Context: an optimization exercise on an open-source flow, tuned for small area. The choices shown serve that exercise and are no tape-out recipe.
Where RTL was checked, it was by simulation tests only, not by an equivalence proof against the original.
Some runs may be left out. An edit can pass the tests and still lose a function that they never use.
Function not checked in runs 5 and 10: the RTL went through the layout flow alone.

## run.sh

```bash
#!/bin/bash
# synth_recipe.tcl (not shown) runs the flow's synth.tcl, then flattens the netlist and writes it again
# the make line also repeats each setting of config.mk as NAME=value (left out here)
make -C /OpenROAD-flow-scripts/flow DESIGN_CONFIG=/design/flow/config.mk WORK_HOME=/design/flow/orfs CLKGATE_MAP_FILE= SYNTH_SCRIPT=/design/flow/synth_recipe.tcl finish
```

## config.mk

```make
export PLATFORM = sky130hd
export DESIGN_NAME = fifo
export DESIGN_NICKNAME = fifo
export VERILOG_FILES = /design/flow/design.v
export SDC_FILE = /design/flow/constraint.sdc
export NUM_CORES = 4
export LEC_CHECK = 0
export CAP_MARGIN = 20
export CORE_MARGIN = 2
export CORE_UTILIZATION = 40
export PLACE_DENSITY = 0.6
export SLEW_MARGIN = 20
```

## constraint.sdc

```tcl
create_clock -name core_clock -period 5.0 [get_ports {clk}]
set_input_delay 1.0000 -clock core_clock [delete_from_list [all_inputs] [get_ports {clk}]]
set_output_delay 1.0000 -clock core_clock [all_outputs]
set_load 0.01 [all_outputs]
```

## design.v

```verilog
module invert (input wire i, output wire o);
   assign o = !i;
endmodule
module and2 (input wire i0, i1, output wire o);
  assign o = i0 & i1;
endmodule
module or2 (input wire i0, i1, output wire o);
  assign o = i0 | i1;
endmodule
module xor2 (input wire i0, i1, output wire o);
  assign o = i0 ^ i1;
endmodule
module and3 (input wire i0, i1, i2, output wire o);
   wire t;
   and2 and2_0 (i0, i1, t);
   and2 and2_1 (i2, t, o);
endmodule
module or3 (input wire i0, i1, i2, output wire o);
   wire t;
   or2 or2_0 (i0, i1, t);
   or2 or2_1 (i2, t, o);
endmodule
module xor3 (input wire i0, i1, i2, output wire o);
   wire t;
   xor2 xor2_0 (i0, i1, t);
   xor2 xor2_1 (i2, t, o);
endmodule
module and5(input wire i0, i1, i2, i3, i4, output wire o);
  wire t1;
  and3 a1(i0,i1,i2,t1);
  and3 a2(i3,i4,t1,o);
endmodule
module or5(input wire i0, i1, i2, i3, i4, output wire o);
  wire t1;
  or3 o1(i0,i1,i2,t1);
  or3 o2(i3,i4,t1,o);
endmodule
module mux2 (input wire i0, i1, j, output wire o);
  assign o = (j==0)?i0:i1;
endmodule
module mux4 (input wire [0:3] i, input wire j1, j0, output wire o);
  wire  t0, t1;
  mux2 mux2_0 (i[0], i[1], j0, t0);
  mux2 mux2_1 (i[2], i[3], j0, t1);
  mux2 mux2_2 (t0, t1, j1, o);
endmodule
module mux8 (input wire [0:7] i, input wire j2, j1, j0, output wire o);
  wire  t0, t1;
  mux4 mux4_0 (i[0:3], j1, j0, t0);
  mux4 mux4_1 (i[4:7], j1, j0, t1);
  mux2 mux2_0 (t0, t1, j2, o);
endmodule
module mux16 (input wire [0:15] i, input wire j3, j2, j1, j0, output wire o);
  wire  t0, t1;
  mux8 mux8_0 (i[0:7], j2, j1, j0, t0);
  mux8 mux8_1 (i[8:15], j2, j1, j0, t1);
  mux2 mux2_0 (t0, t1, j3, o);
endmodule
module demux2 (input wire i, j, output wire o0, o1);
  assign o0 = (j==0)?i:1'b0;
  assign o1 = (j==1)?i:1'b0;
endmodule
module demux4 (input wire i, input wire j1, j0, output wire [0:3] o);
  wire  t0, t1;
  demux2 demux2_0 (i, j1, t0, t1);
  demux2 demux2_1 (t0, j0, o[0], o[1]);
  demux2 demux2_2 (t1, j0, o[2], o[3]);
endmodule
module demux8 (input wire i, j2, j1, j0, output wire [0:7] o);
  wire  t0, t1;
  demux2 demux2_0 (i, j2, t0, t1);
  demux4 demux4_0 (t0, j1, j0, o[0:3]);
  demux4 demux4_1 (t1, j1, j0, o[4:7]);
endmodule
module demux16 (input wire i, j3, j2, j1, j0, output wire [0:15] o);
  wire  t0, t1;
  demux2 demux2_0 (i, j3, t0, t1);
  demux8 demux4_0 (t0, j2, j1, j0, o[0:7]);
  demux8 demux4_1 (t1, j2, j1, j0, o[8:15]);
endmodule
module df (input wire clk, in, output wire out);
  reg df_out;
  always@(posedge clk) df_out <= in;
  assign out = df_out;
endmodule
module dfr (input wire clk, reset, in, output wire out);
  wire reset_, df_in;
  invert invert_0 (reset, reset_);
  and2 and2_0 (in, reset_, df_in);
  df df_0 (clk, df_in, out);
endmodule
module dfr16 (input wire clk,reset, input wire [15:0] in, output wire [15:0] out);
  dfr d0(clk,reset, in[0], out[0]);
  dfr d1(clk,reset, in[1], out[1]);
  dfr d2(clk,reset, in[2], out[2]);
  dfr d3(clk,reset, in[3], out[3]);
  dfr d4(clk,reset, in[4], out[4]);
  dfr d5(clk,reset, in[5], out[5]);
  dfr d6(clk,reset, in[6], out[6]);
  dfr d7(clk,reset, in[7], out[7]);
  dfr d8(clk,reset, in[8], out[8]);
  dfr d9(clk,reset, in[9], out[9]);
  dfr d10(clk,reset, in[10], out[10]);
  dfr d11(clk,reset, in[11], out[11]);
  dfr d12(clk,reset, in[12], out[12]);
  dfr d13(clk,reset, in[13], out[13]);
  dfr d14(clk,reset, in[14], out[14]);
  dfr d15(clk,reset, in[15], out[15]);
endmodule
module dfrl (input wire clk, reset, load, in, output wire out);
  wire _in;
  mux2 mux2_0(out, in, load, _in);
  dfr dfr_1(clk, reset, _in, out);
endmodule
module ha(input wire i0, i1, output wire sum, cout);
  xor2 _i0(i0, i1, sum);
  and2 _i1(i0, i1, cout);
endmodule
module fa (input wire i0, i1, cin, output wire sum, cout);
   wire t0, t1, t2;
   xor3 _i0 (i0, i1, cin, sum);
   and2 _i1 (i0, i1, t0);
   and2 _i2 (i1, cin, t1);
   and2 _i3 (cin, i0, t2);
   or3 _i4 (t0, t1, t2, cout);
endmodule
module addsub (input wire addsub, i0, i1, cin, output wire sumdiff, cout);
  wire t;
  fa _i0 (i0, t, cin, sumdiff, cout);
  xor2 _i1 (i1, addsub, t);
endmodule
module bin_counter(input wire clk, reset, in, output wire[3:0] out);
    wire[3:0] t0,t1;
    dfrl d0(clk,reset,in,t0[0],out[0]);
    dfrl d1(clk,reset,in,t0[1],out[1]);
    dfrl d2(clk,reset,in,t0[2],out[2]);
    dfrl d3(clk,reset,in,t0[3],out[3]);
    ha h0(out[0],in,t0[0],t1[0]);
    ha h1(out[1],t1[0],t0[1],t1[1]);
    ha h2(out[2],t1[1],t0[2],t1[2]);
    ha h3(out[3],t1[2],t0[3],t1[3]);
endmodule
module reg_file_slice (input wire clk, reset, wr, rd, input wire [3:0] rd_addr, wr_addr, input wire d_in, output wire d_out);
	wire [0:15] t1,t2;
	wire t3;
	demux16 dm1(wr, wr_addr[3], wr_addr[2], wr_addr[1], wr_addr[0], t1);
	dfrl d0 (clk,reset,t1[0] ,d_in,t2[0]);
	dfrl d1 (clk,reset,t1[1] ,d_in,t2[1]);
	dfrl d2 (clk,reset,t1[2] ,d_in,t2[2]);
	dfrl d3 (clk,reset,t1[3] ,d_in,t2[3]);
	dfrl d4 (clk,reset,t1[4] ,d_in,t2[4]);
	dfrl d5 (clk,reset,t1[5] ,d_in,t2[5]);
	dfrl d6 (clk,reset,t1[6] ,d_in,t2[6]);
	dfrl d7 (clk,reset,t1[7] ,d_in,t2[7]);
	dfrl d8 (clk,reset,t1[8] ,d_in,t2[8]);
	dfrl d9 (clk,reset,t1[9] ,d_in,t2[9]);
	dfrl d10(clk,reset,t1[10],d_in,t2[10]);
	dfrl d11(clk,reset,t1[11],d_in,t2[11]);
	dfrl d12(clk,reset,t1[12],d_in,t2[12]);
	dfrl d13(clk,reset,t1[13],d_in,t2[13]);
	dfrl d14(clk,reset,t1[14],d_in,t2[14]);
    dfrl d15(clk,reset,t1[15],d_in,t2[15]);
	mux16 m1(t2, rd_addr[3], rd_addr[2], rd_addr[1], rd_addr[0], t3);
	and2 a1(t3, rd, d_out);
endmodule
module full_empty(input wire[3:0] front,rear, output wire full, empty);
	wire [3:0] t,out;
	wire t1,t2;
	addsub as1(1, front[0], rear[0], 1, out[0], t[0]);
	addsub as2(1, front[1], rear[1], t[0], out[1], t[1]);
	addsub as3(1, front[2], rear[2], t[1], out[2], t[2]);
	addsub as4(1, front[3], rear[3], t[2], out[3], t[3]);
	invert i1(t[3],t1);
	and5 a1(out[0],out[1],out[2],out[3],1'b1,full);
	or5 o1(out[0],out[1],out[2],out[3],t1,t2);
	invert i2(t2,empty);
endmodule
module memory(input wire clk, reset, wr, rd, input wire[3:0] wr_addr, rd_addr, input wire[15:0] d_in, output wire[15:0] d_out);
	reg_file_slice r0 (clk,reset,wr,rd,rd_addr,wr_addr,d_in[0], d_out[0]);
	reg_file_slice r1 (clk,reset,wr,rd,rd_addr,wr_addr,d_in[1], d_out[1]);
	reg_file_slice r2 (clk,reset,wr,rd,rd_addr,wr_addr,d_in[2], d_out[2]);
	reg_file_slice r3 (clk,reset,wr,rd,rd_addr,wr_addr,d_in[3], d_out[3]);
	reg_file_slice r4 (clk,reset,wr,rd,rd_addr,wr_addr,d_in[4], d_out[4]);
	reg_file_slice r5 (clk,reset,wr,rd,rd_addr,wr_addr,d_in[5], d_out[5]);
	reg_file_slice r6 (clk,reset,wr,rd,rd_addr,wr_addr,d_in[6], d_out[6]);
	reg_file_slice r7 (clk,reset,wr,rd,rd_addr,wr_addr,d_in[7], d_out[7]);
	reg_file_slice r8 (clk,reset,wr,rd,rd_addr,wr_addr,d_in[8], d_out[8]);
	reg_file_slice r9 (clk,reset,wr,rd,rd_addr,wr_addr,d_in[9], d_out[9]);
	reg_file_slice r10(clk,reset,wr,rd,rd_addr,wr_addr,d_in[10],d_out[10]);
	reg_file_slice r11(clk,reset,wr,rd,rd_addr,wr_addr,d_in[11],d_out[11]);
	reg_file_slice r12(clk,reset,wr,rd,rd_addr,wr_addr,d_in[12],d_out[12]);
	reg_file_slice r13(clk,reset,wr,rd,rd_addr,wr_addr,d_in[13],d_out[13]);
	reg_file_slice r14(clk,reset,wr,rd,rd_addr,wr_addr,d_in[14],d_out[14]);
	reg_file_slice r15(clk,reset,wr,rd,rd_addr,wr_addr,d_in[15],d_out[15]);
endmodule
module fifo(input wire clk,reset,wr,rd, input wire[15:0] d_in, output wire full,empty, output wire[15:0] d_out);
	wire[3:0] front,rear;
	wire[15:0] t;
	wire front_inc,rear_inc,full_,empty_;
	full_empty f0(front,rear,full,empty);
	invert i0(full,full_);
	invert i1(empty,empty_);
	and2 a1(wr,full_,front_inc);
	bin_counter bc0(clk,reset,front_inc,front);
	and2 a2(rd,empty_,rear_inc);
	bin_counter bc1(clk,reset,rear_inc,rear);
	memory m0(clk, reset, front_inc, rear_inc, front, rear, d_in, t);
	dfr16 d0(clk, reset, t, d_out);
endmodule
```

**Run 1: pin placement**

Drawn at 3 px/micron. Pins as bars across the die edge, other pins in gray.
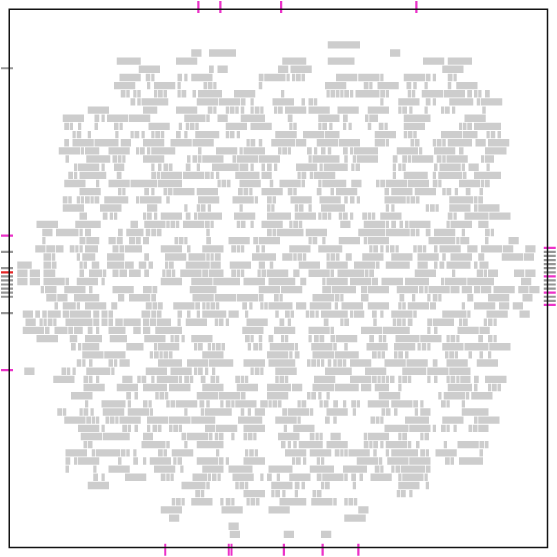
legend:
  magenta:
    port: d_in
    pins: 16
    direction: input
    edge: 6 bottom, 4 top, 4 right, 2 left
  red:
    port: reset
    pins: 1
    direction: input
    edge: left

**Run 1: layout detail**

Window x 124 to 144, y 35 to 55 microns. Cells in gray, sequential cells in the stronger gray; small squares are vias.
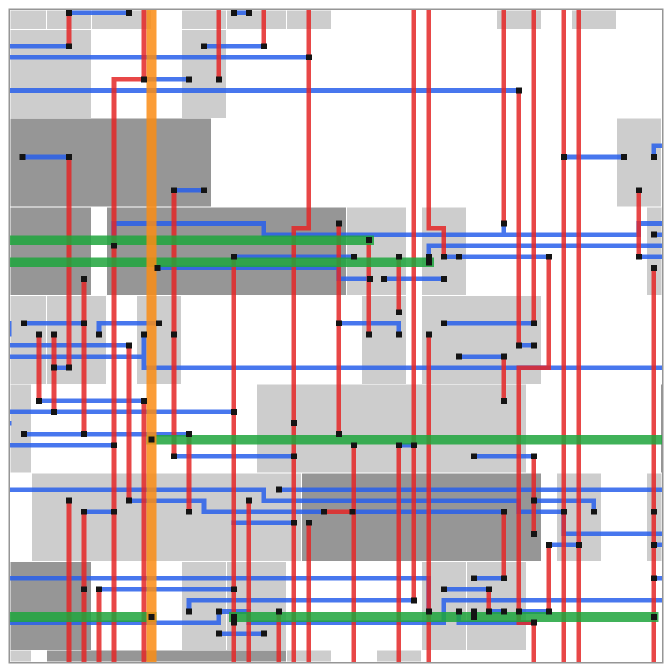
legend:
  red:
    layer: M2
  blue:
    layer: M1
  orange:
    layer: M4
  green:
    layer: M3
sequential cells in the window: 3
most frequent: nand2_1 (9), a21oi_1 (4), dfxtp_1 (3)
cells with their middle in the window: 19

==> flow_metrics.env, run 1 <==
export IMPL_critPathRequiredTime_ns=4.00
export IMPL_dr_pass1_iters=5
export IMPL_viasPerCell=5.41
export IMPL_grt_pass1_vias=9048
export IMPL_initial_core_util_pct=40.3
export IMPL_regToRegSetupSlack_ns=1.31
export IMPL_drt_iter0_drc=923
export IMPL_grt_max_degree=139
export IMPL_synth_simple_area_share_pct=19.8
export IMPL_postSynthAreaPerCell_sq_um=8.74
export IMPL_synth_edff_count=0
export IMPL_post_route_period_util_pct=89.3
export IMPL_synth_area_top_cells="dfxtp_1 46%, nand2_1 16%, mux4_2 12%, a21oi_1 10%, mux2i_1 2.6%"
export IMPL_synth_compound_area_share_pct=11.8
export IMPL_max_cap_violations=0
export IMPL_yosys_area_top_type="dfxtp_1"
export IMPL_ios=38
export IMPL_final_area_sq_mm=0.0133
export IMPL_endpoint_kind="primary output"
export IMPL_fin_crit_ns=4.47
export IMPL_postLayoutCoreUtil_pct=44.0
export IMPL_root_buffer="clkbuf_16"
export IMPL_synth_xor_area_share_pct=0.143
export IMPL_setup_viol=0
export IMPL_place_ws_ns=1.10
export IMPL_status="complete, no violations"
export IMPL_reg2reg_from="bc1.d0.dfr_1.df_0.df_out"
export IMPL_n_antenna_cell=0
export IMPL_fin_tns_setup_ns=0
export IMPL_postCtsSetupRepairBufs=0
export IMPL_synth_top_family_by_area="simple AND/OR/NAND/NOR gates"
export IMPL_die_area_sq_mm=0.0320
export IMPL_cts_resized=0
export IMPL_clk_pin_slew_worst_paths_ns=0.06
export IMPL_antenna_found_initial=0
export IMPL_syn_area_sq_mm=0.0122
export IMPL_vias=9475
export IMPL_grtUsageMet2_pct=33.6
export IMPL_yosysSeqAreaShare_pct=45.8
export IMPL_routed_wl_microns=33400
export IMPL_die_h_microns=179
export IMPL_die_x_microns=179
export IMPL_cts_htree_levels=1
export IMPL_async_flop_share_pct=0
export IMPL_cts_tree="done"
export IMPL_gp_congestion=0.763
export IMPL_drcViolationCount=0
export IMPL_clockBufferDepth=3
export IMPL_hold_violations=0
export IMPL_rsz0062_at_grt="no"
export IMPL_reg2reg_to="m0.r7.d2.dfr_1.df_0.df_out"
export IMPL_hold_end="m0.r9.d10.dfr_1.df_0.df_out"
export IMPL_setup_ws_ns=0.534
export IMPL_hp_class="register to register"
export IMPL_busiest_layer="met2"
export IMPL_synth_fa_ha_area_share_pct=1.21
export IMPL_ys_ff_latch=280
export IMPL_wire_per_inst_microns=19.1
export IMPL_nets=1361
export IMPL_use_met1_pct=30.1
export IMPL_crit_path_max_fanout=16
export IMPL_netlist_instances=1399
export IMPL_slew_viol_final=0
export IMPL_grt_use_met3_pct=3.18
export IMPL_ff2ff_path_depth=11
**Run 1: clock routing**

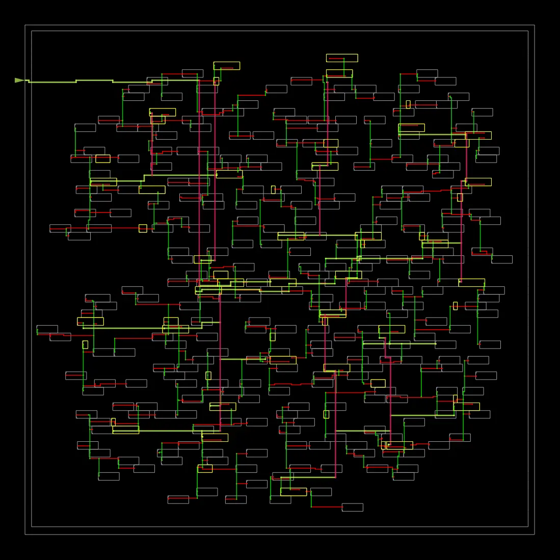
CTS sink count: 280
clock buffer count from CTS: 30
sequential cells: 280
skew final: 0.0227 ns

==> run 1: cells in the mapped netlist, types with 6 or more instances <==
library cell,number
a21oi_1,253
a21oi_2,7
and3_1,7
buf_2,46
buf_4,39
buf_6,7
clkbuf_1,45
clkbuf_2,6
dfxtp_1,280
ha_1,7
inv_1,7
mux2i_1,32
mux4_2,64
nand2_1,520
nand3_1,20
nor3_4,10
o22ai_1,16
==> run 1: metrics by stage <==
| stage | hold slack, ns | instances |
|---|---|---|
| CTS | 0.453 | 1751 |
| detailed placement | 0.444 | 1695 |
| floorplan | 0.433 | 1399 |
| global placement | 0.439 | 1695 |
| global route | 0.467 | 1751 |
| finish | 0.452 | 1751 |
==> run 1: layer usage <==
layer / up-vias / wire, microns
met1: 4576 / 15000
met4: 0 / 607
met3: 46 / 2270
met5: - / 0
met2: 305 / 15500
li1: 4548 / -
==> run 1: worst max-delay path, cell delays in order (launching register included) <==
cell and delay [ns]:
dfxtp_4 0.57, ha_1 0.21, inv_1 0.05, fa_1 0.37, fa_1 0.36, inv_1 0.07
fa_1 0.42, nand4bb_1 0.24, inv_2 0.08, clkdlybuf4s50_1 0.53
==> run 1: worst max-delay path by stage <==
stage | startpoint | endpoint | slack (ns) | depth (start not counted)
after global placement | bc1.d0.dfr_1.df_0.df_out | full | 1.10 | 9
after CTS | bc1.d0.dfr_1.df_0.df_out | full | 0.51 | 9
final | bc1.d0.dfr_1.df_0.df_out | full | 0.53 | 9
after detailed placement | bc1.d0.dfr_1.df_0.df_out | full | 1.10 | 9
after floorplan | bc1.d1.dfr_1.df_0.df_out | full | 1.11 | 12
after global routing | bc1.d0.dfr_1.df_0.df_out | full | 0.41 | 9
==> run 1: cell type report <==
class	count	area, sq um
fill	2875	17000
multi-input combinational	966	5790
sequential	280	5610
clock buffer	45	887
tap	396	495
timing repair buffer	44	427
clock inverter	11	93.8
inverter	9	33.8
==> run 2, diff against run 1 <==
==> design.v (replaced) <==
module fifo(input wire clk, reset, wr, rd, input wire [15:0] d_in,
            output wire full, empty, output wire [15:0] d_out);
	reg [3:0] cnt;       
	reg last_re;         
	reg [239:0] sr;      
	assign empty = (cnt == 4'd0);
	assign full  = (cnt == 4'd15);
	wire we = wr & ~full;
	wire re = rd & ~empty;
	always @(posedge clk) begin
		if (reset) begin
			cnt     <= 4'd0;
			last_re <= 1'b0;
		end else begin
			cnt     <= cnt + {3'b000, we} - {3'b000, re};
			last_re <= re;
		end
	end
	always @(posedge clk)
		if (we) sr <= {sr[223:0], d_in};
	assign d_out = last_re ? sr[16*cnt +: 16] : 16'd0;
endmodule
**Run 2: register map, names as in the netlist**

Drawn at 2 px/micron.
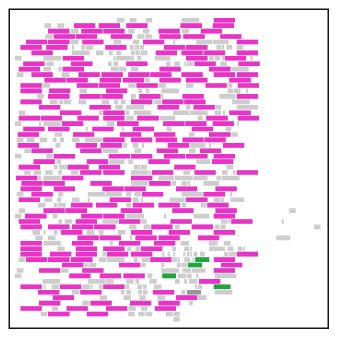
legend:
  green:
    netlist_name: cnt
    placed_flops: 4
    where: bottom center
  magenta:
    netlist_name: sr
    placed_flops: 240
not colored: 1

**Run 2: sizing map**

Drawn at 4 px/micron.
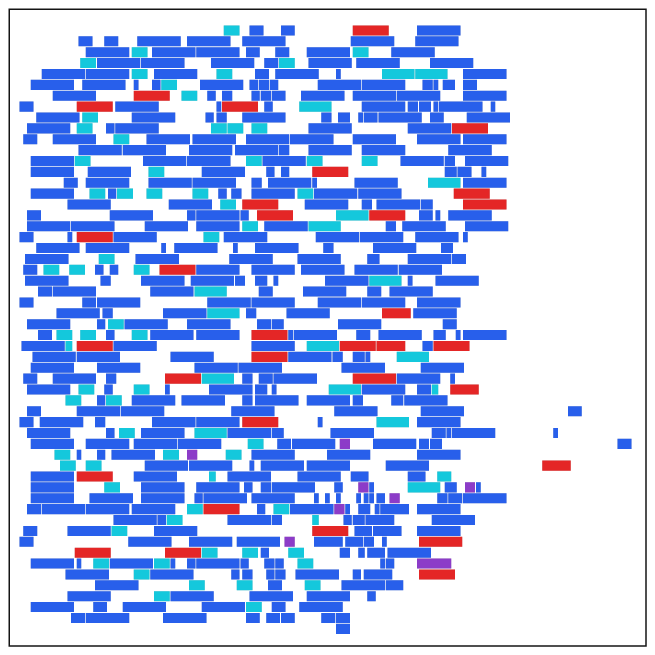
legend:
  red:
    size: x6 and larger
    cells: 32
    share: 5.7%
  blue:
    size: x1 and smaller
    cells: 436
    share: 78%
  purple:
    size: x3 and x4
    cells: 8
    share: 1.4%
  cyan:
    size: x2
    cells: 85
    share: 15%
final setup margin: 0.991 ns
Layout area overhead: 15.9%

**Run 2: supply voltage drop heat map**

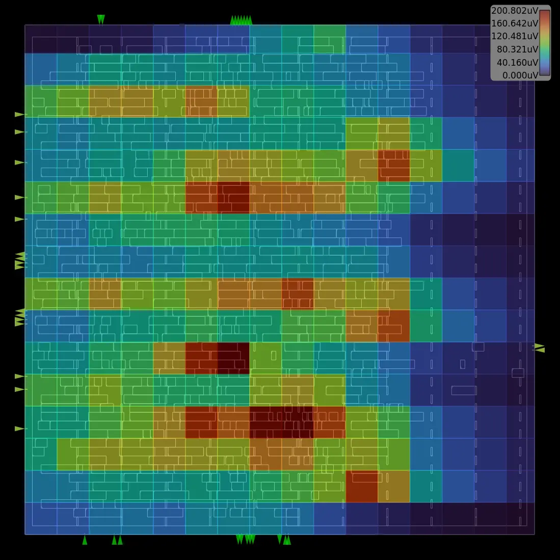

==> run 2 against run 1 <==
Against the previous run:
- die area down 21%
- synthesized cell count down 64%
- non-clock buffer count increased by 2
==> flow_metrics.env, run 2 <==
export IMPL_num_rows=56
export IMPL_yosys_area_top_type="edfxtp_1"
export IMPL_rsz0062_at_grt="no"
export IMPL_synth_most_common_cell="edfxtp_1"
export IMPL_critPathRequiredTime_ns=4.00
export IMPL_cts_hold_buf=0
export IMPL_ios=38
export IMPL_synth_top_cells_by_count="240 x edfxtp_1, 64 x mux2_2, 32 x o22ai_1"
export IMPL_die_h_microns=159
export IMPL_finalNonFillerCells=880
export IMPL_crit_chain="buf_12, mux4_2, o211ai_1, o31ai_1, clkdlybuf4s50_1"
export IMPL_fin_skew_ns=0.00571
export IMPL_antenna_found_initial=0
export IMPL_core_area_sq_mm=0.0235
export IMPL_hold_end="sr[137]"
export IMPL_yosysSeqAreaShare_pct=76.2
export IMPL_nets=571
export IMPL_endpoint_kind="primary output"
export IMPL_dp_cells=836
export IMPL_busiest_layer="met2"
export IMPL_fin_crit_ns=4.01
export IMPL_cts_sinks=245
export IMPL_hp_class="register to register"
export IMPL_synth_cell_type_count=28
export IMPL_dr_pass1_iters=7
export IMPL_cts_resized=0
export IMPL_clk_pin_slew_worst_paths_ns=0.06
export IMPL_slew_headroom_pct=37.5
export IMPL_hold_violations=0
export IMPL_slew_viol_final=0
export IMPL_gp_congestion=0.767
export IMPL_reg2reg_to="sr[72]"
export IMPL_netlist_instances=499
export IMPL_grt_use_met3_pct=1.85
export IMPL_postLayoutCoreUtil_pct=47.3
export IMPL_crit_path_max_fanout=50
export IMPL_wire_per_inst_microns=19.2
export IMPL_grtUsageMet2_pct=20.3
export IMPL_cts_tree="done"
export IMPL_initial_core_util_pct=40.8
export IMPL_synth_area_top_cells="edfxtp_1 75%, mux2_2 7.5%, mux4_2 3.8%, o22ai_1 2.1%, mux2i_1 1.7%"
export IMPL_reg2reg_from="cnt[1]"
export IMPL_ys_ff_latch=245
export IMPL_root_buffer="clkbuf_16"
export IMPL_cts_htree_levels=1
export IMPL_synth_edff_count=240
export IMPL_slowest_delay_ns=0.59
export IMPL_drcViolationCount=0
export IMPL_syn_area_sq_mm=0.00958
export IMPL_ff2ff_path_depth=5
export IMPL_drt_iter0_drc=417
export IMPL_cts_buffers=25
export IMPL_setup_viol=0
export IMPL_max_cap_violations=0
export IMPL_viasPerCell=5.29
export IMPL_status="complete, no violations"
export IMPL_async_flop_share_pct=0
export IMPL_post_route_period_util_pct=80.2
export IMPL_grt_pass1_wl_microns=26900
export IMPL_use_met1_pct=19.7
export IMPL_fin_tns_setup_ns=0
export IMPL_crit_slowest_cell="dfxtp_4"
export IMPL_hold_ws_ns=0.442
export IMPL_vias=4652
export IMPL_postSynthAreaPerCell_sq_um=19.2
export IMPL_routed_wl_microns=16900
export IMPL_grt_max_degree=99
export IMPL_n_antenna_cell=0
export IMPL_final_common_cell="edfxtp_1"
export IMPL_clockBufferDepth=3
export IMPL_grt_pass1_vias=4731
## run 2: changes by cell type after synthesis, sizes merged, moves of 15 or more
| cell | change |
|---|---|
| nand2 | -514 |
| dfxtp | -275 |
| a21oi | -259 |
| edfxtp | +240 |
| buf | -72 |
| mux2 | +64 |
| mux4 | -48 |
| clkbuf | -44 |
| nand3 | -19 |
| mux2i | -16 |
| o221ai | +16 |
| o22ai | +16 |
| o31ai | +16 |
| o211ai | +15 |
## run 2: cell families (layout without fill, tap and decap cells)
family,after synthesis,in the layout,synth area share [%]
and+or+nand+nor,16,16,0.836
AOI/OAI and AO/OA,82,82,6.19
xor gates and xnor gates,2,2,0.183
adders and majority gates,7,7,0.992
DFF,245,245,76.2
buffers and inverters,51,113,2.61
muxes,96,96,13.0
## run 2: layer usage
layer / routed length (microns) / vias up
met5: 0 / -
met2: 7940 / 111
met1: 8080 / 2405
li1: - / 2119
met3: 641 / 17
met4: 252 / 0
## run 2: critical path, delay by kind of cell (launching register included)
kind            cells  cell delay (ns)
flops               1             0.59
buf+inv             2             0.87
mux                 1             0.54
compound gates      2             0.49
## run 2: final cells by class
class                           count  area, sq um
Sequential cell                   245         7310
Timing Repair Buffer               46          475
Inverter                           23         90.1
Multi-Input combinational cell    203         2050
Tap cell                          319          399
Clock inverter                     12          129
Clock buffer                       32          652
Fill cell                        1966        12400
## run 2: per-stage QoR
stage	cell area [sq um]	setup WS [ns]
after floorplan	9610	-0.0132
after global placement	10300	1.44
after detailed placement	10300	1.44
after CTS	11100	0.896
after global routing	11100	0.837
final	11100	0.991
## run 2: worst max-delay path by stage
stage          startpoint        to  cells after the start
2_1_floorplan          wr     sr[0]                      2
6_report           cnt[0]  d_out[1]                      5
3_5_place_dp       cnt[0]  d_out[1]                      5
4_1_cts            cnt[0]  d_out[1]                      5
5_1_grt            cnt[0]  d_out[1]                      5
3_3_place_gp       cnt[0]  d_out[1]                      5
==> run 3, diff against run 2 <==
--- a/design.v
+++ b/design.v
@@ -1,2 +1,29 @@
+module oai22 (input wire a, b, c, d, output wire y);
+	assign y = ~((a | b) & (c | d));
+endmodule
+module oai21 (input wire a, b, c, output wire y);
+	assign y = ~((a | b) & c);
+endmodule
+module nor2 (input wire a, b, output wire y);
+	assign y = ~(a | b);
+endmodule
+module nor4 (input wire a, b, c, d, output wire y);
+	assign y = ~(a | b | c | d);
+endmodule
+module rd_bit (input wire [14:0] nsel, input wire [14:0] w, input wire en, output wire y);
+	wire [7:0] t;
+	wire l, h;
+	genvar k;
+	generate for (k = 0; k < 7; k = k + 1) begin : g_pair
+		oai22 o (nsel[2*k], w[2*k], nsel[2*k+1], w[2*k+1], t[k]);
+	end endgenerate
+	oai21 o7 (nsel[14], w[14], en, t[7]);
+	wire [3:0] u;
+	nor2 n0 (t[0], t[1], u[0]);
+	nor2 n1 (t[2], t[3], u[1]);
+	nor2 n2 (t[4], t[5], u[2]);
+	nor2 n3 (t[6], t[7], u[3]);
+	assign y = &u;
+endmodule
 module fifo(input wire clk, reset, wr, rd, input wire [15:0] d_in,
             output wire full, empty, output wire [15:0] d_out);
@@ -19,4 +46,24 @@
 	always @(posedge clk)
 		if (we) sr <= {sr[223:0], d_in};
-	assign d_out = last_re ? sr[16*cnt +: 16] : 16'd0;
+	wire [3:0] lo, hi;
+	assign lo[0] = ~cnt[1] & ~cnt[0];
+	assign lo[1] = ~cnt[1] &  cnt[0];
+	assign lo[2] =  cnt[1] & ~cnt[0];
+	assign lo[3] =  cnt[1] &  cnt[0];
+	assign hi[0] = ~cnt[3] & ~cnt[2];
+	assign hi[1] = ~cnt[3] &  cnt[2];
+	assign hi[2] =  cnt[3] & ~cnt[2];
+	assign hi[3] =  cnt[3] &  cnt[2];
+	wire [14:0] nsel;
+	genvar k, b;
+	generate for (k = 0; k < 15; k = k + 1) begin : g_dec
+		assign nsel[k] = ~(lo[k % 4] & hi[k / 4]);
+	end endgenerate
+	generate for (b = 0; b < 16; b = b + 1) begin : g_rd
+		wire [14:0] col;
+		for (k = 0; k < 15; k = k + 1) begin : g_col
+			assign col[k] = sr[16*k + b];
+		end
+		rd_bit r (nsel, col, last_re, d_out[b]);
+	end endgenerate
 endmodule
--- a/config.mk
+++ b/config.mk
@@ -8,5 +8,10 @@
 export CAP_MARGIN = 20
 export CORE_MARGIN = 2
-export CORE_UTILIZATION = 40
-export PLACE_DENSITY = 0.6
+export CORE_UTILIZATION = 60
+export CTS_BUF_LIST = sky130_fd_sc_hd__clkbuf_16
+export CTS_CLUSTER_DIAMETER = 80
+export CTS_CLUSTER_SIZE = 35
+export PLACE_DENSITY = 0.75
 export SLEW_MARGIN = 20
+export SYNTH_HIERARCHICAL = 1
+export SYNTH_MINIMUM_KEEP_SIZE = 0
**Run 3: pin placement**

Drawn at 4 px/micron. Pins as bars across the die edge, other pins in gray.
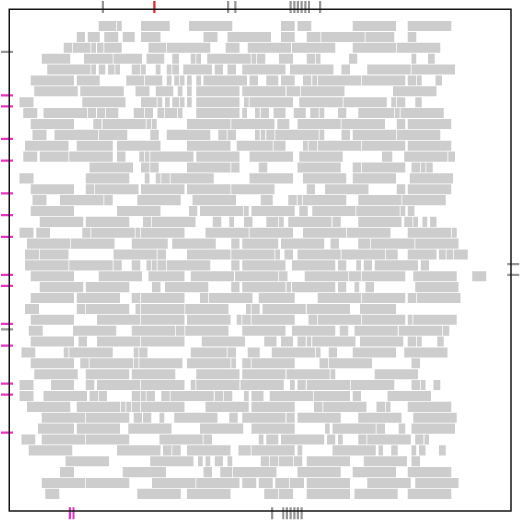
legend:
  magenta:
    port: d_in
    pins: 16
    direction: input
    edge: 14 left, 2 bottom
  red:
    port: reset
    pins: 1
    direction: input
    edge: top
all pins by edge: 16 left, 11 top, 9 bottom, 2 right

**Run 3: layout detail**

Window x 84 to 104, y 21 to 41 microns. Cells in gray, sequential cells in the stronger gray; small squares are vias.
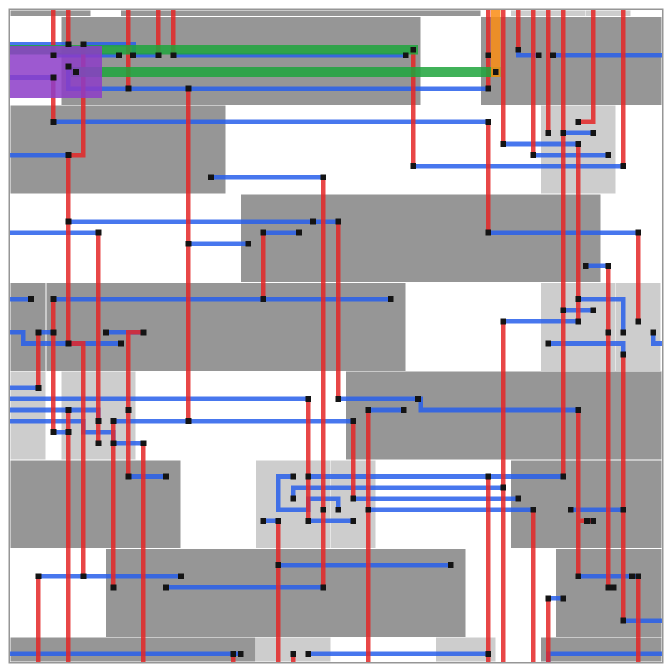
legend:
  green:
    layer: M3
  blue:
    layer: M1
  red:
    layer: M2
  purple:
    layer: M5
  orange:
    layer: M4
cells with their middle in the window: 13
most frequent: edfxtp_1 (7), o22ai_1 (4), nor2_1 (2)
netlist names of flops here include: sr (7)
sequential cells in the window: 7

**Run 3: supply voltage drop heat map**

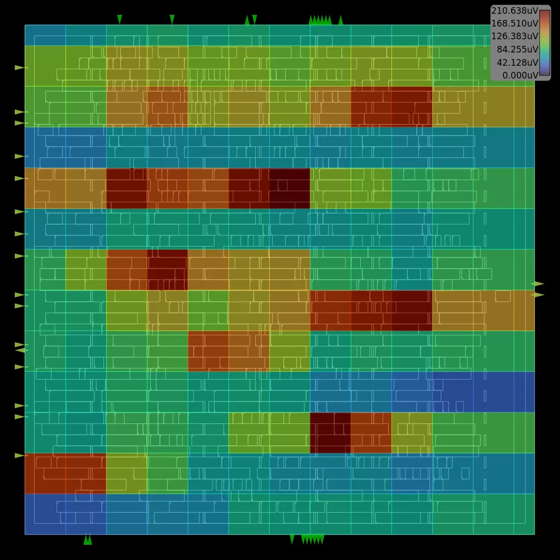

==> run 3 against run 2 <==
Against the previous run:
- still clean on timing, DRC and antenna
- maximum frequency increased by 0.39%
- critical path depth increased by 2
- hold slack about the same
- sequential share of layout area increased by 8.7 points
- synthesized area decreased by 8.3%
- die area decreased by 38%
- via count increased by 2.0%
- register-to-register slack improved by 0.33 ns
- global-route usage increased by 6.3 points
- critical path type unchanged
==> flow_metrics.env, run 3 <==
export IMPL_portBuffers=37
export IMPL_hold_start="sr[22]"
export IMPL_yosysWarnings=7
export IMPL_grtUsageMet2_pct=29.9
export IMPL_use_met1_pct=30.3
export IMPL_crit_path_max_fanout=16
export IMPL_fin_crit_ns=3.99
export IMPL_reg2reg_from="cnt[2]"
export IMPL_status="complete, no violations"
export IMPL_die_area_sq_mm=0.0156
export IMPL_reg2reg_to="cnt[2]"
export IMPL_cts_resized=0
export IMPL_syn_area_sq_mm=0.00879
export IMPL_clk_pin_slew_worst_paths_ns=0.12
export IMPL_nets=585
export IMPL_drcViolationCount=0
export IMPL_cts_buffers=11
export IMPL_slew_headroom_pct=39.5
export IMPL_slew_viol_final=0
export IMPL_drt_iter0_drc=444
export IMPL_ios=38
export IMPL_final_cell_mix="240 x edfxtp_1, 112 x o22ai_1, 68 x nor2_1, 37 x clkdlybuf4s50_1"
export IMPL_netlist_instances=502
export IMPL_hold_violations=0
export IMPL_synth_area_top_cells="edfxtp_1 82%, o22ai_1 8.0%, nor2_1 2.9%, and4_1 1.6%, dfxtp_1 1.1%"
export IMPL_cts_htree_levels=1
export IMPL_gp_congestion=0.750
export IMPL_clk_latency_ns=0.47
export IMPL_postCtsSetupRepairBufs=0
export IMPL_hold_ws_ns=0.442
export IMPL_setup_viol=0
export IMPL_synth_edff_count=240
export IMPL_setup_ws_ns=1.01
export IMPL_postSynthAreaPerCell_sq_um=17.5
export IMPL_synth_most_common_cell="edfxtp_1"
export IMPL_n_antenna_cell=0
export IMPL_routed_wl_microns=15400
export IMPL_ff2ff_path_depth=10
export IMPL_hp_class="register to register"
export IMPL_grt_max_degree=79
export IMPL_initial_core_util_pct=61.0
export IMPL_syn_to_final_growth_pct=11.6
export IMPL_max_cap_violations=0
export IMPL_critPathRequiredTime_ns=4.00
export IMPL_cp_startpoint="cnt[1]"
export IMPL_crit_arrival_ns=2.99
export IMPL_grt_usage_pct=19.5
export IMPL_endpoint_kind="primary output"
export IMPL_regToRegSetupSlack_ns=2.40
export IMPL_largest_reg_flops=240
export IMPL_fill_cells=957
export IMPL_ant_nets=0
export IMPL_async_flop_share_pct=0
export IMPL_fmax_mhz=250
export IMPL_fin_skew_ns=0.0211
export IMPL_grt_pass1_wl_microns=24400
export IMPL_die_x_microns=125
export IMPL_ys_ff_latch=245
export IMPL_tightest_slew_ns=0.905
export IMPL_synth_cell_type_count=20
export IMPL_num_rows=44
export IMPL_yosysSeqAreaShare_pct=83.1
export IMPL_final_common_cell="edfxtp_1"
export IMPL_largest_register="sr"
export IMPL_post_route_period_util_pct=79.9
export IMPL_synth_top_cells_by_count="240 x edfxtp_1, 112 x o22ai_1, 68 x nor2_1"
export IMPL_path_class="register to primary output"
export IMPL_largest_registers="sr: 240 flops, cnt: 4 flops, last_re: 1 flops"
export IMPL_dp_cells=727
export IMPL_synth_top_cell_area_share_pct=82.0
export IMPL_drive_gt1_share_pct=4.46
export IMPL_antenna_found_initial=1
export IMPL_dr_pass1_iters=5
export IMPL_cts_sinks=245
export IMPL_overflow=0
export IMPL_die_h_microns=125
export IMPL_grt_use_met3_pct=3.29
export IMPL_finalNonFillerCells=744
export IMPL_root_buffer="clkbuf_16"
export IMPL_viasPerCell=6.38
export IMPL_cts_hold_buf=0
export IMPL_cts_tree="done"
export IMPL_clockBufferDepth=3
export IMPL_place_ws_ns=1.51
export IMPL_wire_per_inst_microns=20.7
export IMPL_hold_end="sr[38]"
export IMPL_rsz0062_at_grt="no"
export IMPL_vias=4743
export IMPL_busiest_layer="met1"
export IMPL_grt_pass1_vias=4496
export IMPL_yosys_area_top_type="edfxtp_1"
export IMPL_dpl_hpwl_microns=10400
export IMPL_core_area_sq_mm=0.0144
export IMPL_cp_start_kind="register"
export IMPL_worstHoldPathCells=0
export IMPL_ys_flop_type="edfxtp_1"
## run 3: worst max path at each step
stage / end / slack (ns)
2_1_floorplan: sr[0] / -0.01
3_3_place_gp: d_out[10] / 1.64
3_5_place_dp: d_out[14] / 1.51
4_1_cts: d_out[14] / 0.98
5_1_grt: d_out[8] / 0.82
6_report: d_out[15] / 1.01
## run 3: logic make-up (layout without fill, tap and decap cells)
logic type / after synthesis / after routing / synth area share, %
fa+ha+maj: 9 / 9 / 1.37
flops: 245 / 245 / 83.1
simple gates: 108 / 108 / 5.99
buf+inv: 8 / 66 / 0.342
xor+xnor: 1 / 1 / 0.0996
compound gates: 131 / 131 / 9.09
## run 3: Yosys stat by module, one instance, submodules excluded
| module | cell area (sq um) | times used |
|---|---|---|
| nor2 | 3.75 | 64 |
| fifo | 7630 | 1 |
| oai21 | 5.00 | 16 |
| rd_bit | 8.76 | 16 |
| oai22 | 6.26 | 112 |
## run 3: cell type report
cell class                 instances  area [sq um]  area share [%]
timing repair buffer              41           438            4.46
clock buffer                      11           275            2.81
multi-input combinational        249          1470            15.0
tap                              184           230            2.35
sequential                       245          7310            74.5
inverter                           8          33.8           0.344
clock inverter                     6          52.6           0.536
## run 3: metal layers
layer	part of all wire [%]	vias to the layer above
li1	-	2157
met1	44	2384
met2	47	177
met3	7.0	23
met4	1.8	2
met5	0.084	-
## run 3: metrics by stage
step / area [sq um] / setup TNS [ns] / utilization [%]
global placement: 9480 / 0 / 65.7
detailed placement: 9480 / 0 / 65.7
finish: 9810 / 0 / 68.0
global route: 9810 / 0 / 68.0
CTS: 9810 / 0 / 68.0
floorplan: 8810 / -3.24 / -
## run 3: critical path, cell delays in order, from the launching register on
cell,delay [ns]
dfxtp_1,0.49
inv_1,0.17
nor2_1,0.25
nand2_1,0.45
o22ai_1,0.36
nor2_1,0.08
and4_1,0.23
clkdlybuf4s50_1,0.50
==> run 4, diff against run 3 <==
--- a/config.mk
+++ b/config.mk
@@ -9,7 +9,7 @@
 export CORE_MARGIN = 2
 export CORE_UTILIZATION = 60
-export CTS_BUF_LIST = sky130_fd_sc_hd__clkbuf_16
-export CTS_CLUSTER_DIAMETER = 80
-export CTS_CLUSTER_SIZE = 35
+export CTS_BUF_LIST = sky130_fd_sc_hd__clkbuf_8
+export CTS_CLUSTER_DIAMETER = 60
+export CTS_CLUSTER_SIZE = 20
 export PLACE_DENSITY = 0.75
 export SLEW_MARGIN = 20
**Run 4: register map, names as in the netlist**

Drawn at 3 px/micron.
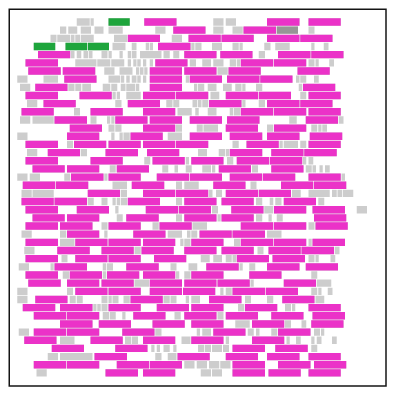
legend:
  magenta:
    netlist_name: sr
    placed_flops: 240
    where: spread over the die
  green:
    netlist_name: cnt
    placed_flops: 4
    where: upper left
not colored: 1
Seq area share: 74.8%
register area: 0.00731 sq mm
final core occ: 67.7%

**Run 4: sizing map**

Drawn at 4 px/micron.
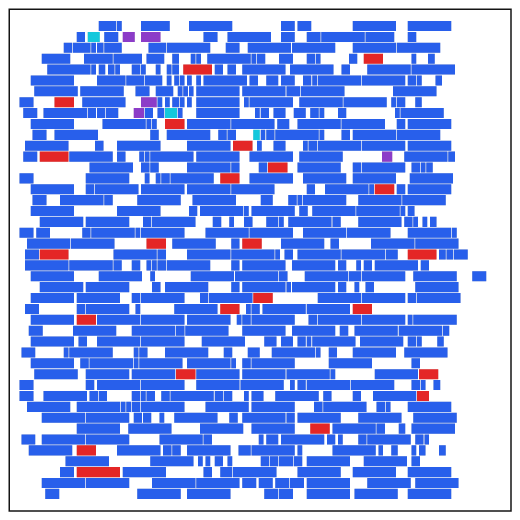
legend:
  red:
    size: x6 and larger
    cells: 23
    share: 4.1%
  blue:
    size: x1 and smaller
    cells: 535
    share: 95%
  cyan:
    size: x2
    cells: 3
    share: 0.53%
  purple:
    size: x3 and x4
    cells: 5
    share: 0.88%

**Run 4: layout detail**

Window x 84 to 104, y 21 to 41 microns. Cells in gray, sequential cells in the stronger gray; small squares are vias.
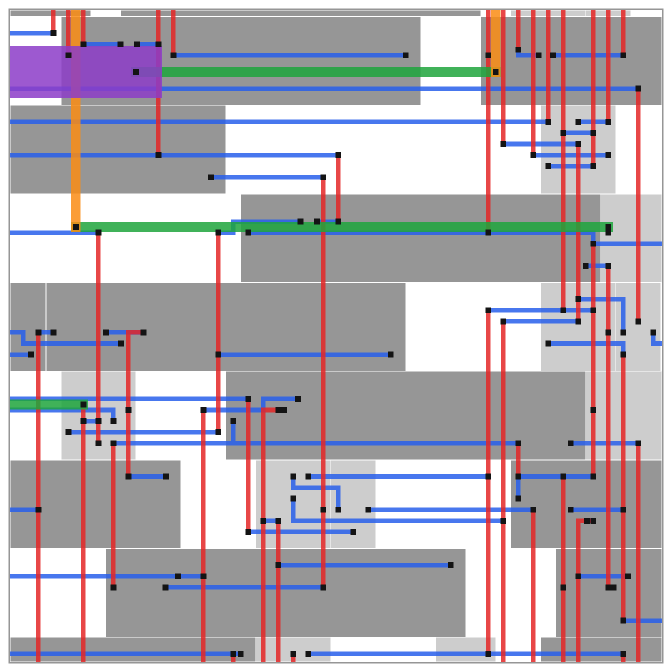
legend:
  purple:
    layer: M5
  green:
    layer: M3
  orange:
    layer: M4
  red:
    layer: M2
  blue:
    layer: M1
netlist names of flops here include: sr (7)
sequential cells in the window: 7
most frequent: edfxtp_1 (7), o22ai_1 (4), nor2_1 (2)
cells with their middle in the window: 14

==> run 4 against run 3 <==
Against the previous run:
- still clean on timing, DRC and antenna
- maximum frequency decreased by 1.5%
- utilization shrank 0.27 points
- design area down 0.40%
- critical endpoint is now d_out[14]
==> flow_metrics.env, run 4 <==
export IMPL_cp_start_kind="register"
export IMPL_drive_gt1_share_pct=5.48
export IMPL_regToRegSetupSlack_ns=2.40
export IMPL_reg2reg_to="cnt[2]"
export IMPL_slew_headroom_pct=39.6
export IMPL_portBuffers=37
export IMPL_synth_area_top_cells="edfxtp_1 82%, o22ai_1 8.0%, nor2_1 2.9%, and4_1 1.6%, dfxtp_1 1.1%"
export IMPL_gp_congestion=0.750
export IMPL_reg2reg_from="cnt[2]"
export IMPL_yosysWarnings=7
export IMPL_initial_core_util_pct=61.0
export IMPL_clockBufferDepth=3
export IMPL_clk_pin_slew_worst_paths_ns=0.11
export IMPL_crit_arrival_ns=3.05
export IMPL_overflow=0
export IMPL_place_ws_ns=1.51
export IMPL_worstSetupEndpoint="d_out[14]"
export IMPL_hold_violations=0
export IMPL_ff2ff_path_depth=10
export IMPL_status="complete, no violations"
export IMPL_slowest_delay_ns=0.50
export IMPL_synth_edff_count=240
export IMPL_crit_path_max_fanout=16
export IMPL_grt_max_degree=79
export IMPL_n_antenna_cell=0
export IMPL_setup_ws_ns=0.947
export IMPL_crit_chain="inv_1, nor2_1, nand2_1, o22ai_1, nor2_1, and4_1, clkdlybuf4s50_1"
export IMPL_largest_registers="sr: 240 flops, cnt: 4 flops, last_re: 1 flops"
export IMPL_routed_wl_microns=15500
export IMPL_crit_top_cell="nor2_1"
export IMPL_cts_htree_levels=1
export IMPL_cp_startpoint="cnt[1]"
export IMPL_postSynthAreaPerCell_sq_um=17.5
export IMPL_die_h_microns=125
export IMPL_grt_usage_pct=19.5
export IMPL_fin_crit_ns=4.05
export IMPL_crit_slowest_cell="dfxtp_1"
export IMPL_root_buffer="clkbuf_8"
export IMPL_ys_ff_latch=245
export IMPL_rsz0062_at_grt="no"
export IMPL_core_area_sq_mm=0.0144
export IMPL_fill_cells=957
export IMPL_drt_iter0_drc=478
export IMPL_die_area_sq_mm=0.0156
## run 4: cell counts after synthesis
Identical to the previous run, type by type.
## run 4: through the flow
step	util [%]	cells	cell area, sq um	TNS [ns]	hold WS [ns]
5_1_grt	67.7	750	9770	0	0.466
3_5_place_dp	65.7	727	9480	0	0.433
2_1_floorplan	-	502	8810	-3.24	0.427
3_3_place_gp	65.7	727	9480	0	0.429
4_1_cts	67.7	750	9770	0	0.455
6_report	67.7	750	9770	0	0.453
## run 4: layout make-up
cell class / instances / share of cell area [%]
Clock buffer: 17 / 2.39
Clock inverter: 6 / 0.564
Inverter: 8 / 0.346
Multi-Input combinational cell: 249 / 15.1
Sequential cell: 245 / 74.8
Tap cell: 184 / 2.36
Timing Repair Buffer: 41 / 4.48
## run 4: worst max-delay path: cells and delay by family (launching register included)
family                 cells  cell delay (ns)
and+or+nand+nor            4             1.04
buffers and inverters      2             0.64
DFF                        1             0.50
AOI/OAI and AO/OA          1             0.38
## run 4: cell families (layout without fill, tap and decap cells)
kind of cell    after synthesis  after routing  share of synthesized area, %
compound gates              131            131                          9.09
flops                       245            245                          83.1
fa+ha+maj                     9              9                          1.37
xor+xnor                      1              1                        0.0996
simple gates                108            108                          5.99
buf+inv                       8             72                         0.342
## run 4: worst min path at each step
stage / startpoint / depth (start not counted) / end
after CTS: sr[90] / 0 / sr[106]
after detailed placement: sr[67] / 0 / sr[83]
after global routing: sr[173] / 0 / sr[189]
after global placement: sr[27] / 0 / sr[43]
final: sr[90] / 0 / sr[106]
after floorplan: sr[96] / 0 / sr[112]
## run 4: per-module statistics from Yosys (local to each module, per instance)
module | cells inside | area [sq um] | flip-flops and latches | times used
fifo | 294 | 7630 | 245 | 1
rd_bit | 1 | 8.76 | 0 | 16
oai22 | 1 | 6.26 | 0 | 112
oai21 | 1 | 5.00 | 0 | 16
nor2 | 1 | 3.75 | 0 | 64
## run 4: per-layer routing
layer  GRT usage [%]  wire length [microns]  part of all wire (%)  vias to the layer above
li1                -                      -                     -                     2158
met5               0                     15                 0.097                        -
met3            3.34                   1000                   6.5                       28
met4            5.23                    304                   2.0                        2
met1            30.5                   6950                    45                     2352
met2            29.3                   7190                    46                      163
==> run 5, diff against run 4 <==
--- a/design.v
+++ b/design.v
@@ -26,24 +26,15 @@
 	assign y = &u;
 endmodule
-module fifo(input wire clk, reset, wr, rd, input wire [15:0] d_in,
-            output wire full, empty, output wire [15:0] d_out);
-	reg [3:0] cnt;       
-	reg last_re;         
-	reg [239:0] sr;      
+module ctrl (input wire [3:0] cnt, input wire wr, rd, reset,
+             output wire full, empty, we, output wire [3:0] cnt_d, output wire last_re_d);
+	wire re;
 	assign empty = (cnt == 4'd0);
 	assign full  = (cnt == 4'd15);
-	wire we = wr & ~full;
-	wire re = rd & ~empty;
-	always @(posedge clk) begin
-		if (reset) begin
-			cnt     <= 4'd0;
-			last_re <= 1'b0;
-		end else begin
-			cnt     <= cnt + {3'b000, we} - {3'b000, re};
-			last_re <= re;
-		end
-	end
-	always @(posedge clk)
-		if (we) sr <= {sr[223:0], d_in};
+	assign we = wr & ~full;
+	assign re = rd & ~empty;
+	assign cnt_d = reset ? 4'd0 : cnt + {3'b000, we} - {3'b000, re};
+	assign last_re_d = ~reset & re;
+endmodule
+module dec (input wire [3:0] cnt, output wire [14:0] nsel);
 	wire [3:0] lo, hi;
 	assign lo[0] = ~cnt[1] & ~cnt[0];
@@ -55,9 +46,26 @@
 	assign hi[2] =  cnt[3] & ~cnt[2];
 	assign hi[3] =  cnt[3] &  cnt[2];
-	wire [14:0] nsel;
-	genvar k, b;
+	genvar k;
 	generate for (k = 0; k < 15; k = k + 1) begin : g_dec
 		assign nsel[k] = ~(lo[k % 4] & hi[k / 4]);
 	end endgenerate
+endmodule
+module fifo(input wire clk, reset, wr, rd, input wire [15:0] d_in,
+            output wire full, empty, output wire [15:0] d_out);
+	reg [3:0] cnt;       
+	reg last_re;         
+	reg [239:0] sr;      
+	wire we, last_re_d;
+	wire [3:0] cnt_d;
+	ctrl c0 (cnt, wr, rd, reset, full, empty, we, cnt_d, last_re_d);
+	always @(posedge clk) begin
+		cnt     <= cnt_d;
+		last_re <= last_re_d;
+	end
+	always @(posedge clk)
+		if (we) sr <= {sr[223:0], d_in};
+	wire [14:0] nsel;
+	dec d0 (cnt, nsel);
+	genvar k, b;
 	generate for (b = 0; b < 16; b = b + 1) begin : g_rd
 		wire [14:0] col;
==> flow/run.sh (new file) <==
#!/bin/bash
# The standard ORFS flow (standard.sh, which also runs the standard
# synthesis), with three changes to how the layout is made:
#  - ports are buffered with the smallest buffer (buf_1) instead of the
#    default clkdlybuf4s50_1;
#  - CTS clusters about 20 registers per clkbuf_8 and adds no dummy loads;
#  - after placement repair, gates with positive slack are sized down
#    (repair_timing -recover_power), see post_resize.tcl.
set -euo pipefail
here=$(pwd)
export BUFFER_PORTS_ARGS="-buffer_cell sky130_fd_sc_hd__buf_1"
export CTS_ARGS="-sink_clustering_enable -repair_clock_nets -dont_use_dummy_load -buf_list sky130_fd_sc_hd__clkbuf_8 -sink_clustering_size 20 -sink_clustering_max_diameter 60"
export POST_RESIZE_TCL="$here/flow/post_resize.tcl"
bash standard.sh finish > "$here/flow_make.log" 2>&1
==> flow/post_resize.tcl (new file) <==
# Size down gates that have slack to spare, then legalise.
repair_timing -recover_power 100 -verbose
detailed_placement
==> standard.sh (new file) <==
#!/bin/bash
# synth_recipe.tcl (not shown) runs the flow's synth.tcl, then flattens the netlist and writes it again
# the make line also repeats each setting of config.mk as NAME=value (left out here)
make -C /OpenROAD-flow-scripts/flow DESIGN_CONFIG=/design/flow/config.mk WORK_HOME=/design/flow/orfs CLKGATE_MAP_FILE= SYNTH_SCRIPT=/design/flow/synth_recipe.tcl "${@:-finish}"
--- a/config.mk
+++ b/config.mk
@@ -9,7 +9,4 @@
 export CORE_MARGIN = 2
 export CORE_UTILIZATION = 60
-export CTS_BUF_LIST = sky130_fd_sc_hd__clkbuf_8
-export CTS_CLUSTER_DIAMETER = 60
-export CTS_CLUSTER_SIZE = 20
 export PLACE_DENSITY = 0.75
 export SLEW_MARGIN = 20
removed: run.sh
**Run 5: register map, names as in the netlist**

Drawn at 3 px/micron.
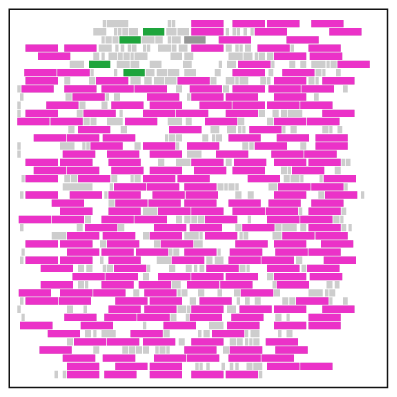
legend:
  green:
    netlist_name: cnt
    placed_flops: 4
  magenta:
    netlist_name: sr
    placed_flops: 240
    where: spread over the die
not colored: 1
final core occ: 65.4%
Seq area share: 77.2%

**Run 5: pin placement**

Drawn at 4 px/micron. Pins as bars across the die edge, other pins in gray.
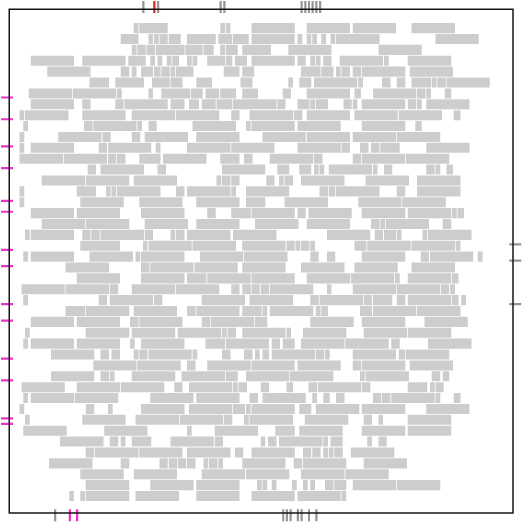
legend:
  red:
    port: reset
    pins: 1
    direction: input
    edge: top
  magenta:
    port: d_in
    pins: 16
    direction: input
    edge: 14 left, 2 bottom
all pins by edge: 14 left, 11 top, 10 bottom, 3 right
Port Buf Inserts: 37
Die Height: 126 microns
Die X-Extent: 126 microns

**Run 5: clock routing**

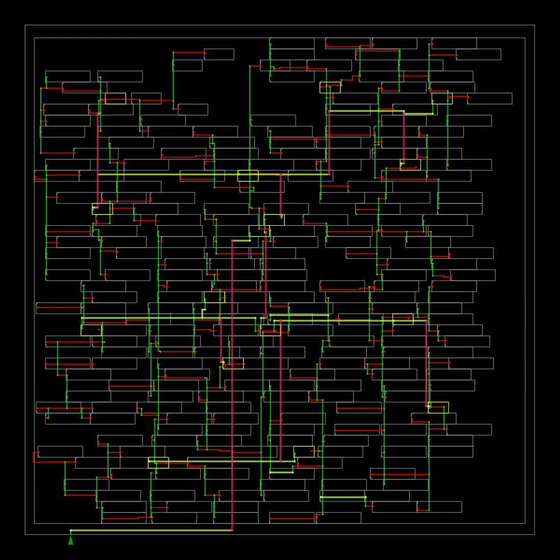
Clk Latency, worst-skew pair: 0.51 ns
sequential cells: 245

==> run 5 against run 4 <==
Against the previous run:
- non-clock buffer count shrank 2
- setup slack improved by 0.11 ns
- synthesized area increased by 0.87%
- via count rose by 2.7%
- hold slack worse by 0.011 ns
- design area shrank 3.1%
- maximum frequency up 2.8%
- synthesized cell count decreased by 0.20%
- sequential share of layout area is 2.4 points higher
- critical endpoint unchanged
- largest cell class unchanged
==> flow_metrics.env, run 5 <==
export IMPL_root_buffer="clkbuf_8"
export IMPL_postSynthAreaPerCell_sq_um=17.7
export IMPL_fmax_mhz=254
export IMPL_nets=581
export IMPL_synth_top_cells_by_count="240 x edfxtp_1, 112 x o22ai_1, 66 x nor2_1"
export IMPL_dr_wl_met2_microns=7810
export IMPL_routed_wl_microns=16500
export IMPL_dp_cells=719
export IMPL_grt_max_degree=187
export IMPL_fin_skew_ns=0.0424
export IMPL_gp_congestion=0.781
export IMPL_clk_pin_slew_worst_paths_ns=0.11
export IMPL_ant_nets=0
export IMPL_overflow=0
export IMPL_setup_viol=0
export IMPL_drcViolationCount=0
export IMPL_core_area_sq_mm=0.0145
export IMPL_status="complete, no violations"
export IMPL_tightest_slew_ns=1.01
export IMPL_cts_htree_levels=1
export IMPL_fin_crit_ns=3.94
export IMPL_endpoint_kind="primary output"
export IMPL_cts_resized=0
export IMPL_grt_pass1_wl_microns=25800
export IMPL_cts_sinks=245
export IMPL_multi_input_area_sq_mm=0.00150
export IMPL_crit_path_max_fanout=19
export IMPL_post_route_period_util_pct=78.8
export IMPL_cts_buffers=16
export IMPL_max_cap_violations=0
export IMPL_viasPerCell=6.56
export IMPL_synth_most_common_cell="edfxtp_1"
export IMPL_async_flop_share_pct=0
export IMPL_syn_area_sq_mm=0.00887
export IMPL_fin_tns_setup_ns=0
export IMPL_rsz0062_at_grt="no"
export IMPL_synth_cell_type_count=24
export IMPL_wl_met1_microns=7170
export IMPL_seqCellArea_sq_mm=0.00731
export IMPL_slew_viol_final=0
export IMPL_initial_core_util_pct=61.3
export IMPL_top_layer="met4"
export IMPL_path_class="register to primary output"
export IMPL_route_met3_wl_microns=1190
export IMPL_die_area_sq_mm=0.0158
export IMPL_synth_top_cell_area_share_pct=81.3
export IMPL_cts_tree="done"
export IMPL_finalNonFillerCells=736
export IMPL_antenna_found_initial=0
export IMPL_final_common_cell="edfxtp_1"
export IMPL_grt_usage_pct=20.7
export IMPL_fill_cells=994
export IMPL_vias=4828
export IMPL_largest_register="sr"
export IMPL_slew_headroom_pct=32.3
export IMPL_dr_pass1_iters=5
export IMPL_largest_reg_flops=240
export IMPL_dpl_hpwl_microns=9810
export IMPL_drive_gt1_share_pct=3.62
export IMPL_syn_to_final_growth_pct=6.76
export IMPL_clockBufferDepth=3
export IMPL_yosysSeqAreaShare_pct=82.4
export IMPL_crit_arrival_ns=2.94
export IMPL_cts_hold_buf=0
export IMPL_regToRegSetupSlack_ns=2.08
export IMPL_hp_class="register to register"
export IMPL_yosysWarnings=7
export IMPL_cp_start_kind="register"
export IMPL_hold_violations=0
export IMPL_netlist_instances=501
[run 5: cell count changes in the layout (fill, tap and decap cells not counted), moves of 4 or more]
cell,previous run,this run
buf_1,0,37
nand4b_1,0,4
or4b_1,0,4
clkdlybuf4s50_1,37,0
nand4bb_1,0,6
nand2_1,11,0
[run 5: cell families after synthesis]
| group | synth area share [%] |
|---|---|
| flops | 82.4 |
| compound gates | 9.06 |
| simple gates | 6.74 |
| buf+inv | 0.635 |
| fa+ha+maj | 1.07 |
| xor+xnor | 0.0988 |
[run 5: metrics by stage]
stage | area [sq um] | worst slack, ns | hold slack (ns) | utilization, %
floorplan | 8870 | 0.942 | 0.427 | -
global placement | 9230 | 1.68 | 0.428 | 63.7
detailed placement | 9210 | 0.836 | 0.435 | 63.6
CTS | 9430 | 1.06 | 0.440 | 65.1
global route | 9470 | 0.902 | 0.442 | 65.4
finish | 9470 | 1.06 | 0.442 | 65.4
[run 5: final cells by class]
cell class	count	share of cell area (%)
flip-flops and latches	245	77.2
repair buffers	39	1.92
well taps	184	2.43
multi-input cells	245	15.9
inverters	7	0.278
clock buffers	16	2.33
[run 5: critical path, stage by stage (launching register included)]
cell       delay [ns]
dfxtp_1          0.65
nand4bb_1        0.85
o22ai_1          0.52
nor2_1           0.09
and4_1           0.23
buf_1            0.13
[run 5: worst paths after layout]
kind	from	end	cells past startpoint
min reg2reg	sr[22]	sr[38]	0
max reg2reg	cnt[2]	sr[235]	5
max	cnt[1]	d_out[14]	5
min	sr[22]	sr[38]	0
[run 5: routing by layer]
layer	global-route usage, %	vias up
met3	2.23	27
met1	31.6	2406
met4	5.10	0
met2	32.9	234
li1	-	2161
met5	0	-
[run 5: modules after synthesis (local to each module, per instance)]
module / cells inside / cell area [sq um]
ctrl: 29 / 220
dec: 19 / 180
rd_bit: 1 / 8.76
oai21: 1 / 5.00
nor2: 1 / 3.75
fifo: 245 / 7310
oai22: 1 / 6.26
==> run 6, diff against run 5 <==
--- a/design.v
+++ b/design.v
@@ -28,25 +28,35 @@
 module ctrl (input wire [3:0] cnt, input wire wr, rd, reset,
              output wire full, empty, we, output wire [3:0] cnt_d, output wire last_re_d);
-	wire re;
-	assign empty = (cnt == 4'd0);
-	assign full  = (cnt == 4'd15);
+	wire re, up, dn;
+	wire [3:0] t;
+	assign empty = ~(cnt[0] | cnt[1] | cnt[2] | cnt[3]);
+	assign full  = cnt[0] & cnt[1] & cnt[2] & cnt[3];
 	assign we = wr & ~full;
 	assign re = rd & ~empty;
-	assign cnt_d = reset ? 4'd0 : cnt + {3'b000, we} - {3'b000, re};
+	assign up = we & ~re;
+	assign dn = re & ~we;
+	assign t[0] = up | dn;
+	assign t[1] = (up & cnt[0]) | (dn & ~cnt[0]);
+	assign t[2] = (up & cnt[0] & cnt[1]) | (dn & ~cnt[0] & ~cnt[1]);
+	assign t[3] = (up & cnt[0] & cnt[1] & cnt[2]) | (dn & ~cnt[0] & ~cnt[1] & ~cnt[2]);
+	assign cnt_d = {4{~reset}} & (cnt ^ t);
 	assign last_re_d = ~reset & re;
+endmodule
+module dec2 (input wire [1:0] a, output wire [3:0] y);
+	assign y[0] = ~a[1] & ~a[0];
+	assign y[1] = ~a[1] &  a[0];
+	assign y[2] =  a[1] & ~a[0];
+	assign y[3] =  a[1] &  a[0];
+endmodule
+module nand2 (input wire a, b, output wire y);
+	assign y = ~(a & b);
 endmodule
 module dec (input wire [3:0] cnt, output wire [14:0] nsel);
 	wire [3:0] lo, hi;
-	assign lo[0] = ~cnt[1] & ~cnt[0];
-	assign lo[1] = ~cnt[1] &  cnt[0];
-	assign lo[2] =  cnt[1] & ~cnt[0];
-	assign lo[3] =  cnt[1] &  cnt[0];
-	assign hi[0] = ~cnt[3] & ~cnt[2];
-	assign hi[1] = ~cnt[3] &  cnt[2];
-	assign hi[2] =  cnt[3] & ~cnt[2];
-	assign hi[3] =  cnt[3] &  cnt[2];
+	dec2 dl (cnt[1:0], lo);
+	dec2 dh (cnt[3:2], hi);
 	genvar k;
 	generate for (k = 0; k < 15; k = k + 1) begin : g_dec
-		assign nsel[k] = ~(lo[k % 4] & hi[k / 4]);
+		nand2 n (lo[k % 4], hi[k / 4], nsel[k]);
 	end endgenerate
 endmodule
**Run 6: register map, names as in the netlist**

Drawn at 3 px/micron.
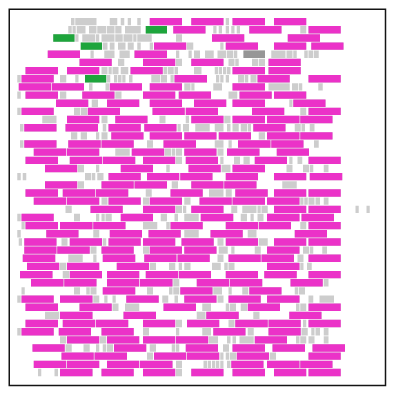
legend:
  green:
    netlist_name: cnt
    placed_flops: 4
    where: upper left
  magenta:
    netlist_name: sr
    placed_flops: 240
    where: spread over the die
final core occ: 65.0%
Seq area share: 77.9%

**Run 6: clock routing**

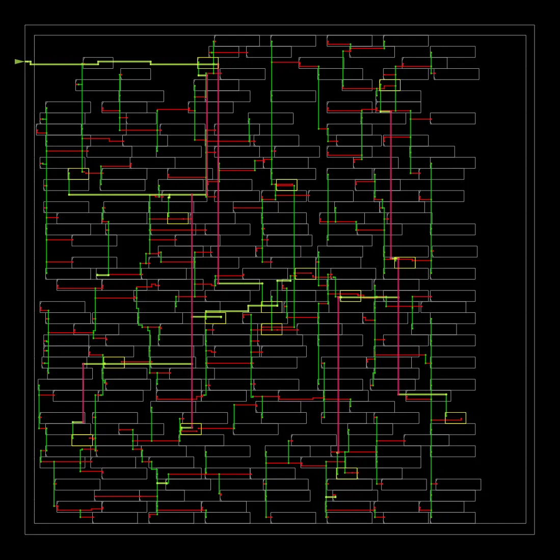
CTS sink count: 245
clkbuf count: 16

**Run 6: sizing map**

Drawn at 4 px/micron.
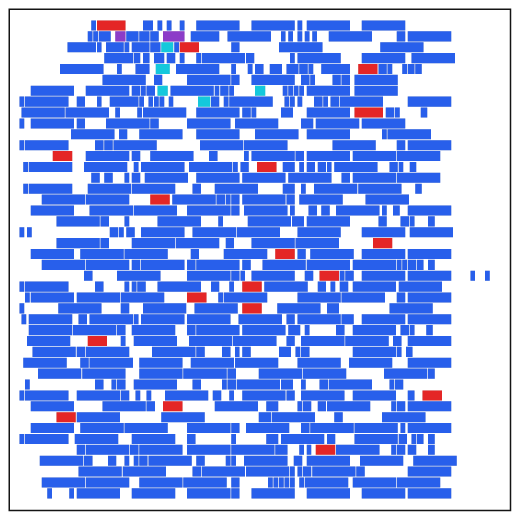
legend:
  cyan:
    size: x2
    cells: 5
    share: 0.90%
  purple:
    size: x3 and x4
    cells: 2
    share: 0.36%
  red:
    size: x6 and larger
    cells: 18
    share: 3.2%
  blue:
    size: x1 and smaller
    cells: 530
    share: 95%

==> run 6 against run 5 <==
Against the previous run:
- setup slack better by 0.31 ns
- final cell count grew 0.41%
- sequential cell count is the same
- largest cell class unchanged
- global-route usage is 2.8 points lower
- synthesized cell count increased by 0.20%
- design area shrank 0.94%
- die area down 1.0%
- synthesized area down 1.1%
- register-to-register slack got worse by 0.03 ns
- highest routed layer unchanged
==> flow_metrics.env, run 6 <==
export IMPL_status="complete, no violations"
export IMPL_cts_resized=0
export IMPL_async_flop_share_pct=0
export IMPL_synth_top_cells_by_count="240 x edfxtp_1, 112 x o22ai_1, 70 x nor2_1"
export IMPL_reg2reg_to="cnt[3]"
export IMPL_cts_tree="done"
export IMPL_portBuffers=37
export IMPL_syn_to_final_growth_pct=6.92
export IMPL_path_class="register to primary output"
export IMPL_synth_edff_count=240
export IMPL_yosysSeqAreaShare_pct=83.3
export IMPL_die_x_microns=125
export IMPL_core_area_sq_mm=0.0144
export IMPL_initial_core_util_pct=60.8
export IMPL_synth_simple_area_share_pct=6.55
export IMPL_fin_crit_ns=3.63
export IMPL_reg2reg_from="cnt[0]"
export IMPL_largest_register="sr"
export IMPL_cp_start_kind="register"
export IMPL_viasPerCell=6.23
export IMPL_crit_path_max_fanout=16
export IMPL_drive_gt1_share_pct=4.50
export IMPL_largest_reg_flops=240
export IMPL_die_area_sq_mm=0.0156
export IMPL_overflow=0
export IMPL_synth_compound_area_share_pct=9.13
export IMPL_num_rows=44
export IMPL_synth_xor_area_share_pct=0.200
export IMPL_tightest_slew_ns=1.10
export IMPL_root_buffer="clkbuf_8"
export IMPL_hold_violations=0
export IMPL_clk_latency_ns=0.49
export IMPL_synth_top_family_by_area="compound AO/OA/AOI/OAI gates"
export IMPL_max_cap_violations=0
export IMPL_worstHoldPathCells=0
export IMPL_fin_tns_setup_ns=0
export IMPL_netlist_instances=502
export IMPL_crit_arrival_ns=2.63
export IMPL_gp_congestion=0.837
export IMPL_wire_per_inst_microns=19.5
export IMPL_synth_fa_ha_area_share_pct=0.285
export IMPL_hp_class="register to register"
export IMPL_postCtsSetupRepairBufs=0
export IMPL_hold_start="sr[207]"
export IMPL_setup_ws_ns=1.37
export IMPL_slew_viol_final=0
export IMPL_post_route_period_util_pct=72.5
export IMPL_ys_ff_latch=245
export IMPL_dr_pass1_iters=5
export IMPL_ant_nets=0
export IMPL_final_cell_mix="240 x edfxtp_1, 112 x o22ai_1, 70 x nor2_1, 37 x buf_1"
export IMPL_syn_area_sq_mm=0.00877
export IMPL_grt_pass1_vias=4346
export IMPL_final_common_cell="edfxtp_1"
export IMPL_synth_most_common_cell="edfxtp_1"
export IMPL_setup_viol=0
export IMPL_place_ws_ns=0.989
export IMPL_clk_pin_slew_worst_paths_ns=0.11
export IMPL_grt_max_degree=208
export IMPL_synthMuxAreaShare_pct=0.285
export IMPL_ff2ff_path_depth=7
export IMPL_synth_area_top_cells="edfxtp_1 82%, o22ai_1 8.0%, nor2_1 3.0%, and4_1 1.6%, dfxtp_1 1.1%"
export IMPL_nets=579
export IMPL_drt_iter0_drc=518
export IMPL_slew_headroom_pct=26.7
export IMPL_synth_top_cell_area_share_pct=82.2
export IMPL_dpl_cell_area_sq_mm=0.00916
export IMPL_synth_cell_type_count=25
export IMPL_fin_skew_ns=0.0262
export IMPL_largest_registers="sr: 240 flops, cnt: 4 flops, last_re: 1 flops"
export IMPL_drcViolationCount=0
export IMPL_critPathRequiredTime_ns=4.00
export IMPL_hold_end="sr[223]"
export IMPL_vias=4601
-- run 6: how the worst max path moves through the flow --
stage               end  cells after the start  slack [ns]
6_report       d_out[6]                      6        1.37
5_1_grt        d_out[2]                      6        1.17
4_1_cts          cnt[3]                      7        1.17
3_5_place_dp     cnt[3]                      7        0.99
3_3_place_gp      sr[1]                      4        2.00
2_1_floorplan    cnt[3]                      6       -0.75
-- run 6: area by class of cell --
type / count / area [sq um]
clock buffers: 16 / 220
inverters: 3 / 15.0
repair buffers: 38 / 159
multi-input cells: 253 / 1450
well taps: 184 / 230
flip-flops and latches: 245 / 7310
fillers: 1018 / 5040
-- run 6: modules after synthesis, one instance, submodules excluded, a selection --
module  cell area, sq um  copies in the design  cells
ctrl                 195                     1     26
oai22               6.26                   112      1
fifo                7310                     1    245
rd_bit              8.76                    16      1
oai21               5.00                    16      1
nand2               3.75                    15      1
nor2                3.75                    64      1
dec2                26.3                     2      4
-- run 6: per-stage QoR --
| stage | cells |
|---|---|
| finish | 739 |
| detailed placement | 723 |
| CTS | 739 |
| global route | 739 |
| global placement | 723 |
| floorplan | 502 |
-- run 6: cells by family (layout without fill, tap and decap cells) --
logic type      Yosys count  in the layout
fa+ha+maj                 2              2
simple gates            117            117
flops                   245            245
xor+xnor                  2              2
buf+inv                   4             57
mux                       2              2
compound gates          130            130
-- run 6: worst max-delay path: stages, from the launching register on --
cell,delay [ns]
dfxtp_1,0.52
nor2b_1,0.37
nand2_1,0.43
o22ai_1,0.34
nor2_1,0.12
and4_1,0.22
buf_1,0.14
-- run 6: layer usage --
layer | global-route usage (%) | routed length (microns) | up-vias
li1 | - | - | 2145
met5 | 0 | 0 | -
met1 | 27.9 | 6720 | 2286
met3 | 2.88 | 772 | 27
met2 | 26.4 | 6530 | 143
met4 | 6.27 | 413 | 0
==> run 7, diff against run 6 <==
--- a/flow/run.sh
+++ b/flow/run.sh
@@ -10,5 +10,5 @@
 here=$(pwd)
 export BUFFER_PORTS_ARGS="-buffer_cell sky130_fd_sc_hd__buf_1"
-export CTS_ARGS="-sink_clustering_enable -repair_clock_nets -dont_use_dummy_load -buf_list sky130_fd_sc_hd__clkbuf_8 -sink_clustering_size 20 -sink_clustering_max_diameter 60"
+export CTS_ARGS="-sink_clustering_enable -repair_clock_nets -dont_use_dummy_load -buf_list sky130_fd_sc_hd__clkbuf_8 -sink_clustering_size 22 -sink_clustering_max_diameter 45"
 export POST_RESIZE_TCL="$here/flow/post_resize.tcl"
 bash standard.sh finish > "$here/flow_make.log" 2>&1
**Run 7: register map, names as in the netlist**

Drawn at 3 px/micron.
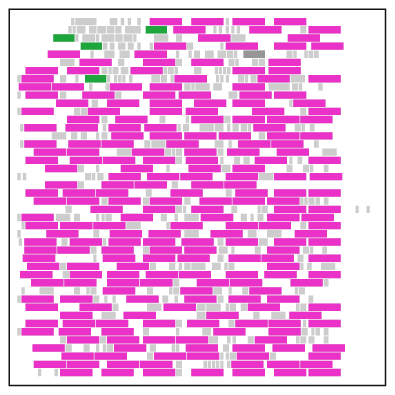
legend:
  magenta:
    netlist_name: sr
    placed_flops: 240
    where: spread over the die
  green:
    netlist_name: cnt
    placed_flops: 4
    where: upper left
not colored: 1
Seq area share: 77.1%
final core occ: 65.7%

**Run 7: supply voltage drop heat map**

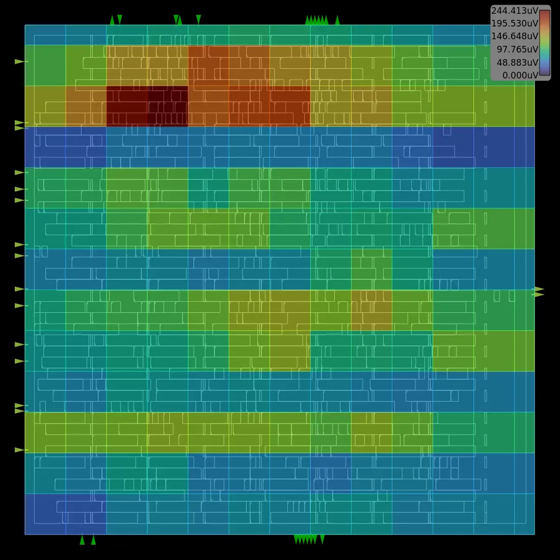

**Run 7: clock routing**

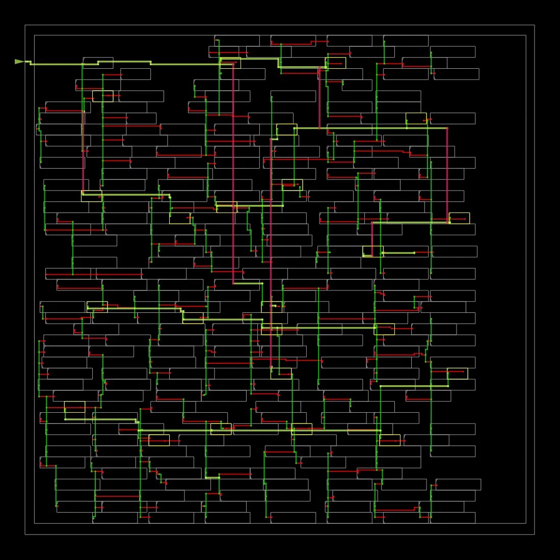
clock buffer count from CTS: 23
Clk Latency, worst-skew pair: 0.54 ns

==> run 7 against run 6 <==
Against the previous run:
- still clean on timing, DRC and antenna
- sequential cell count did not move
- clock skew rose by 0.018 ns
- synthesized cell count did not move
- count of clock-buffer cells in the layout rose by 7
- routed wire length grew 0.30%
- register-to-register slack worse by 0.03 ns
- final cell count is 0.95% higher
- maximum frequency shrank 1.2%
- die area unchanged
- non-clock buffer count unchanged
==> flow_metrics.env, run 7 <==
export IMPL_viasPerCell=6.19
export IMPL_grt_pass1_wl_microns=22700
export IMPL_yosysSeqAreaShare_pct=83.3
export IMPL_grt_use_met3_pct=3.82
export IMPL_gp_congestion=0.837
export IMPL_largest_register="sr"
export IMPL_multi_input_area_sq_mm=0.00145
export IMPL_die_x_microns=125
export IMPL_crit_arrival_ns=2.67
export IMPL_grt_pass1_vias=4410
export IMPL_max_cap_violations=0
export IMPL_cts_tree="done"
export IMPL_grtUsageMet2_pct=26.4
export IMPL_cp_start_kind="register"
export IMPL_endpoint_kind="primary output"
export IMPL_dr_pass1_iters=5
export IMPL_fin_crit_ns=3.67
export IMPL_netlist_instances=502
export IMPL_final_area_sq_mm=0.00948
export IMPL_yosys_area_top_type="edfxtp_1"
export IMPL_syn_to_final_growth_pct=8.02
export IMPL_worstHoldPathCells=0
export IMPL_synth_cell_type_count=25
export IMPL_tightest_slew_ns=1.05
export IMPL_hold_start="sr[93]"
export IMPL_busiest_layer="met1"
export IMPL_ant_nets=0
export IMPL_yosysWarnings=7
export IMPL_setup_ws_ns=1.33
export IMPL_drive_gt1_share_pct=5.69
export IMPL_synth_edff_count=240
export IMPL_initial_core_util_pct=60.8
export IMPL_ios=38
export IMPL_antenna_found_initial=1
export IMPL_cts_hold_buf=0
export IMPL_n_antenna_cell=0
export IMPL_use_met1_pct=27.9
export IMPL_cts_resized=0
export IMPL_ys_flop_type="edfxtp_1"
export IMPL_syn_area_sq_mm=0.00877
export IMPL_status="complete, no violations"
export IMPL_synth_most_common_cell="edfxtp_1"
export IMPL_fill_cells=1003
export IMPL_largest_reg_flops=240
export IMPL_ys_ff_latch=245
[run 7: changes by cell type in the layout (fill, tap and decap cells not counted)]
cell	before	now
clkbuf_8	16	23
[run 7: layout make-up]
cell class	instances	share of cell area, %
Timing Repair Buffer	38	1.68
Tap cell	184	2.43
Inverter	3	0.158
Sequential cell	245	77.1
Multi-Input combinational cell	253	15.3
Clock buffer	23	3.34
[run 7: per-module statistics from Yosys (local to each module, per instance), excerpt]
module  times used  cell area (sq um)
rd_bit          16               8.76
fifo             1               7310
nor2            64               3.75
oai22          112               6.26
ctrl             1                195
nand2           15               3.75
oai21           16               5.00
dec2             2               26.3
[run 7: how the worst max path moves through the flow]
| stage | to | slack, ns | cells past startpoint |
|---|---|---|---|
| floorplan | cnt[3] | -0.75 | 6 |
| CTS | cnt[3] | 1.15 | 7 |
| global placement | sr[1] | 2.00 | 4 |
| finish | d_out[6] | 1.33 | 6 |
| detailed placement | cnt[3] | 0.99 | 7 |
| global route | d_out[8] | 1.15 | 6 |
[run 7: worst max-delay path: stages (launching register included)]
cell	delay (ns)
dfxtp_1	0.52
nor2b_1	0.38
nand2_1	0.43
o22ai_1	0.34
nor2_1	0.12
and4_1	0.21
buf_1	0.14
[run 7: cell families after synthesis]
family | Yosys count | synth area share [%]
buf+inv | 4 | 0.257
simple gates | 117 | 6.55
compound gates | 130 | 9.13
flops | 245 | 83.3
xor+xnor | 2 | 0.200
fa+ha+maj | 2 | 0.285
mux | 2 | 0.285
[run 7: routing by layer]
| metal | part of all wire [%] | up-vias | wire, microns |
|---|---|---|---|
| met5 | 0 | - | 0 |
| met4 | 2.1 | 0 | 310 |
| met3 | 7.1 | 21 | 1020 |
| met2 | 45 | 178 | 6510 |
| met1 | 46 | 2258 | 6640 |
| li1 | - | 2161 | - |
[run 7: metrics by stage]
| stage | hold slack, ns | cells |
|---|---|---|
| final | 0.428 | 746 |
| after global placement | 0.429 | 723 |
| after CTS | 0.426 | 746 |
| after detailed placement | 0.433 | 723 |
| after global routing | 0.428 | 746 |
| after floorplan | 0.427 | 502 |
==> run 8, diff against run 7 <==
--- a/design.v
+++ b/design.v
@@ -4,7 +4,4 @@
 module oai21 (input wire a, b, c, output wire y);
 	assign y = ~((a | b) & c);
-endmodule
-module nor2 (input wire a, b, output wire y);
-	assign y = ~(a | b);
 endmodule
 module nor4 (input wire a, b, c, d, output wire y);
@@ -19,9 +16,7 @@
 	end endgenerate
 	oai21 o7 (nsel[14], w[14], en, t[7]);
-	wire [3:0] u;
-	nor2 n0 (t[0], t[1], u[0]);
-	nor2 n1 (t[2], t[3], u[1]);
-	nor2 n2 (t[4], t[5], u[2]);
-	nor2 n3 (t[6], t[7], u[3]);
+	wire [1:0] u;
+	nor4 n0 (t[0], t[1], t[2], t[3], u[0]);
+	nor4 n1 (t[4], t[5], t[6], t[7], u[1]);
 	assign y = &u;
 endmodule
==> flow/run.sh (replaced) <==
#!/bin/bash
# The standard ORFS flow (standard.sh, which also runs the standard
# synthesis), with three changes to how the layout is made:
#  - ports are buffered with the smallest buffer (buf_1) instead of the
#    default clkdlybuf4s50_1;
#  - CTS clusters about 20 registers per clkbuf_8 and adds no dummy loads;
#  - after placement repair, gates are sized down where timing and the
#    slew/capacitance limits allow, see post_resize.tcl and downsize.tcl.
set -euo pipefail
here=$(pwd)
export BUFFER_PORTS_ARGS="-buffer_cell sky130_fd_sc_hd__buf_1"
export CTS_ARGS="-sink_clustering_enable -repair_clock_nets -dont_use_dummy_load -buf_list sky130_fd_sc_hd__clkbuf_8 -sink_clustering_size 20 -sink_clustering_max_diameter 60"
export POST_RESIZE_TCL="$here/flow/post_resize.tcl"
bash standard.sh finish > "$here/flow_make.log" 2>&1
==> flow/downsize.tcl (new file) <==
# Greedy downsizing: try each combinational cell at a smaller drive
# strength of the same function; keep the change only if the worst setup
# slack stays above a margin and no max-slew, max-capacitance or
# max-fanout violation is added.
proc ds_counts {} {
  return [expr {[sta::max_slew_violation_count] + [sta::max_capacitance_violation_count] + [sta::max_fanout_violation_count]}]
}
proc ds_run { margin } {
  estimate_parasitics -placement
  set base_viol [ds_counts]
  set saved 0.0
  set n 0
  foreach inst [get_cells *] {
    set name [get_property $inst full_name]
    set m [get_property $inst ref_name]
    if {![regexp {^(sky130_fd_sc_hd__[a-z0-9]+)_([0-9]+)$} $m -> base sz]} { continue }
    if {[regexp {df|dl|tap|fill|decap|conb|clk|probe|lpflow} $base]} { continue }
    foreach c {0 1 2 4 6} {
      if {$c >= $sz} { break }
      set lc [get_lib_cells -quiet */${base}_$c]
      if {$lc eq ""} { continue }
      set a0 [get_property [get_lib_cells */$m] area]
      set a1 [get_property $lc area]
      if {$a1 >= $a0} { continue }
      replace_cell $name ${base}_$c
      estimate_parasitics -placement
      if {[sta::worst_slack_cmd max] >= $margin && [ds_counts] <= $base_viol} {
        set saved [expr {$saved + $a0 - $a1}]
        incr n
        break
      }
      replace_cell $name $m
      estimate_parasitics -placement
    }
  }
  puts "downsize: $n cells, [format %.2f $saved] um2 saved, worst slack [sta::worst_slack_cmd max]"
}
==> flow/post_resize.tcl (replaced) <==
# After placement repair: size gates down where timing and the slew,
# capacitance and fanout limits allow (downsize.tcl).
source [file join [file dirname [info script]] downsize.tcl]
ds_run 0.5e-9
--- a/config.mk
+++ b/config.mk
@@ -6,9 +6,9 @@
 export NUM_CORES = 4
 export LEC_CHECK = 0
-export CAP_MARGIN = 20
+export CAP_MARGIN = 0
 export CORE_MARGIN = 2
 export CORE_UTILIZATION = 60
 export PLACE_DENSITY = 0.75
-export SLEW_MARGIN = 20
+export SLEW_MARGIN = 0
 export SYNTH_HIERARCHICAL = 1
 export SYNTH_MINIMUM_KEEP_SIZE = 0
**Run 8: supply voltage drop heat map**

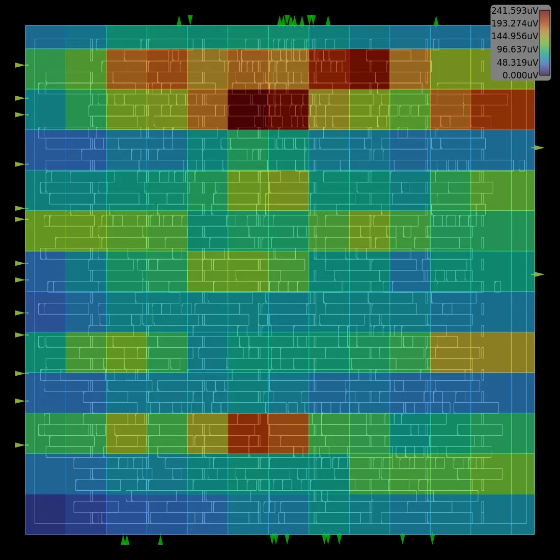

**Run 8: sizing map**

Drawn at 4 px/micron.
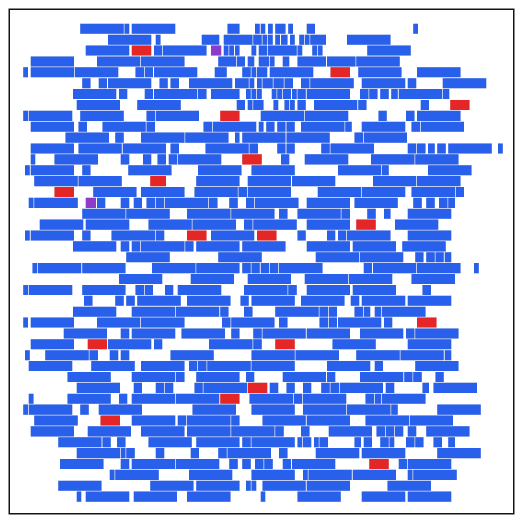
legend:
  red:
    size: x6 and larger
    cells: 17
    share: 3.2%
  purple:
    size: x3 and x4
    cells: 2
    share: 0.38%
  blue:
    size: x1 and smaller
    cells: 505
    share: 96%
final setup margin: 0.944 ns
Layout area overhead: 4.22%

**Run 8: layout detail**

Window x 84 to 104, y 21 to 41 microns. Cells in gray, sequential cells in the stronger gray; small squares are vias.
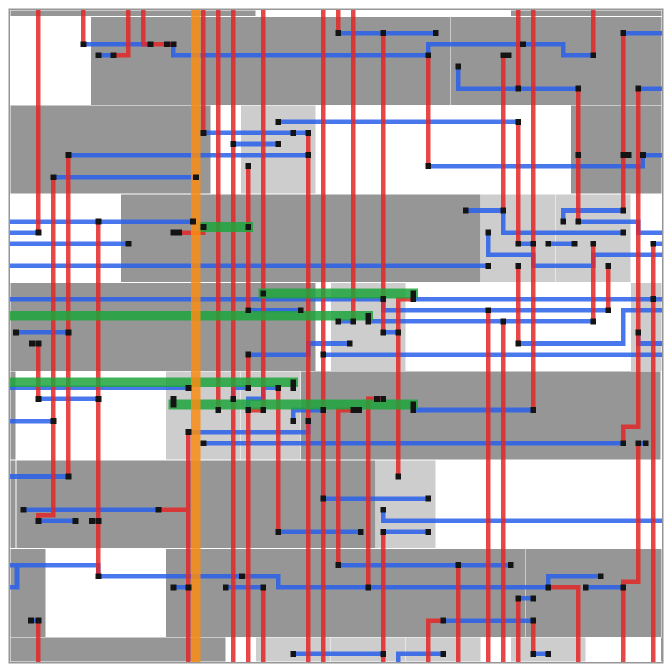
legend:
  orange:
    layer: M4
  green:
    layer: M3
  red:
    layer: M2
  blue:
    layer: M1
cells with their middle in the window: 16
most frequent: edfxtp_1 (8), o22ai_1 (3), o21ai_1 (3)
sequential cells in the window: 8
netlist names of flops here include: sr (8)

==> run 8 against run 7 <==
Against the previous run:
- final cell count is 5.1% lower
- clock skew is 0.0024 ns higher
- maximum frequency is 9.5% lower
- still clean
- global-route usage is 2.1 points higher
- die area is 1.3% higher
- synthesized area is 1.4% higher
- sequential share of layout area is 1.7 points higher
- hold slack better by 0.0065 ns
- largest cell class unchanged
- critical path type unchanged
- sequential cell count stayed put
==> flow_metrics.env, run 8 <==
export IMPL_ff2ff_path_depth=7
export IMPL_root_buffer="clkbuf_8"
export IMPL_largest_registers="sr: 240 flops, cnt: 4 flops, last_re: 1 flops"
export IMPL_grt_max_degree=144
export IMPL_ant_nets=0
export IMPL_crit_chain="and2b_1, nand2_1, o22ai_1, nor4_1, and2_1, buf_1"
export IMPL_synth_cell_type_count=26
export IMPL_die_area_sq_mm=0.0158
export IMPL_fin_skew_ns=0.0466
export IMPL_cts_sinks=245
export IMPL_crit_path_max_fanout=16
export IMPL_reg2reg_to="cnt[3]"
export IMPL_vias=4656
export IMPL_wire_per_inst_microns=22.7
export IMPL_postSynthAreaPerCell_sq_um=18.9
export IMPL_endpoint_kind="primary output"
export IMPL_drive_gt1_share_pct=3.63
export IMPL_grt_pass1_vias=4542
export IMPL_slowest_delay_ns=0.64
export IMPL_finalNonFillerCells=708
export IMPL_cts_hold_buf=0
export IMPL_status="complete, no violations"
export IMPL_ys_flop_type="edfxtp_1"
export IMPL_num_rows=44
export IMPL_fin_crit_ns=4.06
export IMPL_clk_pin_slew_worst_paths_ns=0.11
export IMPL_fill_cells=1038
export IMPL_clockBufferDepth=3
export IMPL_clk_latency_ns=0.52
export IMPL_final_cell_mix="240 x edfxtp_1, 112 x o22ai_1, 37 x buf_1, 33 x nor4_1"
export IMPL_dp_cells=692
export IMPL_slew_headroom_pct=16.0
export IMPL_syn_area_sq_mm=0.00889
export IMPL_synth_most_common_cell="edfxtp_1"
export IMPL_post_route_period_util_pct=81.1
export IMPL_largest_register="sr"
export IMPL_crit_arrival_ns=3.06
export IMPL_hold_start="sr[150]"
export IMPL_grt_pass1_wl_microns=25300
export IMPL_viasPerCell=6.58
export IMPL_setup_viol=0
export IMPL_fin_tns_setup_ns=0
export IMPL_postCtsSetupRepairBufs=0
export IMPL_nets=548
export IMPL_worstHoldPathCells=0
export IMPL_largest_reg_flops=240
export IMPL_max_cap_violations=0
export IMPL_crit_buf_inv=1
export IMPL_cts_buffers=16
export IMPL_crit_slowest_cell="nor4_1"
export IMPL_critPathRequiredTime_ns=4.00
export IMPL_tightest_slew_ns=1.26
export IMPL_drt_iter0_drc=639
export IMPL_async_flop_share_pct=0
export IMPL_n_antenna_cell=0
export IMPL_die_h_microns=126
export IMPL_cts_htree_levels=1
export IMPL_synth_top_cell_area_share_pct=81.0
export IMPL_yosysWarnings=7
export IMPL_gp_congestion=0.808
export IMPL_hold_ws_ns=0.434
export IMPL_dpl_cell_area_sq_mm=0.00904
export IMPL_rsz0062_at_grt="no"
export IMPL_regToRegSetupSlack_ns=2.19
export IMPL_die_x_microns=126
export IMPL_path_delay_family="simple AND/OR/NAND/NOR gates"
export IMPL_hold_end="sr[166]"
export IMPL_path_class="register to primary output"
export IMPL_postLayoutCoreUtil_pct=63.8
export IMPL_use_met1_pct=31.3
-- run 8: kinds of logic after synthesis --
logic type	Yosys count	share of synthesized area, %
DFF	245	82.2
AOI/OAI and AO/OA	130	9.01
and+or+nand+nor	85	7.81
buffers and inverters	4	0.253
xor gates and xnor gates	2	0.197
muxes	2	0.281
adders and majority gates	2	0.281
-- run 8: layout make-up --
| cell class | instances | area (sq um) | share of cell area [%] |
|---|---|---|---|
| Tap cell | 184 | 230 | 2.48 |
| Sequential cell | 245 | 7310 | 78.8 |
| Timing Repair Buffer | 39 | 158 | 1.70 |
| Clock buffer | 16 | 220 | 2.38 |
| Multi-Input combinational cell | 221 | 1340 | 14.4 |
| Inverter | 3 | 15.0 | 0.162 |
-- run 8: per-layer routing --
layer,vias to the layer above,share of wire (%)
li1,2081,-
met2,194,47
met3,17,7.3
met5,-,0
met1,2364,44
met4,0,1.1
-- run 8: modules after synthesis, one instance, submodules excluded, a selection --
| module | area, sq um | times used |
|---|---|---|
| rd_bit | 6.26 | 16 |
| ctrl | 195 | 1 |
| nand2 | 3.75 | 15 |
| oai22 | 6.26 | 112 |
| nor4 | 12.5 | 32 |
| oai21 | 5.00 | 16 |
| dec2 | 26.3 | 2 |
| fifo | 7310 | 1 |
-- run 8: how the worst max path moves through the flow --
stage	start	to	slack [ns]	depth (start not counted)
2_1_floorplan	wr	cnt[3]	-0.75	6
3_3_place_gp	cnt[1]	d_out[13]	1.78	6
3_5_place_dp	cnt[1]	d_out[13]	1.62	6
4_1_cts	cnt[1]	d_out[13]	1.03	6
5_1_grt	cnt[1]	d_out[13]	0.84	6
6_report	cnt[1]	d_out[13]	0.94	6
-- run 8: per-stage QoR --
stage	setup WS, ns
finish	0.944
global route	0.837
global placement	1.78
detailed placement	1.62
floorplan	-0.747
CTS	1.03
==> run 9, diff against run 8 <==
--- a/config.mk
+++ b/config.mk
@@ -6,9 +6,9 @@
 export NUM_CORES = 4
 export LEC_CHECK = 0
-export CAP_MARGIN = 0
+export CAP_MARGIN = 20
 export CORE_MARGIN = 2
 export CORE_UTILIZATION = 60
 export PLACE_DENSITY = 0.75
-export SLEW_MARGIN = 0
+export SLEW_MARGIN = 20
 export SYNTH_HIERARCHICAL = 1
 export SYNTH_MINIMUM_KEEP_SIZE = 0
**Run 9: sizing map**

Drawn at 4 px/micron.
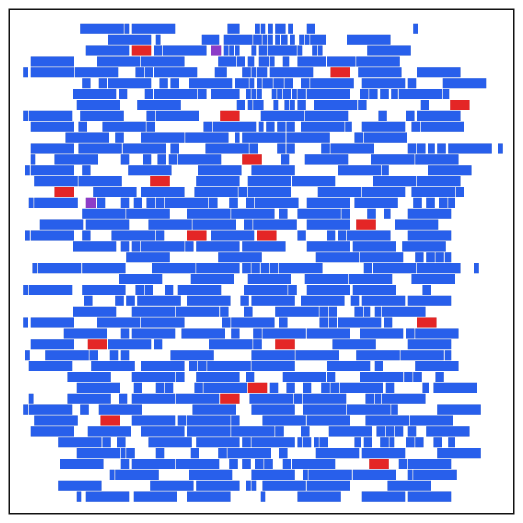
legend:
  red:
    size: x6 and larger
    cells: 17
    share: 3.2%
  blue:
    size: x1 and smaller
    cells: 505
    share: 96%
  purple:
    size: x3 and x4
    cells: 2
    share: 0.38%
cell area after layout: 0.00927 sq mm
Signal buffers: 39
Layout area overhead: 4.25%
final setup margin: 0.916 ns

**Run 9: pin placement**

Drawn at 4 px/micron. Pins as bars across the die edge, other pins in gray.
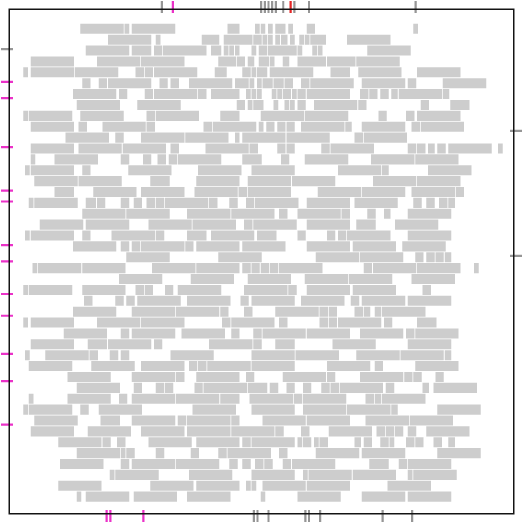
legend:
  magenta:
    port: d_in
    pins: 16
    direction: input
    edge: 12 left, 3 bottom, 1 top
  red:
    port: reset
    pins: 1
    direction: input
    edge: top
all pins by edge: 13 left, 12 top, 11 bottom, 2 right
Die Height: 126 microns
Die X-Extent: 126 microns

**Run 9: clock routing**

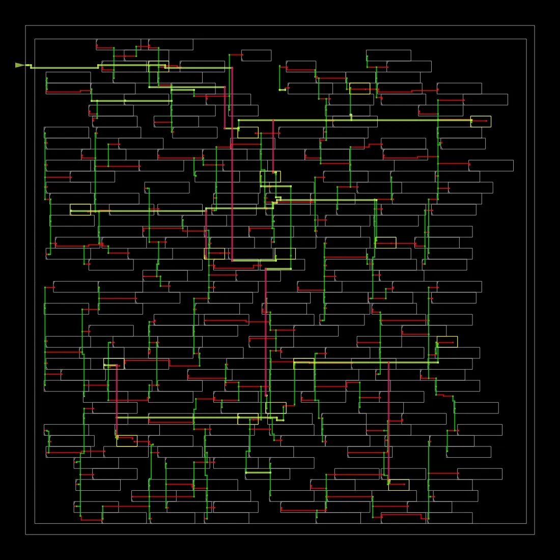
Clk Latency, worst-skew pair: 0.52 ns
skew final: 0.0502 ns
clock buffer count from CTS: 16

==> run 9 against run 8 <==
Against the previous run:
- critical path type unchanged
- largest cell class unchanged
- hold slack lost 0.0025 ns
- first-iteration DRC count is the same
- design area is essentially flat
- maximum frequency shrank 0.68%
- routed wire length shrank 0.19%
- still clean
- utilization is essentially flat
==> flow_metrics.env, run 9 <==
export IMPL_rsz0062_at_grt="no"
export IMPL_overflow=0
export IMPL_largest_register="sr"
export IMPL_vias=4653
export IMPL_slew_viol_final=0
export IMPL_ys_flop_type="edfxtp_1"
export IMPL_crit_path_max_fanout=16
export IMPL_yosys_area_top_type="edfxtp_1"
export IMPL_postSynthAreaPerCell_sq_um=18.9
export IMPL_grt_usage_pct=20.2
export IMPL_cts_resized=0
export IMPL_crit_chain="and2b_1, nand2_1, o22ai_1, nor4_1, and2_1, buf_1"
export IMPL_root_buffer="clkbuf_8"
export IMPL_num_rows=44
export IMPL_die_area_sq_mm=0.0158
export IMPL_path_delay_family="simple AND/OR/NAND/NOR gates"
export IMPL_path_class="register to primary output"
export IMPL_ff2ff_path_depth=4
export IMPL_nets=548
export IMPL_fmax_mhz=245
export IMPL_clockBufferDepth=3
export IMPL_post_route_period_util_pct=81.7
export IMPL_largest_reg_flops=240
export IMPL_reg2reg_to="sr[210]"
export IMPL_fin_tns_setup_ns=0
export IMPL_synth_area_top_cells="edfxtp_1 81%, o22ai_1 7.9%, nor4_2 4.5%, and2_1 1.1%, dfxtp_1 1.1%"
export IMPL_crit_cells=6
export IMPL_antenna_found_initial=0
export IMPL_seqCellArea_sq_mm=0.00731
export IMPL_critPathRequiredTime_ns=4.00
export IMPL_yosysSeqAreaShare_pct=82.2
export IMPL_crit_buf_inv=1
export IMPL_synth_top_cells_by_count="240 x edfxtp_1, 112 x o22ai_1, 32 x nor4_2"
export IMPL_status="complete, no violations"
export IMPL_core_area_sq_mm=0.0145
export IMPL_hold_violations=0
export IMPL_setup_viol=0
export IMPL_ios=38
export IMPL_cts_hold_buf=0
export IMPL_cts_htree_levels=1
export IMPL_viasPerCell=6.57
export IMPL_drcViolationCount=0
export IMPL_dpl_hpwl_microns=9480
export IMPL_n_antenna_cell=0
export IMPL_drive_gt1_share_pct=3.63
export IMPL_gp_congestion=0.808
export IMPL_postLayoutCoreUtil_pct=63.8
export IMPL_netlist_instances=470
export IMPL_reg2reg_from="cnt[0]"
export IMPL_portBuffers=37
export IMPL_final_cell_mix="240 x edfxtp_1, 112 x o22ai_1, 37 x buf_1, 33 x nor4_1, 17 x clkbuf_8"
run 9: layout make-up:
cell class / count / share of cell area, %
Sequential cell: 245 / 78.8
Inverter: 3 / 0.162
Clock buffer: 16 / 2.38
Multi-Input combinational cell: 221 / 14.4
Tap cell: 184 / 2.48
Timing Repair Buffer: 39 / 1.73
run 9: layer usage:
metal / share of wire, % / track usage (%) / wire length [microns] / up-vias
li1: - / - / - / 2083
met1: 44 / 31.3 / 7130 / 2365
met2: 47 / 31.2 / 7570 / 188
met3: 7.5 / 3.23 / 1200 / 17
met4: 1.1 / 4.59 / 175 / 0
met5: 0 / 0 / 0 / -
run 9: worst max path at each step:
stage	from	end	slack, ns
2_1_floorplan	wr	cnt[3]	-0.75
4_1_cts	cnt[1]	d_out[13]	1.03
5_1_grt	cnt[1]	d_out[13]	0.84
3_5_place_dp	cnt[1]	d_out[13]	1.62
3_3_place_gp	cnt[1]	d_out[13]	1.78
6_report	cnt[1]	d_out[13]	0.92
run 9: cell families after synthesis:
group	Yosys count	synth area share, %
compound gates	130	9.01
xor+xnor	2	0.197
fa+ha+maj	2	0.281
buf+inv	4	0.253
flops	245	82.2
mux	2	0.281
simple gates	85	7.81
run 9: modules after synthesis (local to each module, per instance), a selection:
module  cells inside  flip-flops and latches  area [sq um]
fifo             245                     245          7310
ctrl              26                       0           195
dec2               4                       0          26.3
nor4               1                       0          12.5
oai22              1                       0          6.26
rd_bit             1                       0          6.26
oai21              1                       0          5.00
nand2              1                       0          3.75
run 9: metrics by stage:
| step | area, sq um | std cells | hold WS, ns |
|---|---|---|---|
| 3_3_place_gp | 9300 | 692 | 0.429 |
| 5_1_grt | 9270 | 708 | 0.436 |
| 6_report | 9270 | 708 | 0.432 |
| 2_1_floorplan | 8910 | 470 | 0.427 |
| 3_5_place_dp | 9040 | 692 | 0.434 |
| 4_1_cts | 9270 | 708 | 0.433 |
==> run 10, diff against run 9 <==
==> design.v (replaced) <==
module aoi222 (input wire a0, a1, b0, b1, c0, c1, output wire y);
	assign y = ~((a0 & a1) | (b0 & b1) | (c0 & c1));
endmodule
module nand4 (input wire a, b, c, d, output wire y);
	assign y = ~(a & b & c & d);
endmodule
module nand2b (input wire an, b, output wire y);
	assign y = an | ~b;
endmodule
module rd_bit (input wire [14:0] sel, input wire [14:0] w, output wire y);
	wire [4:0] t;
	wire v;
	genvar k;
	generate for (k = 0; k < 5; k = k + 1) begin : g_tri
		aoi222 a (sel[3*k], w[3*k], sel[3*k+1], w[3*k+1], sel[3*k+2], w[3*k+2], t[k]);
	end endgenerate
	nand4 n0 (t[0], t[1], t[2], t[3], v);
	nand2b n1 (v, t[4], y);
endmodule
module ctrl (input wire [3:0] cnt, input wire wr, rd, reset,
             output wire full, empty, we, output wire [3:0] cnt_d, output wire last_re_d);
	wire re, up, dn;
	wire [3:0] t;
	assign empty = ~(cnt[0] | cnt[1] | cnt[2] | cnt[3]);
	assign full  = cnt[0] & cnt[1] & cnt[2] & cnt[3];
	assign we = wr & ~full;
	assign re = rd & ~empty;
	assign up = we & ~re;
	assign dn = re & ~we;
	assign t[0] = up | dn;
	assign t[1] = (up & cnt[0]) | (dn & ~cnt[0]);
	assign t[2] = (up & cnt[0] & cnt[1]) | (dn & ~cnt[0] & ~cnt[1]);
	assign t[3] = (up & cnt[0] & cnt[1] & cnt[2]) | (dn & ~cnt[0] & ~cnt[1] & ~cnt[2]);
	assign cnt_d = {4{~reset}} & (cnt ^ t);
	assign last_re_d = ~reset & re;
endmodule
module dec2n (input wire [1:0] a, input wire en, output wire [3:0] yn);
	assign yn[0] = ~(en & ~a[1] & ~a[0]);
	assign yn[1] = ~(en & ~a[1] &  a[0]);
	assign yn[2] = ~(en &  a[1] & ~a[0]);
	assign yn[3] = ~(en &  a[1] &  a[0]);
endmodule
module nor2 (input wire a, b, output wire y);
	assign y = ~(a | b);
endmodule
module dec (input wire [3:0] cnt, input wire en, output wire [14:0] sel);
	wire [3:0] lon, hin;
	dec2n dl (cnt[1:0], en, lon);
	dec2n dh (cnt[3:2], 1'b1, hin);
	genvar k;
	generate for (k = 0; k < 15; k = k + 1) begin : g_dec
		nor2 n (lon[k % 4], hin[k / 4], sel[k]);
	end endgenerate
endmodule
module fifo(input wire clk, reset, wr, rd, input wire [15:0] d_in,
            output wire full, empty, output wire [15:0] d_out);
	reg [3:0] cnt;       
	reg last_re;         
	reg [239:0] sr;      
	wire we, last_re_d;
	wire [3:0] cnt_d;
	ctrl c0 (cnt, wr, rd, reset, full, empty, we, cnt_d, last_re_d);
	always @(posedge clk) begin
		cnt     <= cnt_d;
		last_re <= last_re_d;
	end
	always @(posedge clk)
		if (we) sr <= {sr[223:0], d_in};
	wire [14:0] sel;
	dec d0 (cnt, last_re, sel);
	genvar k, b;
	generate for (b = 0; b < 16; b = b + 1) begin : g_rd
		wire [14:0] col;
		for (k = 0; k < 15; k = k + 1) begin : g_col
			assign col[k] = sr[16*k + b];
		end
		rd_bit r (sel, col, d_out[b]);
	end endgenerate
endmodule
**Run 10: layout detail**

Window x 83 to 103, y 21 to 41 microns. Cells in gray, sequential cells in the stronger gray; small squares are vias.
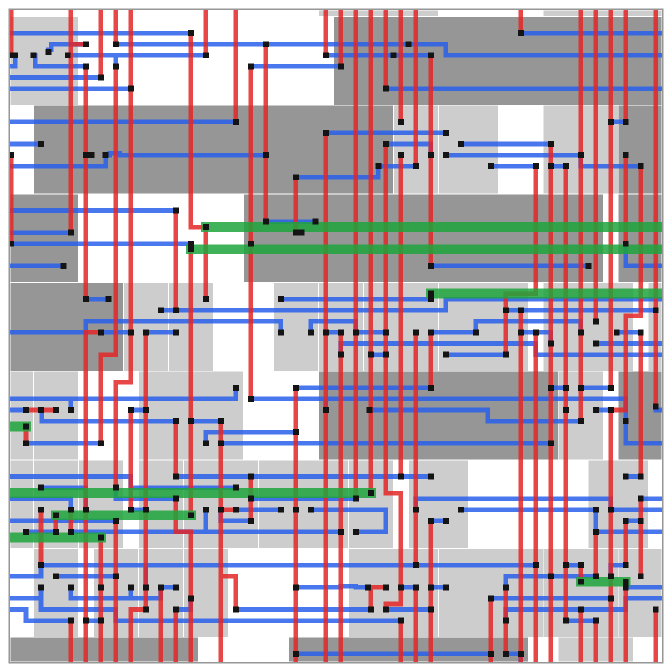
legend:
  red:
    layer: M2
  green:
    layer: M3
  blue:
    layer: M1
cells with their middle in the window: 35
sequential cells in the window: 4
netlist names of flops here include: sr (3), cnt (1)
most frequent: nor2_1 (9), buf_1 (5)

**Run 10: sizing map**

Drawn at 4 px/micron.
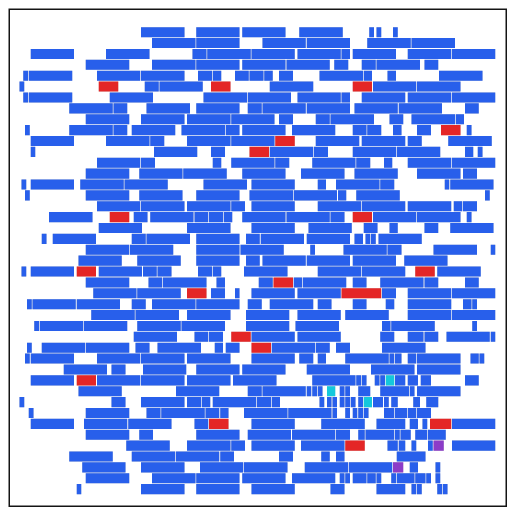
legend:
  cyan:
    size: x2
    cells: 3
    share: 0.63%
  blue:
    size: x1 and smaller
    cells: 454
    share: 95%
  red:
    size: x6 and larger
    cells: 19
    share: 4.0%
  purple:
    size: x3 and x4
    cells: 2
    share: 0.42%
cell area after layout: 0.00931 sq mm
Signal buffers: 52

**Run 10: supply voltage drop heat map**

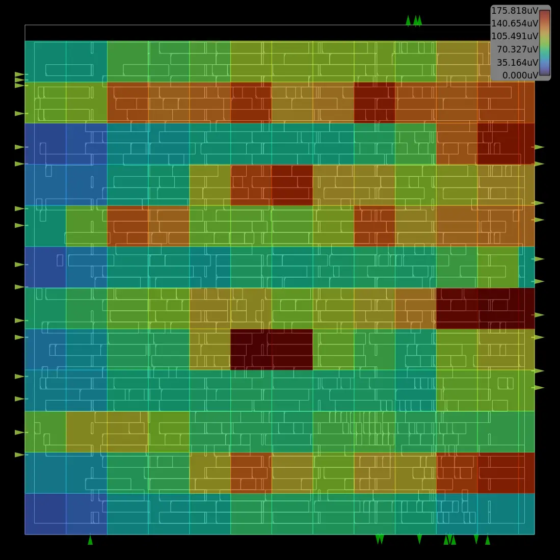

==> run 10 against run 9 <==
Against the previous run:
- synthesized cell count fell by 13%
- largest cell class unchanged
- sequential cell count unchanged
- critical endpoint is now d_out[6]
- critical path type unchanged
- routed wire length fell by 0.11%
- highest routed layer unchanged
==> flow_metrics.env, run 10 <==
export IMPL_fill_cells=871
export IMPL_syn_area_sq_mm=0.00862
export IMPL_largest_registers="sr: 240 flops, cnt: 4 flops, last_re: 1 flops"
export IMPL_fin_crit_ns=4.09
export IMPL_fin_tns_setup_ns=0
export IMPL_die_area_sq_mm=0.0153
export IMPL_yosys_area_top_type="edfxtp_1"
export IMPL_grt_pass1_wl_microns=24600
export IMPL_ys_ff_latch=245
export IMPL_drt_iter0_drc=1058
export IMPL_grt_max_degree=179
export IMPL_ff2ff_path_depth=5
export IMPL_setup_viol=0
export IMPL_reg2reg_to="sr[160]"
export IMPL_die_x_microns=124
export IMPL_hp_class="register to register"
export IMPL_postCtsSetupRepairBufs=0
export IMPL_crit_slowest_cell="dfxtp_1"
export IMPL_status="complete, no violations"
export IMPL_root_buffer="clkbuf_8"
export IMPL_num_rows=43
export IMPL_cp_start_kind="register"
export IMPL_initial_core_util_pct=61.9
export IMPL_cts_tree="done"
export IMPL_clk_pin_slew_worst_paths_ns=0.11
export IMPL_synth_cell_type_count=26
export IMPL_clk_latency_ns=0.51
export IMPL_tightest_slew_ns=1.07
export IMPL_slowest_delay_ns=0.55
export IMPL_crit_path_max_fanout=11
export IMPL_ys_flop_type="edfxtp_1"
export IMPL_synth_most_common_cell="edfxtp_1"
export IMPL_wire_per_inst_microns=24.4
export IMPL_cts_hold_buf=0
export IMPL_hold_violations=0
export IMPL_finalNonFillerCells=658
export IMPL_synth_edff_count=240
export IMPL_ant_nets=0
export IMPL_setup_ws_ns=0.911
export IMPL_gp_congestion=0.830
export IMPL_portBuffers=37
export IMPL_busiest_layer="met1"
export IMPL_antenna_found_initial=0
export IMPL_path_class="register to primary output"
export IMPL_yosysWarnings=7
export IMPL_endpoint_kind="primary output"
export IMPL_max_cap_violations=0
export IMPL_dr_pass1_iters=7
export IMPL_cp_startpoint="cnt[0]"
export IMPL_ios=38
export IMPL_crit_buf_inv=2
export IMPL_cts_htree_levels=1
[run 10: modules after synthesis, one instance, submodules excluded, excerpt]
module / times used / cell area (sq um) / flip-flops and latches / cells inside
dec: 1 / 3.75 / 0 / 1
nor2: 15 / 3.75 / 0 / 1
fifo: 1 / 7310 / 245 / 245
nand4: 16 / 6.26 / 0 / 1
nand2b: 16 / 6.26 / 0 / 1
dec2n: 2 / 28.8 / 0 / 4
ctrl: 1 / 195 / 0 / 26
aoi222: 80 / 10.0 / 0 / 1
[run 10: cell families after synthesis]
| kind of cell | Yosys count | synth area share [%] |
|---|---|---|
| buf+inv | 4 | 0.261 |
| compound gates | 82 | 9.52 |
| fa+ha+maj | 2 | 0.290 |
| xor+xnor | 2 | 0.203 |
| simple gates | 69 | 4.63 |
| mux | 2 | 0.290 |
| other cells | 1 | 0.0435 |
| flops | 245 | 84.8 |
[run 10: worst min path at each step]
| stage | startpoint | to | slack (ns) | depth (start not counted) |
|---|---|---|---|---|
| floorplan | sr[96] | sr[112] | 0.43 | 0 |
| global placement | sr[150] | sr[166] | 0.43 | 0 |
| detailed placement | sr[86] | sr[102] | 0.43 | 0 |
| CTS | sr[86] | sr[102] | 0.39 | 0 |
| global route | sr[86] | sr[102] | 0.38 | 0 |
| finish | sr[86] | sr[102] | 0.38 | 0 |
[run 10: metrics by stage]
step / hold slack [ns] / cell area, sq um
3_5_place_dp: 0.433 / 9030
6_report: 0.383 / 9310
2_1_floorplan: 0.425 / 8650
5_1_grt: 0.384 / 9310
4_1_cts: 0.386 / 9260
3_3_place_gp: 0.428 / 9130
[run 10: layout make-up]
class | count | area, sq um | share of cell area, %
Tap cell | 180 | 225 | 2.42
Sequential cell | 245 | 7310 | 78.5
Timing Repair Buffer | 52 | 234 | 2.51
Clock buffer | 17 | 234 | 2.51
Multi-Input combinational cell | 161 | 1290 | 13.9
Inverter | 3 | 15.0 | 0.161
[run 10: worst register-to-register path, delay by kind of cell, from the launching register on]
family / cells / cell delay [ns]
buffers and inverters: 3 / 1.06
flip-flops: 1 / 0.43
AND/OR/NAND/NOR: 2 / 0.30
[run 10: metal layers]
metal  routed length [microns]  share of wire (%)  vias up
li1                          -                  -     1980
met3                      1830                 11       18
met5                         0                  0        -
met4                       206                1.3        0
met1                      6520                 41     2246
met2                      7500                 47      266
==> run 11, diff against run 10 <==
--- a/design.v
+++ b/design.v
@@ -41,4 +41,10 @@
 	assign yn[3] = ~(en &  a[1] &  a[0]);
 endmodule
+module dec2nn (input wire [1:0] a, output wire [3:0] yn);
+	assign yn[0] = ~(~a[1] & ~a[0]);
+	assign yn[1] = ~(~a[1] &  a[0]);
+	assign yn[2] = ~( a[1] & ~a[0]);
+	assign yn[3] = ~( a[1] &  a[0]);
+endmodule
 module nor2 (input wire a, b, output wire y);
 	assign y = ~(a | b);
@@ -47,5 +53,5 @@
 	wire [3:0] lon, hin;
 	dec2n dl (cnt[1:0], en, lon);
-	dec2n dh (cnt[3:2], 1'b1, hin);
+	dec2nn dh (cnt[3:2], hin);
 	genvar k;
 	generate for (k = 0; k < 15; k = k + 1) begin : g_dec
--- a/config.mk
+++ b/config.mk
@@ -6,9 +6,9 @@
 export NUM_CORES = 4
 export LEC_CHECK = 0
-export CAP_MARGIN = 20
+export CAP_MARGIN = 0
 export CORE_MARGIN = 2
 export CORE_UTILIZATION = 60
 export PLACE_DENSITY = 0.75
-export SLEW_MARGIN = 20
+export SLEW_MARGIN = 0
 export SYNTH_HIERARCHICAL = 1
 export SYNTH_MINIMUM_KEEP_SIZE = 0
**Run 11: sizing map**

Drawn at 4 px/micron.
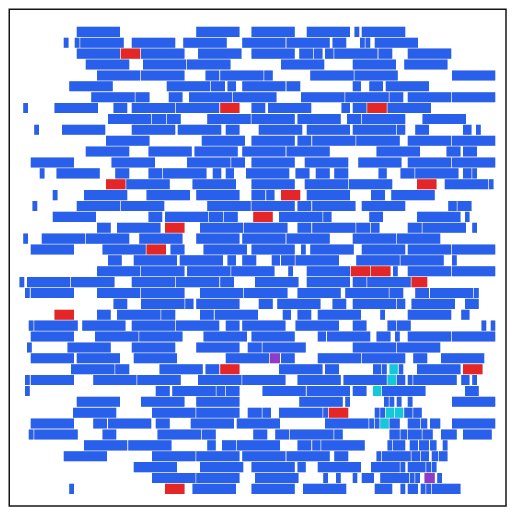
legend:
  cyan:
    size: x2
    cells: 6
    share: 1.3%
  purple:
    size: x3 and x4
    cells: 2
    share: 0.43%
  blue:
    size: x1 and smaller
    cells: 443
    share: 95%
  red:
    size: x6 and larger
    cells: 17
    share: 3.6%
cell area after layout: 0.00923 sq mm
Signal buffers: 47
Layout area overhead: 7.21%
final setup margin: 0.784 ns

**Run 11: layout detail**

Window x 83 to 103, y 21 to 41 microns. Cells in gray, sequential cells in the stronger gray; small squares are vias.
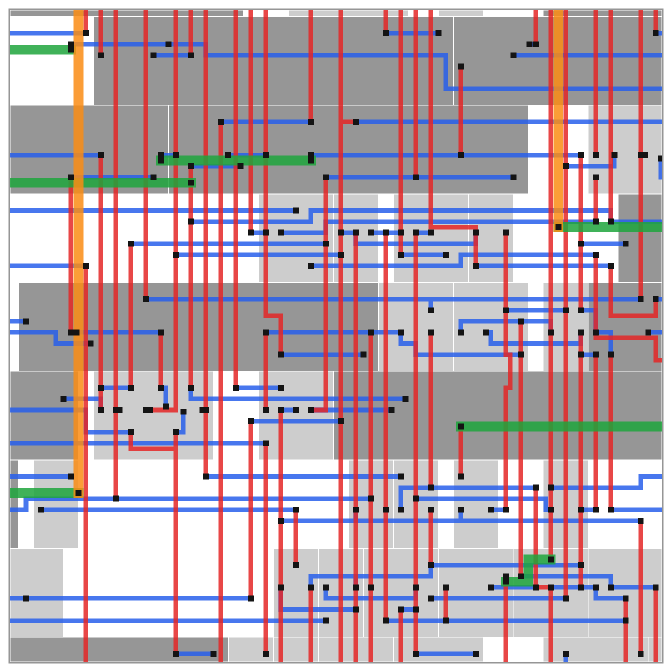
legend:
  green:
    layer: M3
  blue:
    layer: M1
  orange:
    layer: M4
  red:
    layer: M2
netlist names of flops here include: sr (5)
most frequent: nor2_1 (8), nor2_2 (5), edfxtp_1 (5)
sequential cells in the window: 5
cells with their middle in the window: 26

**Run 11: pin placement**

Drawn at 4 px/micron. Pins as bars across the die edge, other pins in gray.
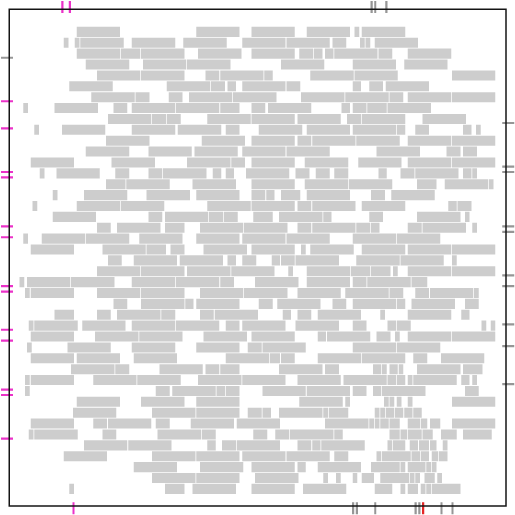
legend:
  red:
    port: reset
    pins: 1
    direction: input
    edge: bottom
  magenta:
    port: d_in
    pins: 16
    direction: input
    edge: 13 left, 2 top, 1 bottom
all pins by edge: 14 left, 10 right, 9 bottom, 5 top

==> run 11 against run 10 <==
Against the previous run:
- still clean on timing, DRC and antenna
- sequential share of layout area up 0.63 points
- setup slack lost 0.13 ns
- utilization decreased by 0.53 points
- register-to-register slack got worse by 0.73 ns
- count of clock-buffer cells in the layout decreased by 1
- clock skew fell by 0.013 ns
- die area is 0.11% lower
- final cell count decreased by 1.5%
- via count grew 0.40%
- routed wire length grew 1.8%
- hold slack improved by 0.056 ns
- critical endpoint is now d_out[8]
==> flow_metrics.env, run 11 <==
export IMPL_hold_ws_ns=0.439
export IMPL_cp_startpoint="cnt[1]"
export IMPL_tightest_slew_ns=1.36
export IMPL_dp_cells=632
export IMPL_dpl_hpwl_microns=9790
export IMPL_syn_area_sq_mm=0.00861
export IMPL_fmax_mhz=237
export IMPL_largest_register="sr"
export IMPL_routed_wl_microns=16300
export IMPL_postSynthAreaPerCell_sq_um=21.2
export IMPL_antenna_found_initial=0
export IMPL_cts_resized=0
export IMPL_cts_hold_buf=0
export IMPL_fin_crit_ns=4.22
export IMPL_synth_most_common_cell="edfxtp_1"
export IMPL_synth_cell_type_count=26
export IMPL_synth_edff_count=240
export IMPL_slew_viol_final=0
export IMPL_fill_cells=902
export IMPL_clk_pin_slew_worst_paths_ns=0.12
export IMPL_path_delay_family="simple AND/OR/NAND/NOR gates"
export IMPL_status="complete, no violations"
export IMPL_nets=492
export IMPL_yosys_area_top_type="edfxtp_1"
## run 11: per-layer routing
layer | wire, microns | share of wire (%) | GRT usage [%]
met5 | 0 | 0 | 0
met3 | 1630 | 10 | 4.35
met1 | 6880 | 42 | 33.1
met4 | 303 | 1.9 | 5.61
met2 | 7530 | 46 | 32.6
## run 11: stage by stage
| stage | TNS [ns] | instance area [sq um] | worst slack, ns |
|---|---|---|---|
| final | 0 | 9230 | 0.784 |
| after floorplan | -8.33 | 8630 | -0.747 |
| after detailed placement | 0 | 9000 | 1.26 |
| after global placement | 0 | 9090 | 1.77 |
| after CTS | 0 | 9220 | 0.692 |
| after global routing | 0 | 9230 | 0.599 |
## run 11: path summary, 6_finish.rpt
kind / to / cells past startpoint
max: d_out[8] / 6
min: sr[176] / 0
max reg2reg: cnt[3] / 7
min reg2reg: sr[176] / 0
## run 11: cell families after synthesis
logic type      Yosys count  share of synthesized area (%)
compound gates           82                           9.53
xor+xnor                  2                          0.203
fa+ha+maj                 2                          0.291
buf+inv                   4                          0.262
flops                   245                           84.9
mux                       2                          0.291
simple gates             69                           4.56
## run 11: per-module statistics from Yosys (local to each module, per instance), a selection
module	flip-flops and latches	area [sq um]
fifo	245	7310
nand2b	0	6.26
nand4	0	6.26
nor2	0	3.75
aoi222	0	10.0
dec2n	0	28.8
dec2nn	0	22.5
## run 11: cell type report
cell class	instances	share of cell area [%]
clock buffer	16	2.39
tap	180	2.44
sequential	245	79.2
inverter	3	0.163
timing repair buffer	47	2.03
multi-input combinational	157	13.8

## Gallery

Layout detail.
(a)
Window x 84 to 104, y 21 to 41 microns. Cells in gray, sequential cells in the stronger gray; small squares are vias.
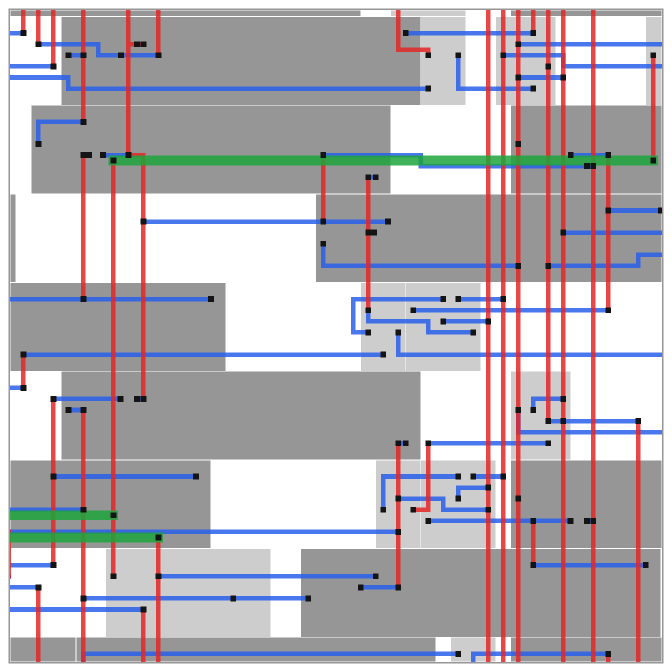
(b)
Window x 109 to 129, y 30 to 50 microns. Cells in gray, sequential cells in the stronger gray; small squares are vias.
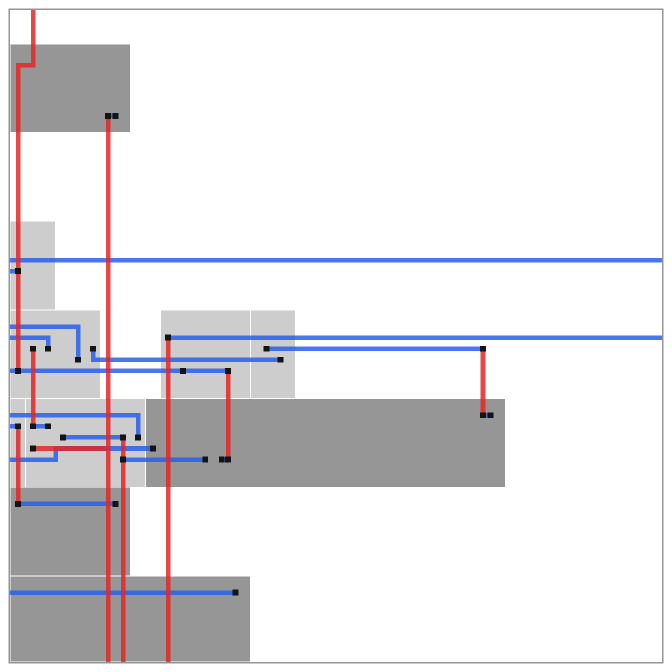
(c)
Window x 84 to 104, y 21 to 41 microns. Cells in gray, sequential cells in the stronger gray; small squares are vias.
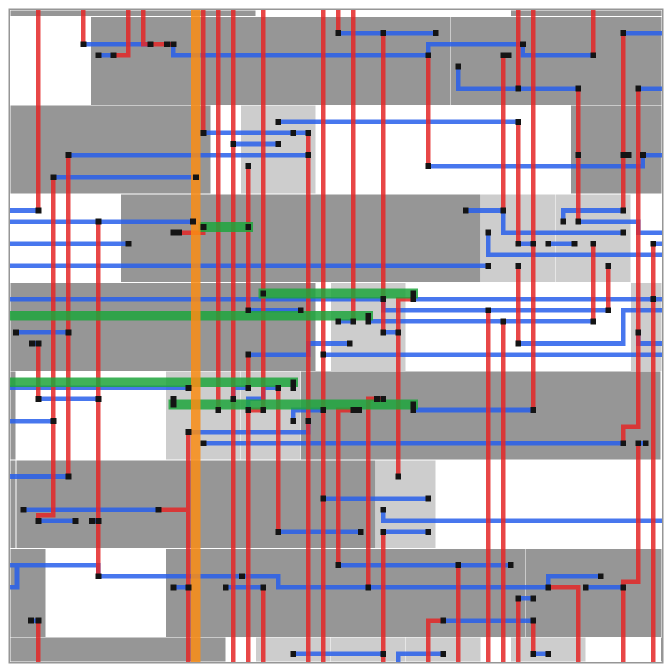
(d)
Window x 84 to 104, y 21 to 41 microns. Cells in gray, sequential cells in the stronger gray; small squares are vias.
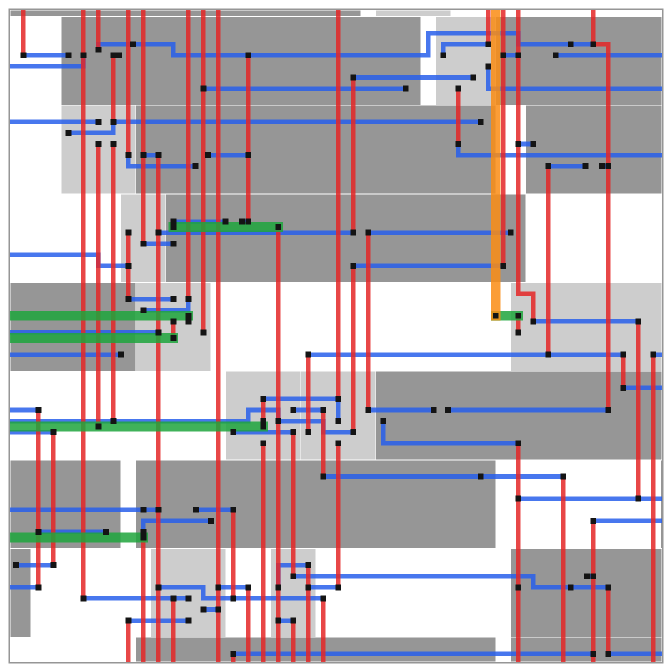
For run 7, see (a).
For run 5, see (d).
For run 9, see (c).
For run 2, see (b).

Key to (d):
legend:
  orange:
    layer: M4
  green:
    layer: M3
  blue:
    layer: M1
  red:
    layer: M2
sequential cells in the window: 5
netlist names of flops here include: sr (5)
most frequent: o22ai_1 (5), edfxtp_1 (5), nor2_1 (2)
cells with their middle in the window: 14


==> screenshots <==
Sizing map.
image #1
Drawn at 4 px/micron.
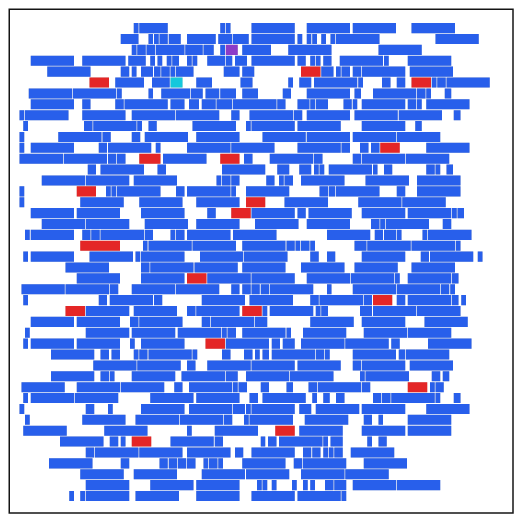
image #2
Drawn at 4 px/micron.
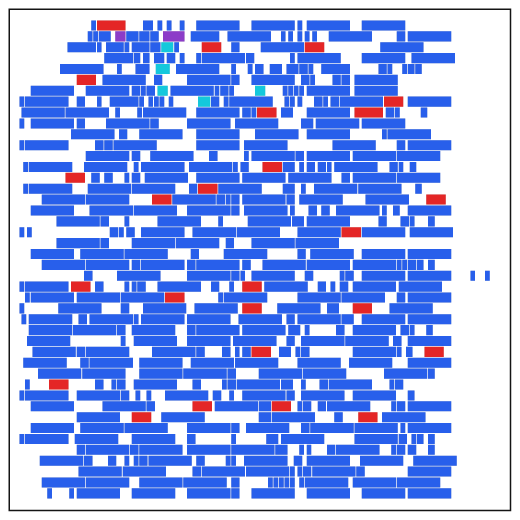
image #3
Drawn at 4 px/micron.
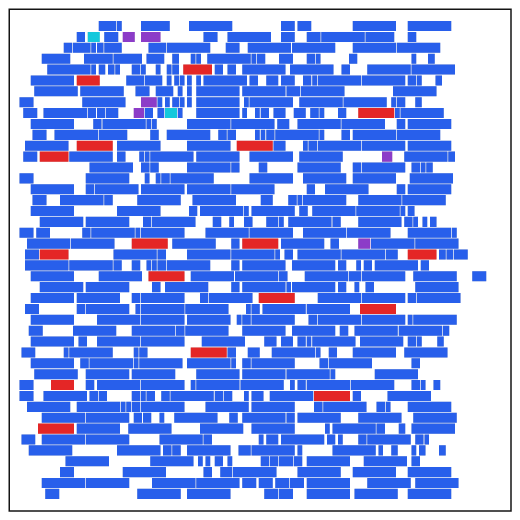
- image #2 = run 7
- image #3 = run 3
- image #1 = run 5

Key to image #1:
legend:
  purple:
    size: x3 and x4
    cells: 1
    share: 0.18%
  blue:
    size: x1 and smaller
    cells: 532
    share: 96%
  red:
    size: x6 and larger
    cells: 18
    share: 3.3%
  cyan:
    size: x2
    cells: 1
    share: 0.18%

[separate check: timing with driven ports]
In the flow no input, the clock included, has a driving cell. The finished layouts below were timed again as built, in two steps. Step 1, drivers: a clkbuf_16 drives clk and a buf_2 each remaining input, both assumed. Step 2 adds t to the input delays and takes it off the output delays; t is the mean of the earliest and latest rising clock arrival at the registers after step 1. Input paths then give back, and output paths get back, about the clock's delay inside the block. Slacks: no drivers / after step 1 / after step 2; pairs: no drivers / after step 1.
| run | t (ns) | setup WS [ns] | worst hold slack (ns) | cell pins on the clock port's net |
|---|---|---|---|---|
| run 1 | 0.601 | 0.534 / 0.485 / 1.086 | 0.452 / 0.452 / 0.452 | 1 |
| run 2 | 0.544 | 0.991 / 0.951 / 1.494 | 0.442 / 0.442 / 0.442 | 1 |
| run 3 | 0.499 | 1.006 / 0.964 / 1.463 | 0.442 / 0.442 / 0.442 | 1 |
| run 4 | 0.535 | 0.947 / 0.909 / 1.444 | 0.453 / 0.453 / 0.453 | 1 |
| run 5 | 0.520 | 1.058 / 1.023 / 1.544 | 0.442 / 0.442 / 0.442 | 1 |
| run 6 | 0.520 | 1.373 / 1.334 / 1.824 | 0.445 / 0.445 / 0.445 | 1 |
| run 7 | 0.552 | 1.328 / 1.290 / 1.842 | 0.428 / 0.428 / 0.428 | 1 |
| run 8 | 0.533 | 0.944 / 0.907 / 1.440 | 0.434 / 0.434 / 0.434 | 1 |
| run 9 | 0.535 | 0.916 / 0.879 / 1.414 | 0.432 / 0.432 / 0.432 | 1 |
| run 10 | 0.517 | 0.911 / 0.873 / 1.390 | 0.383 / 0.383 / 0.383 | 1 |
| run 11 | 0.533 | 0.784 / 0.748 / 1.281 | 0.439 / 0.439 / 0.439 | 1 |
After both steps setup and hold are still met in every run listed.
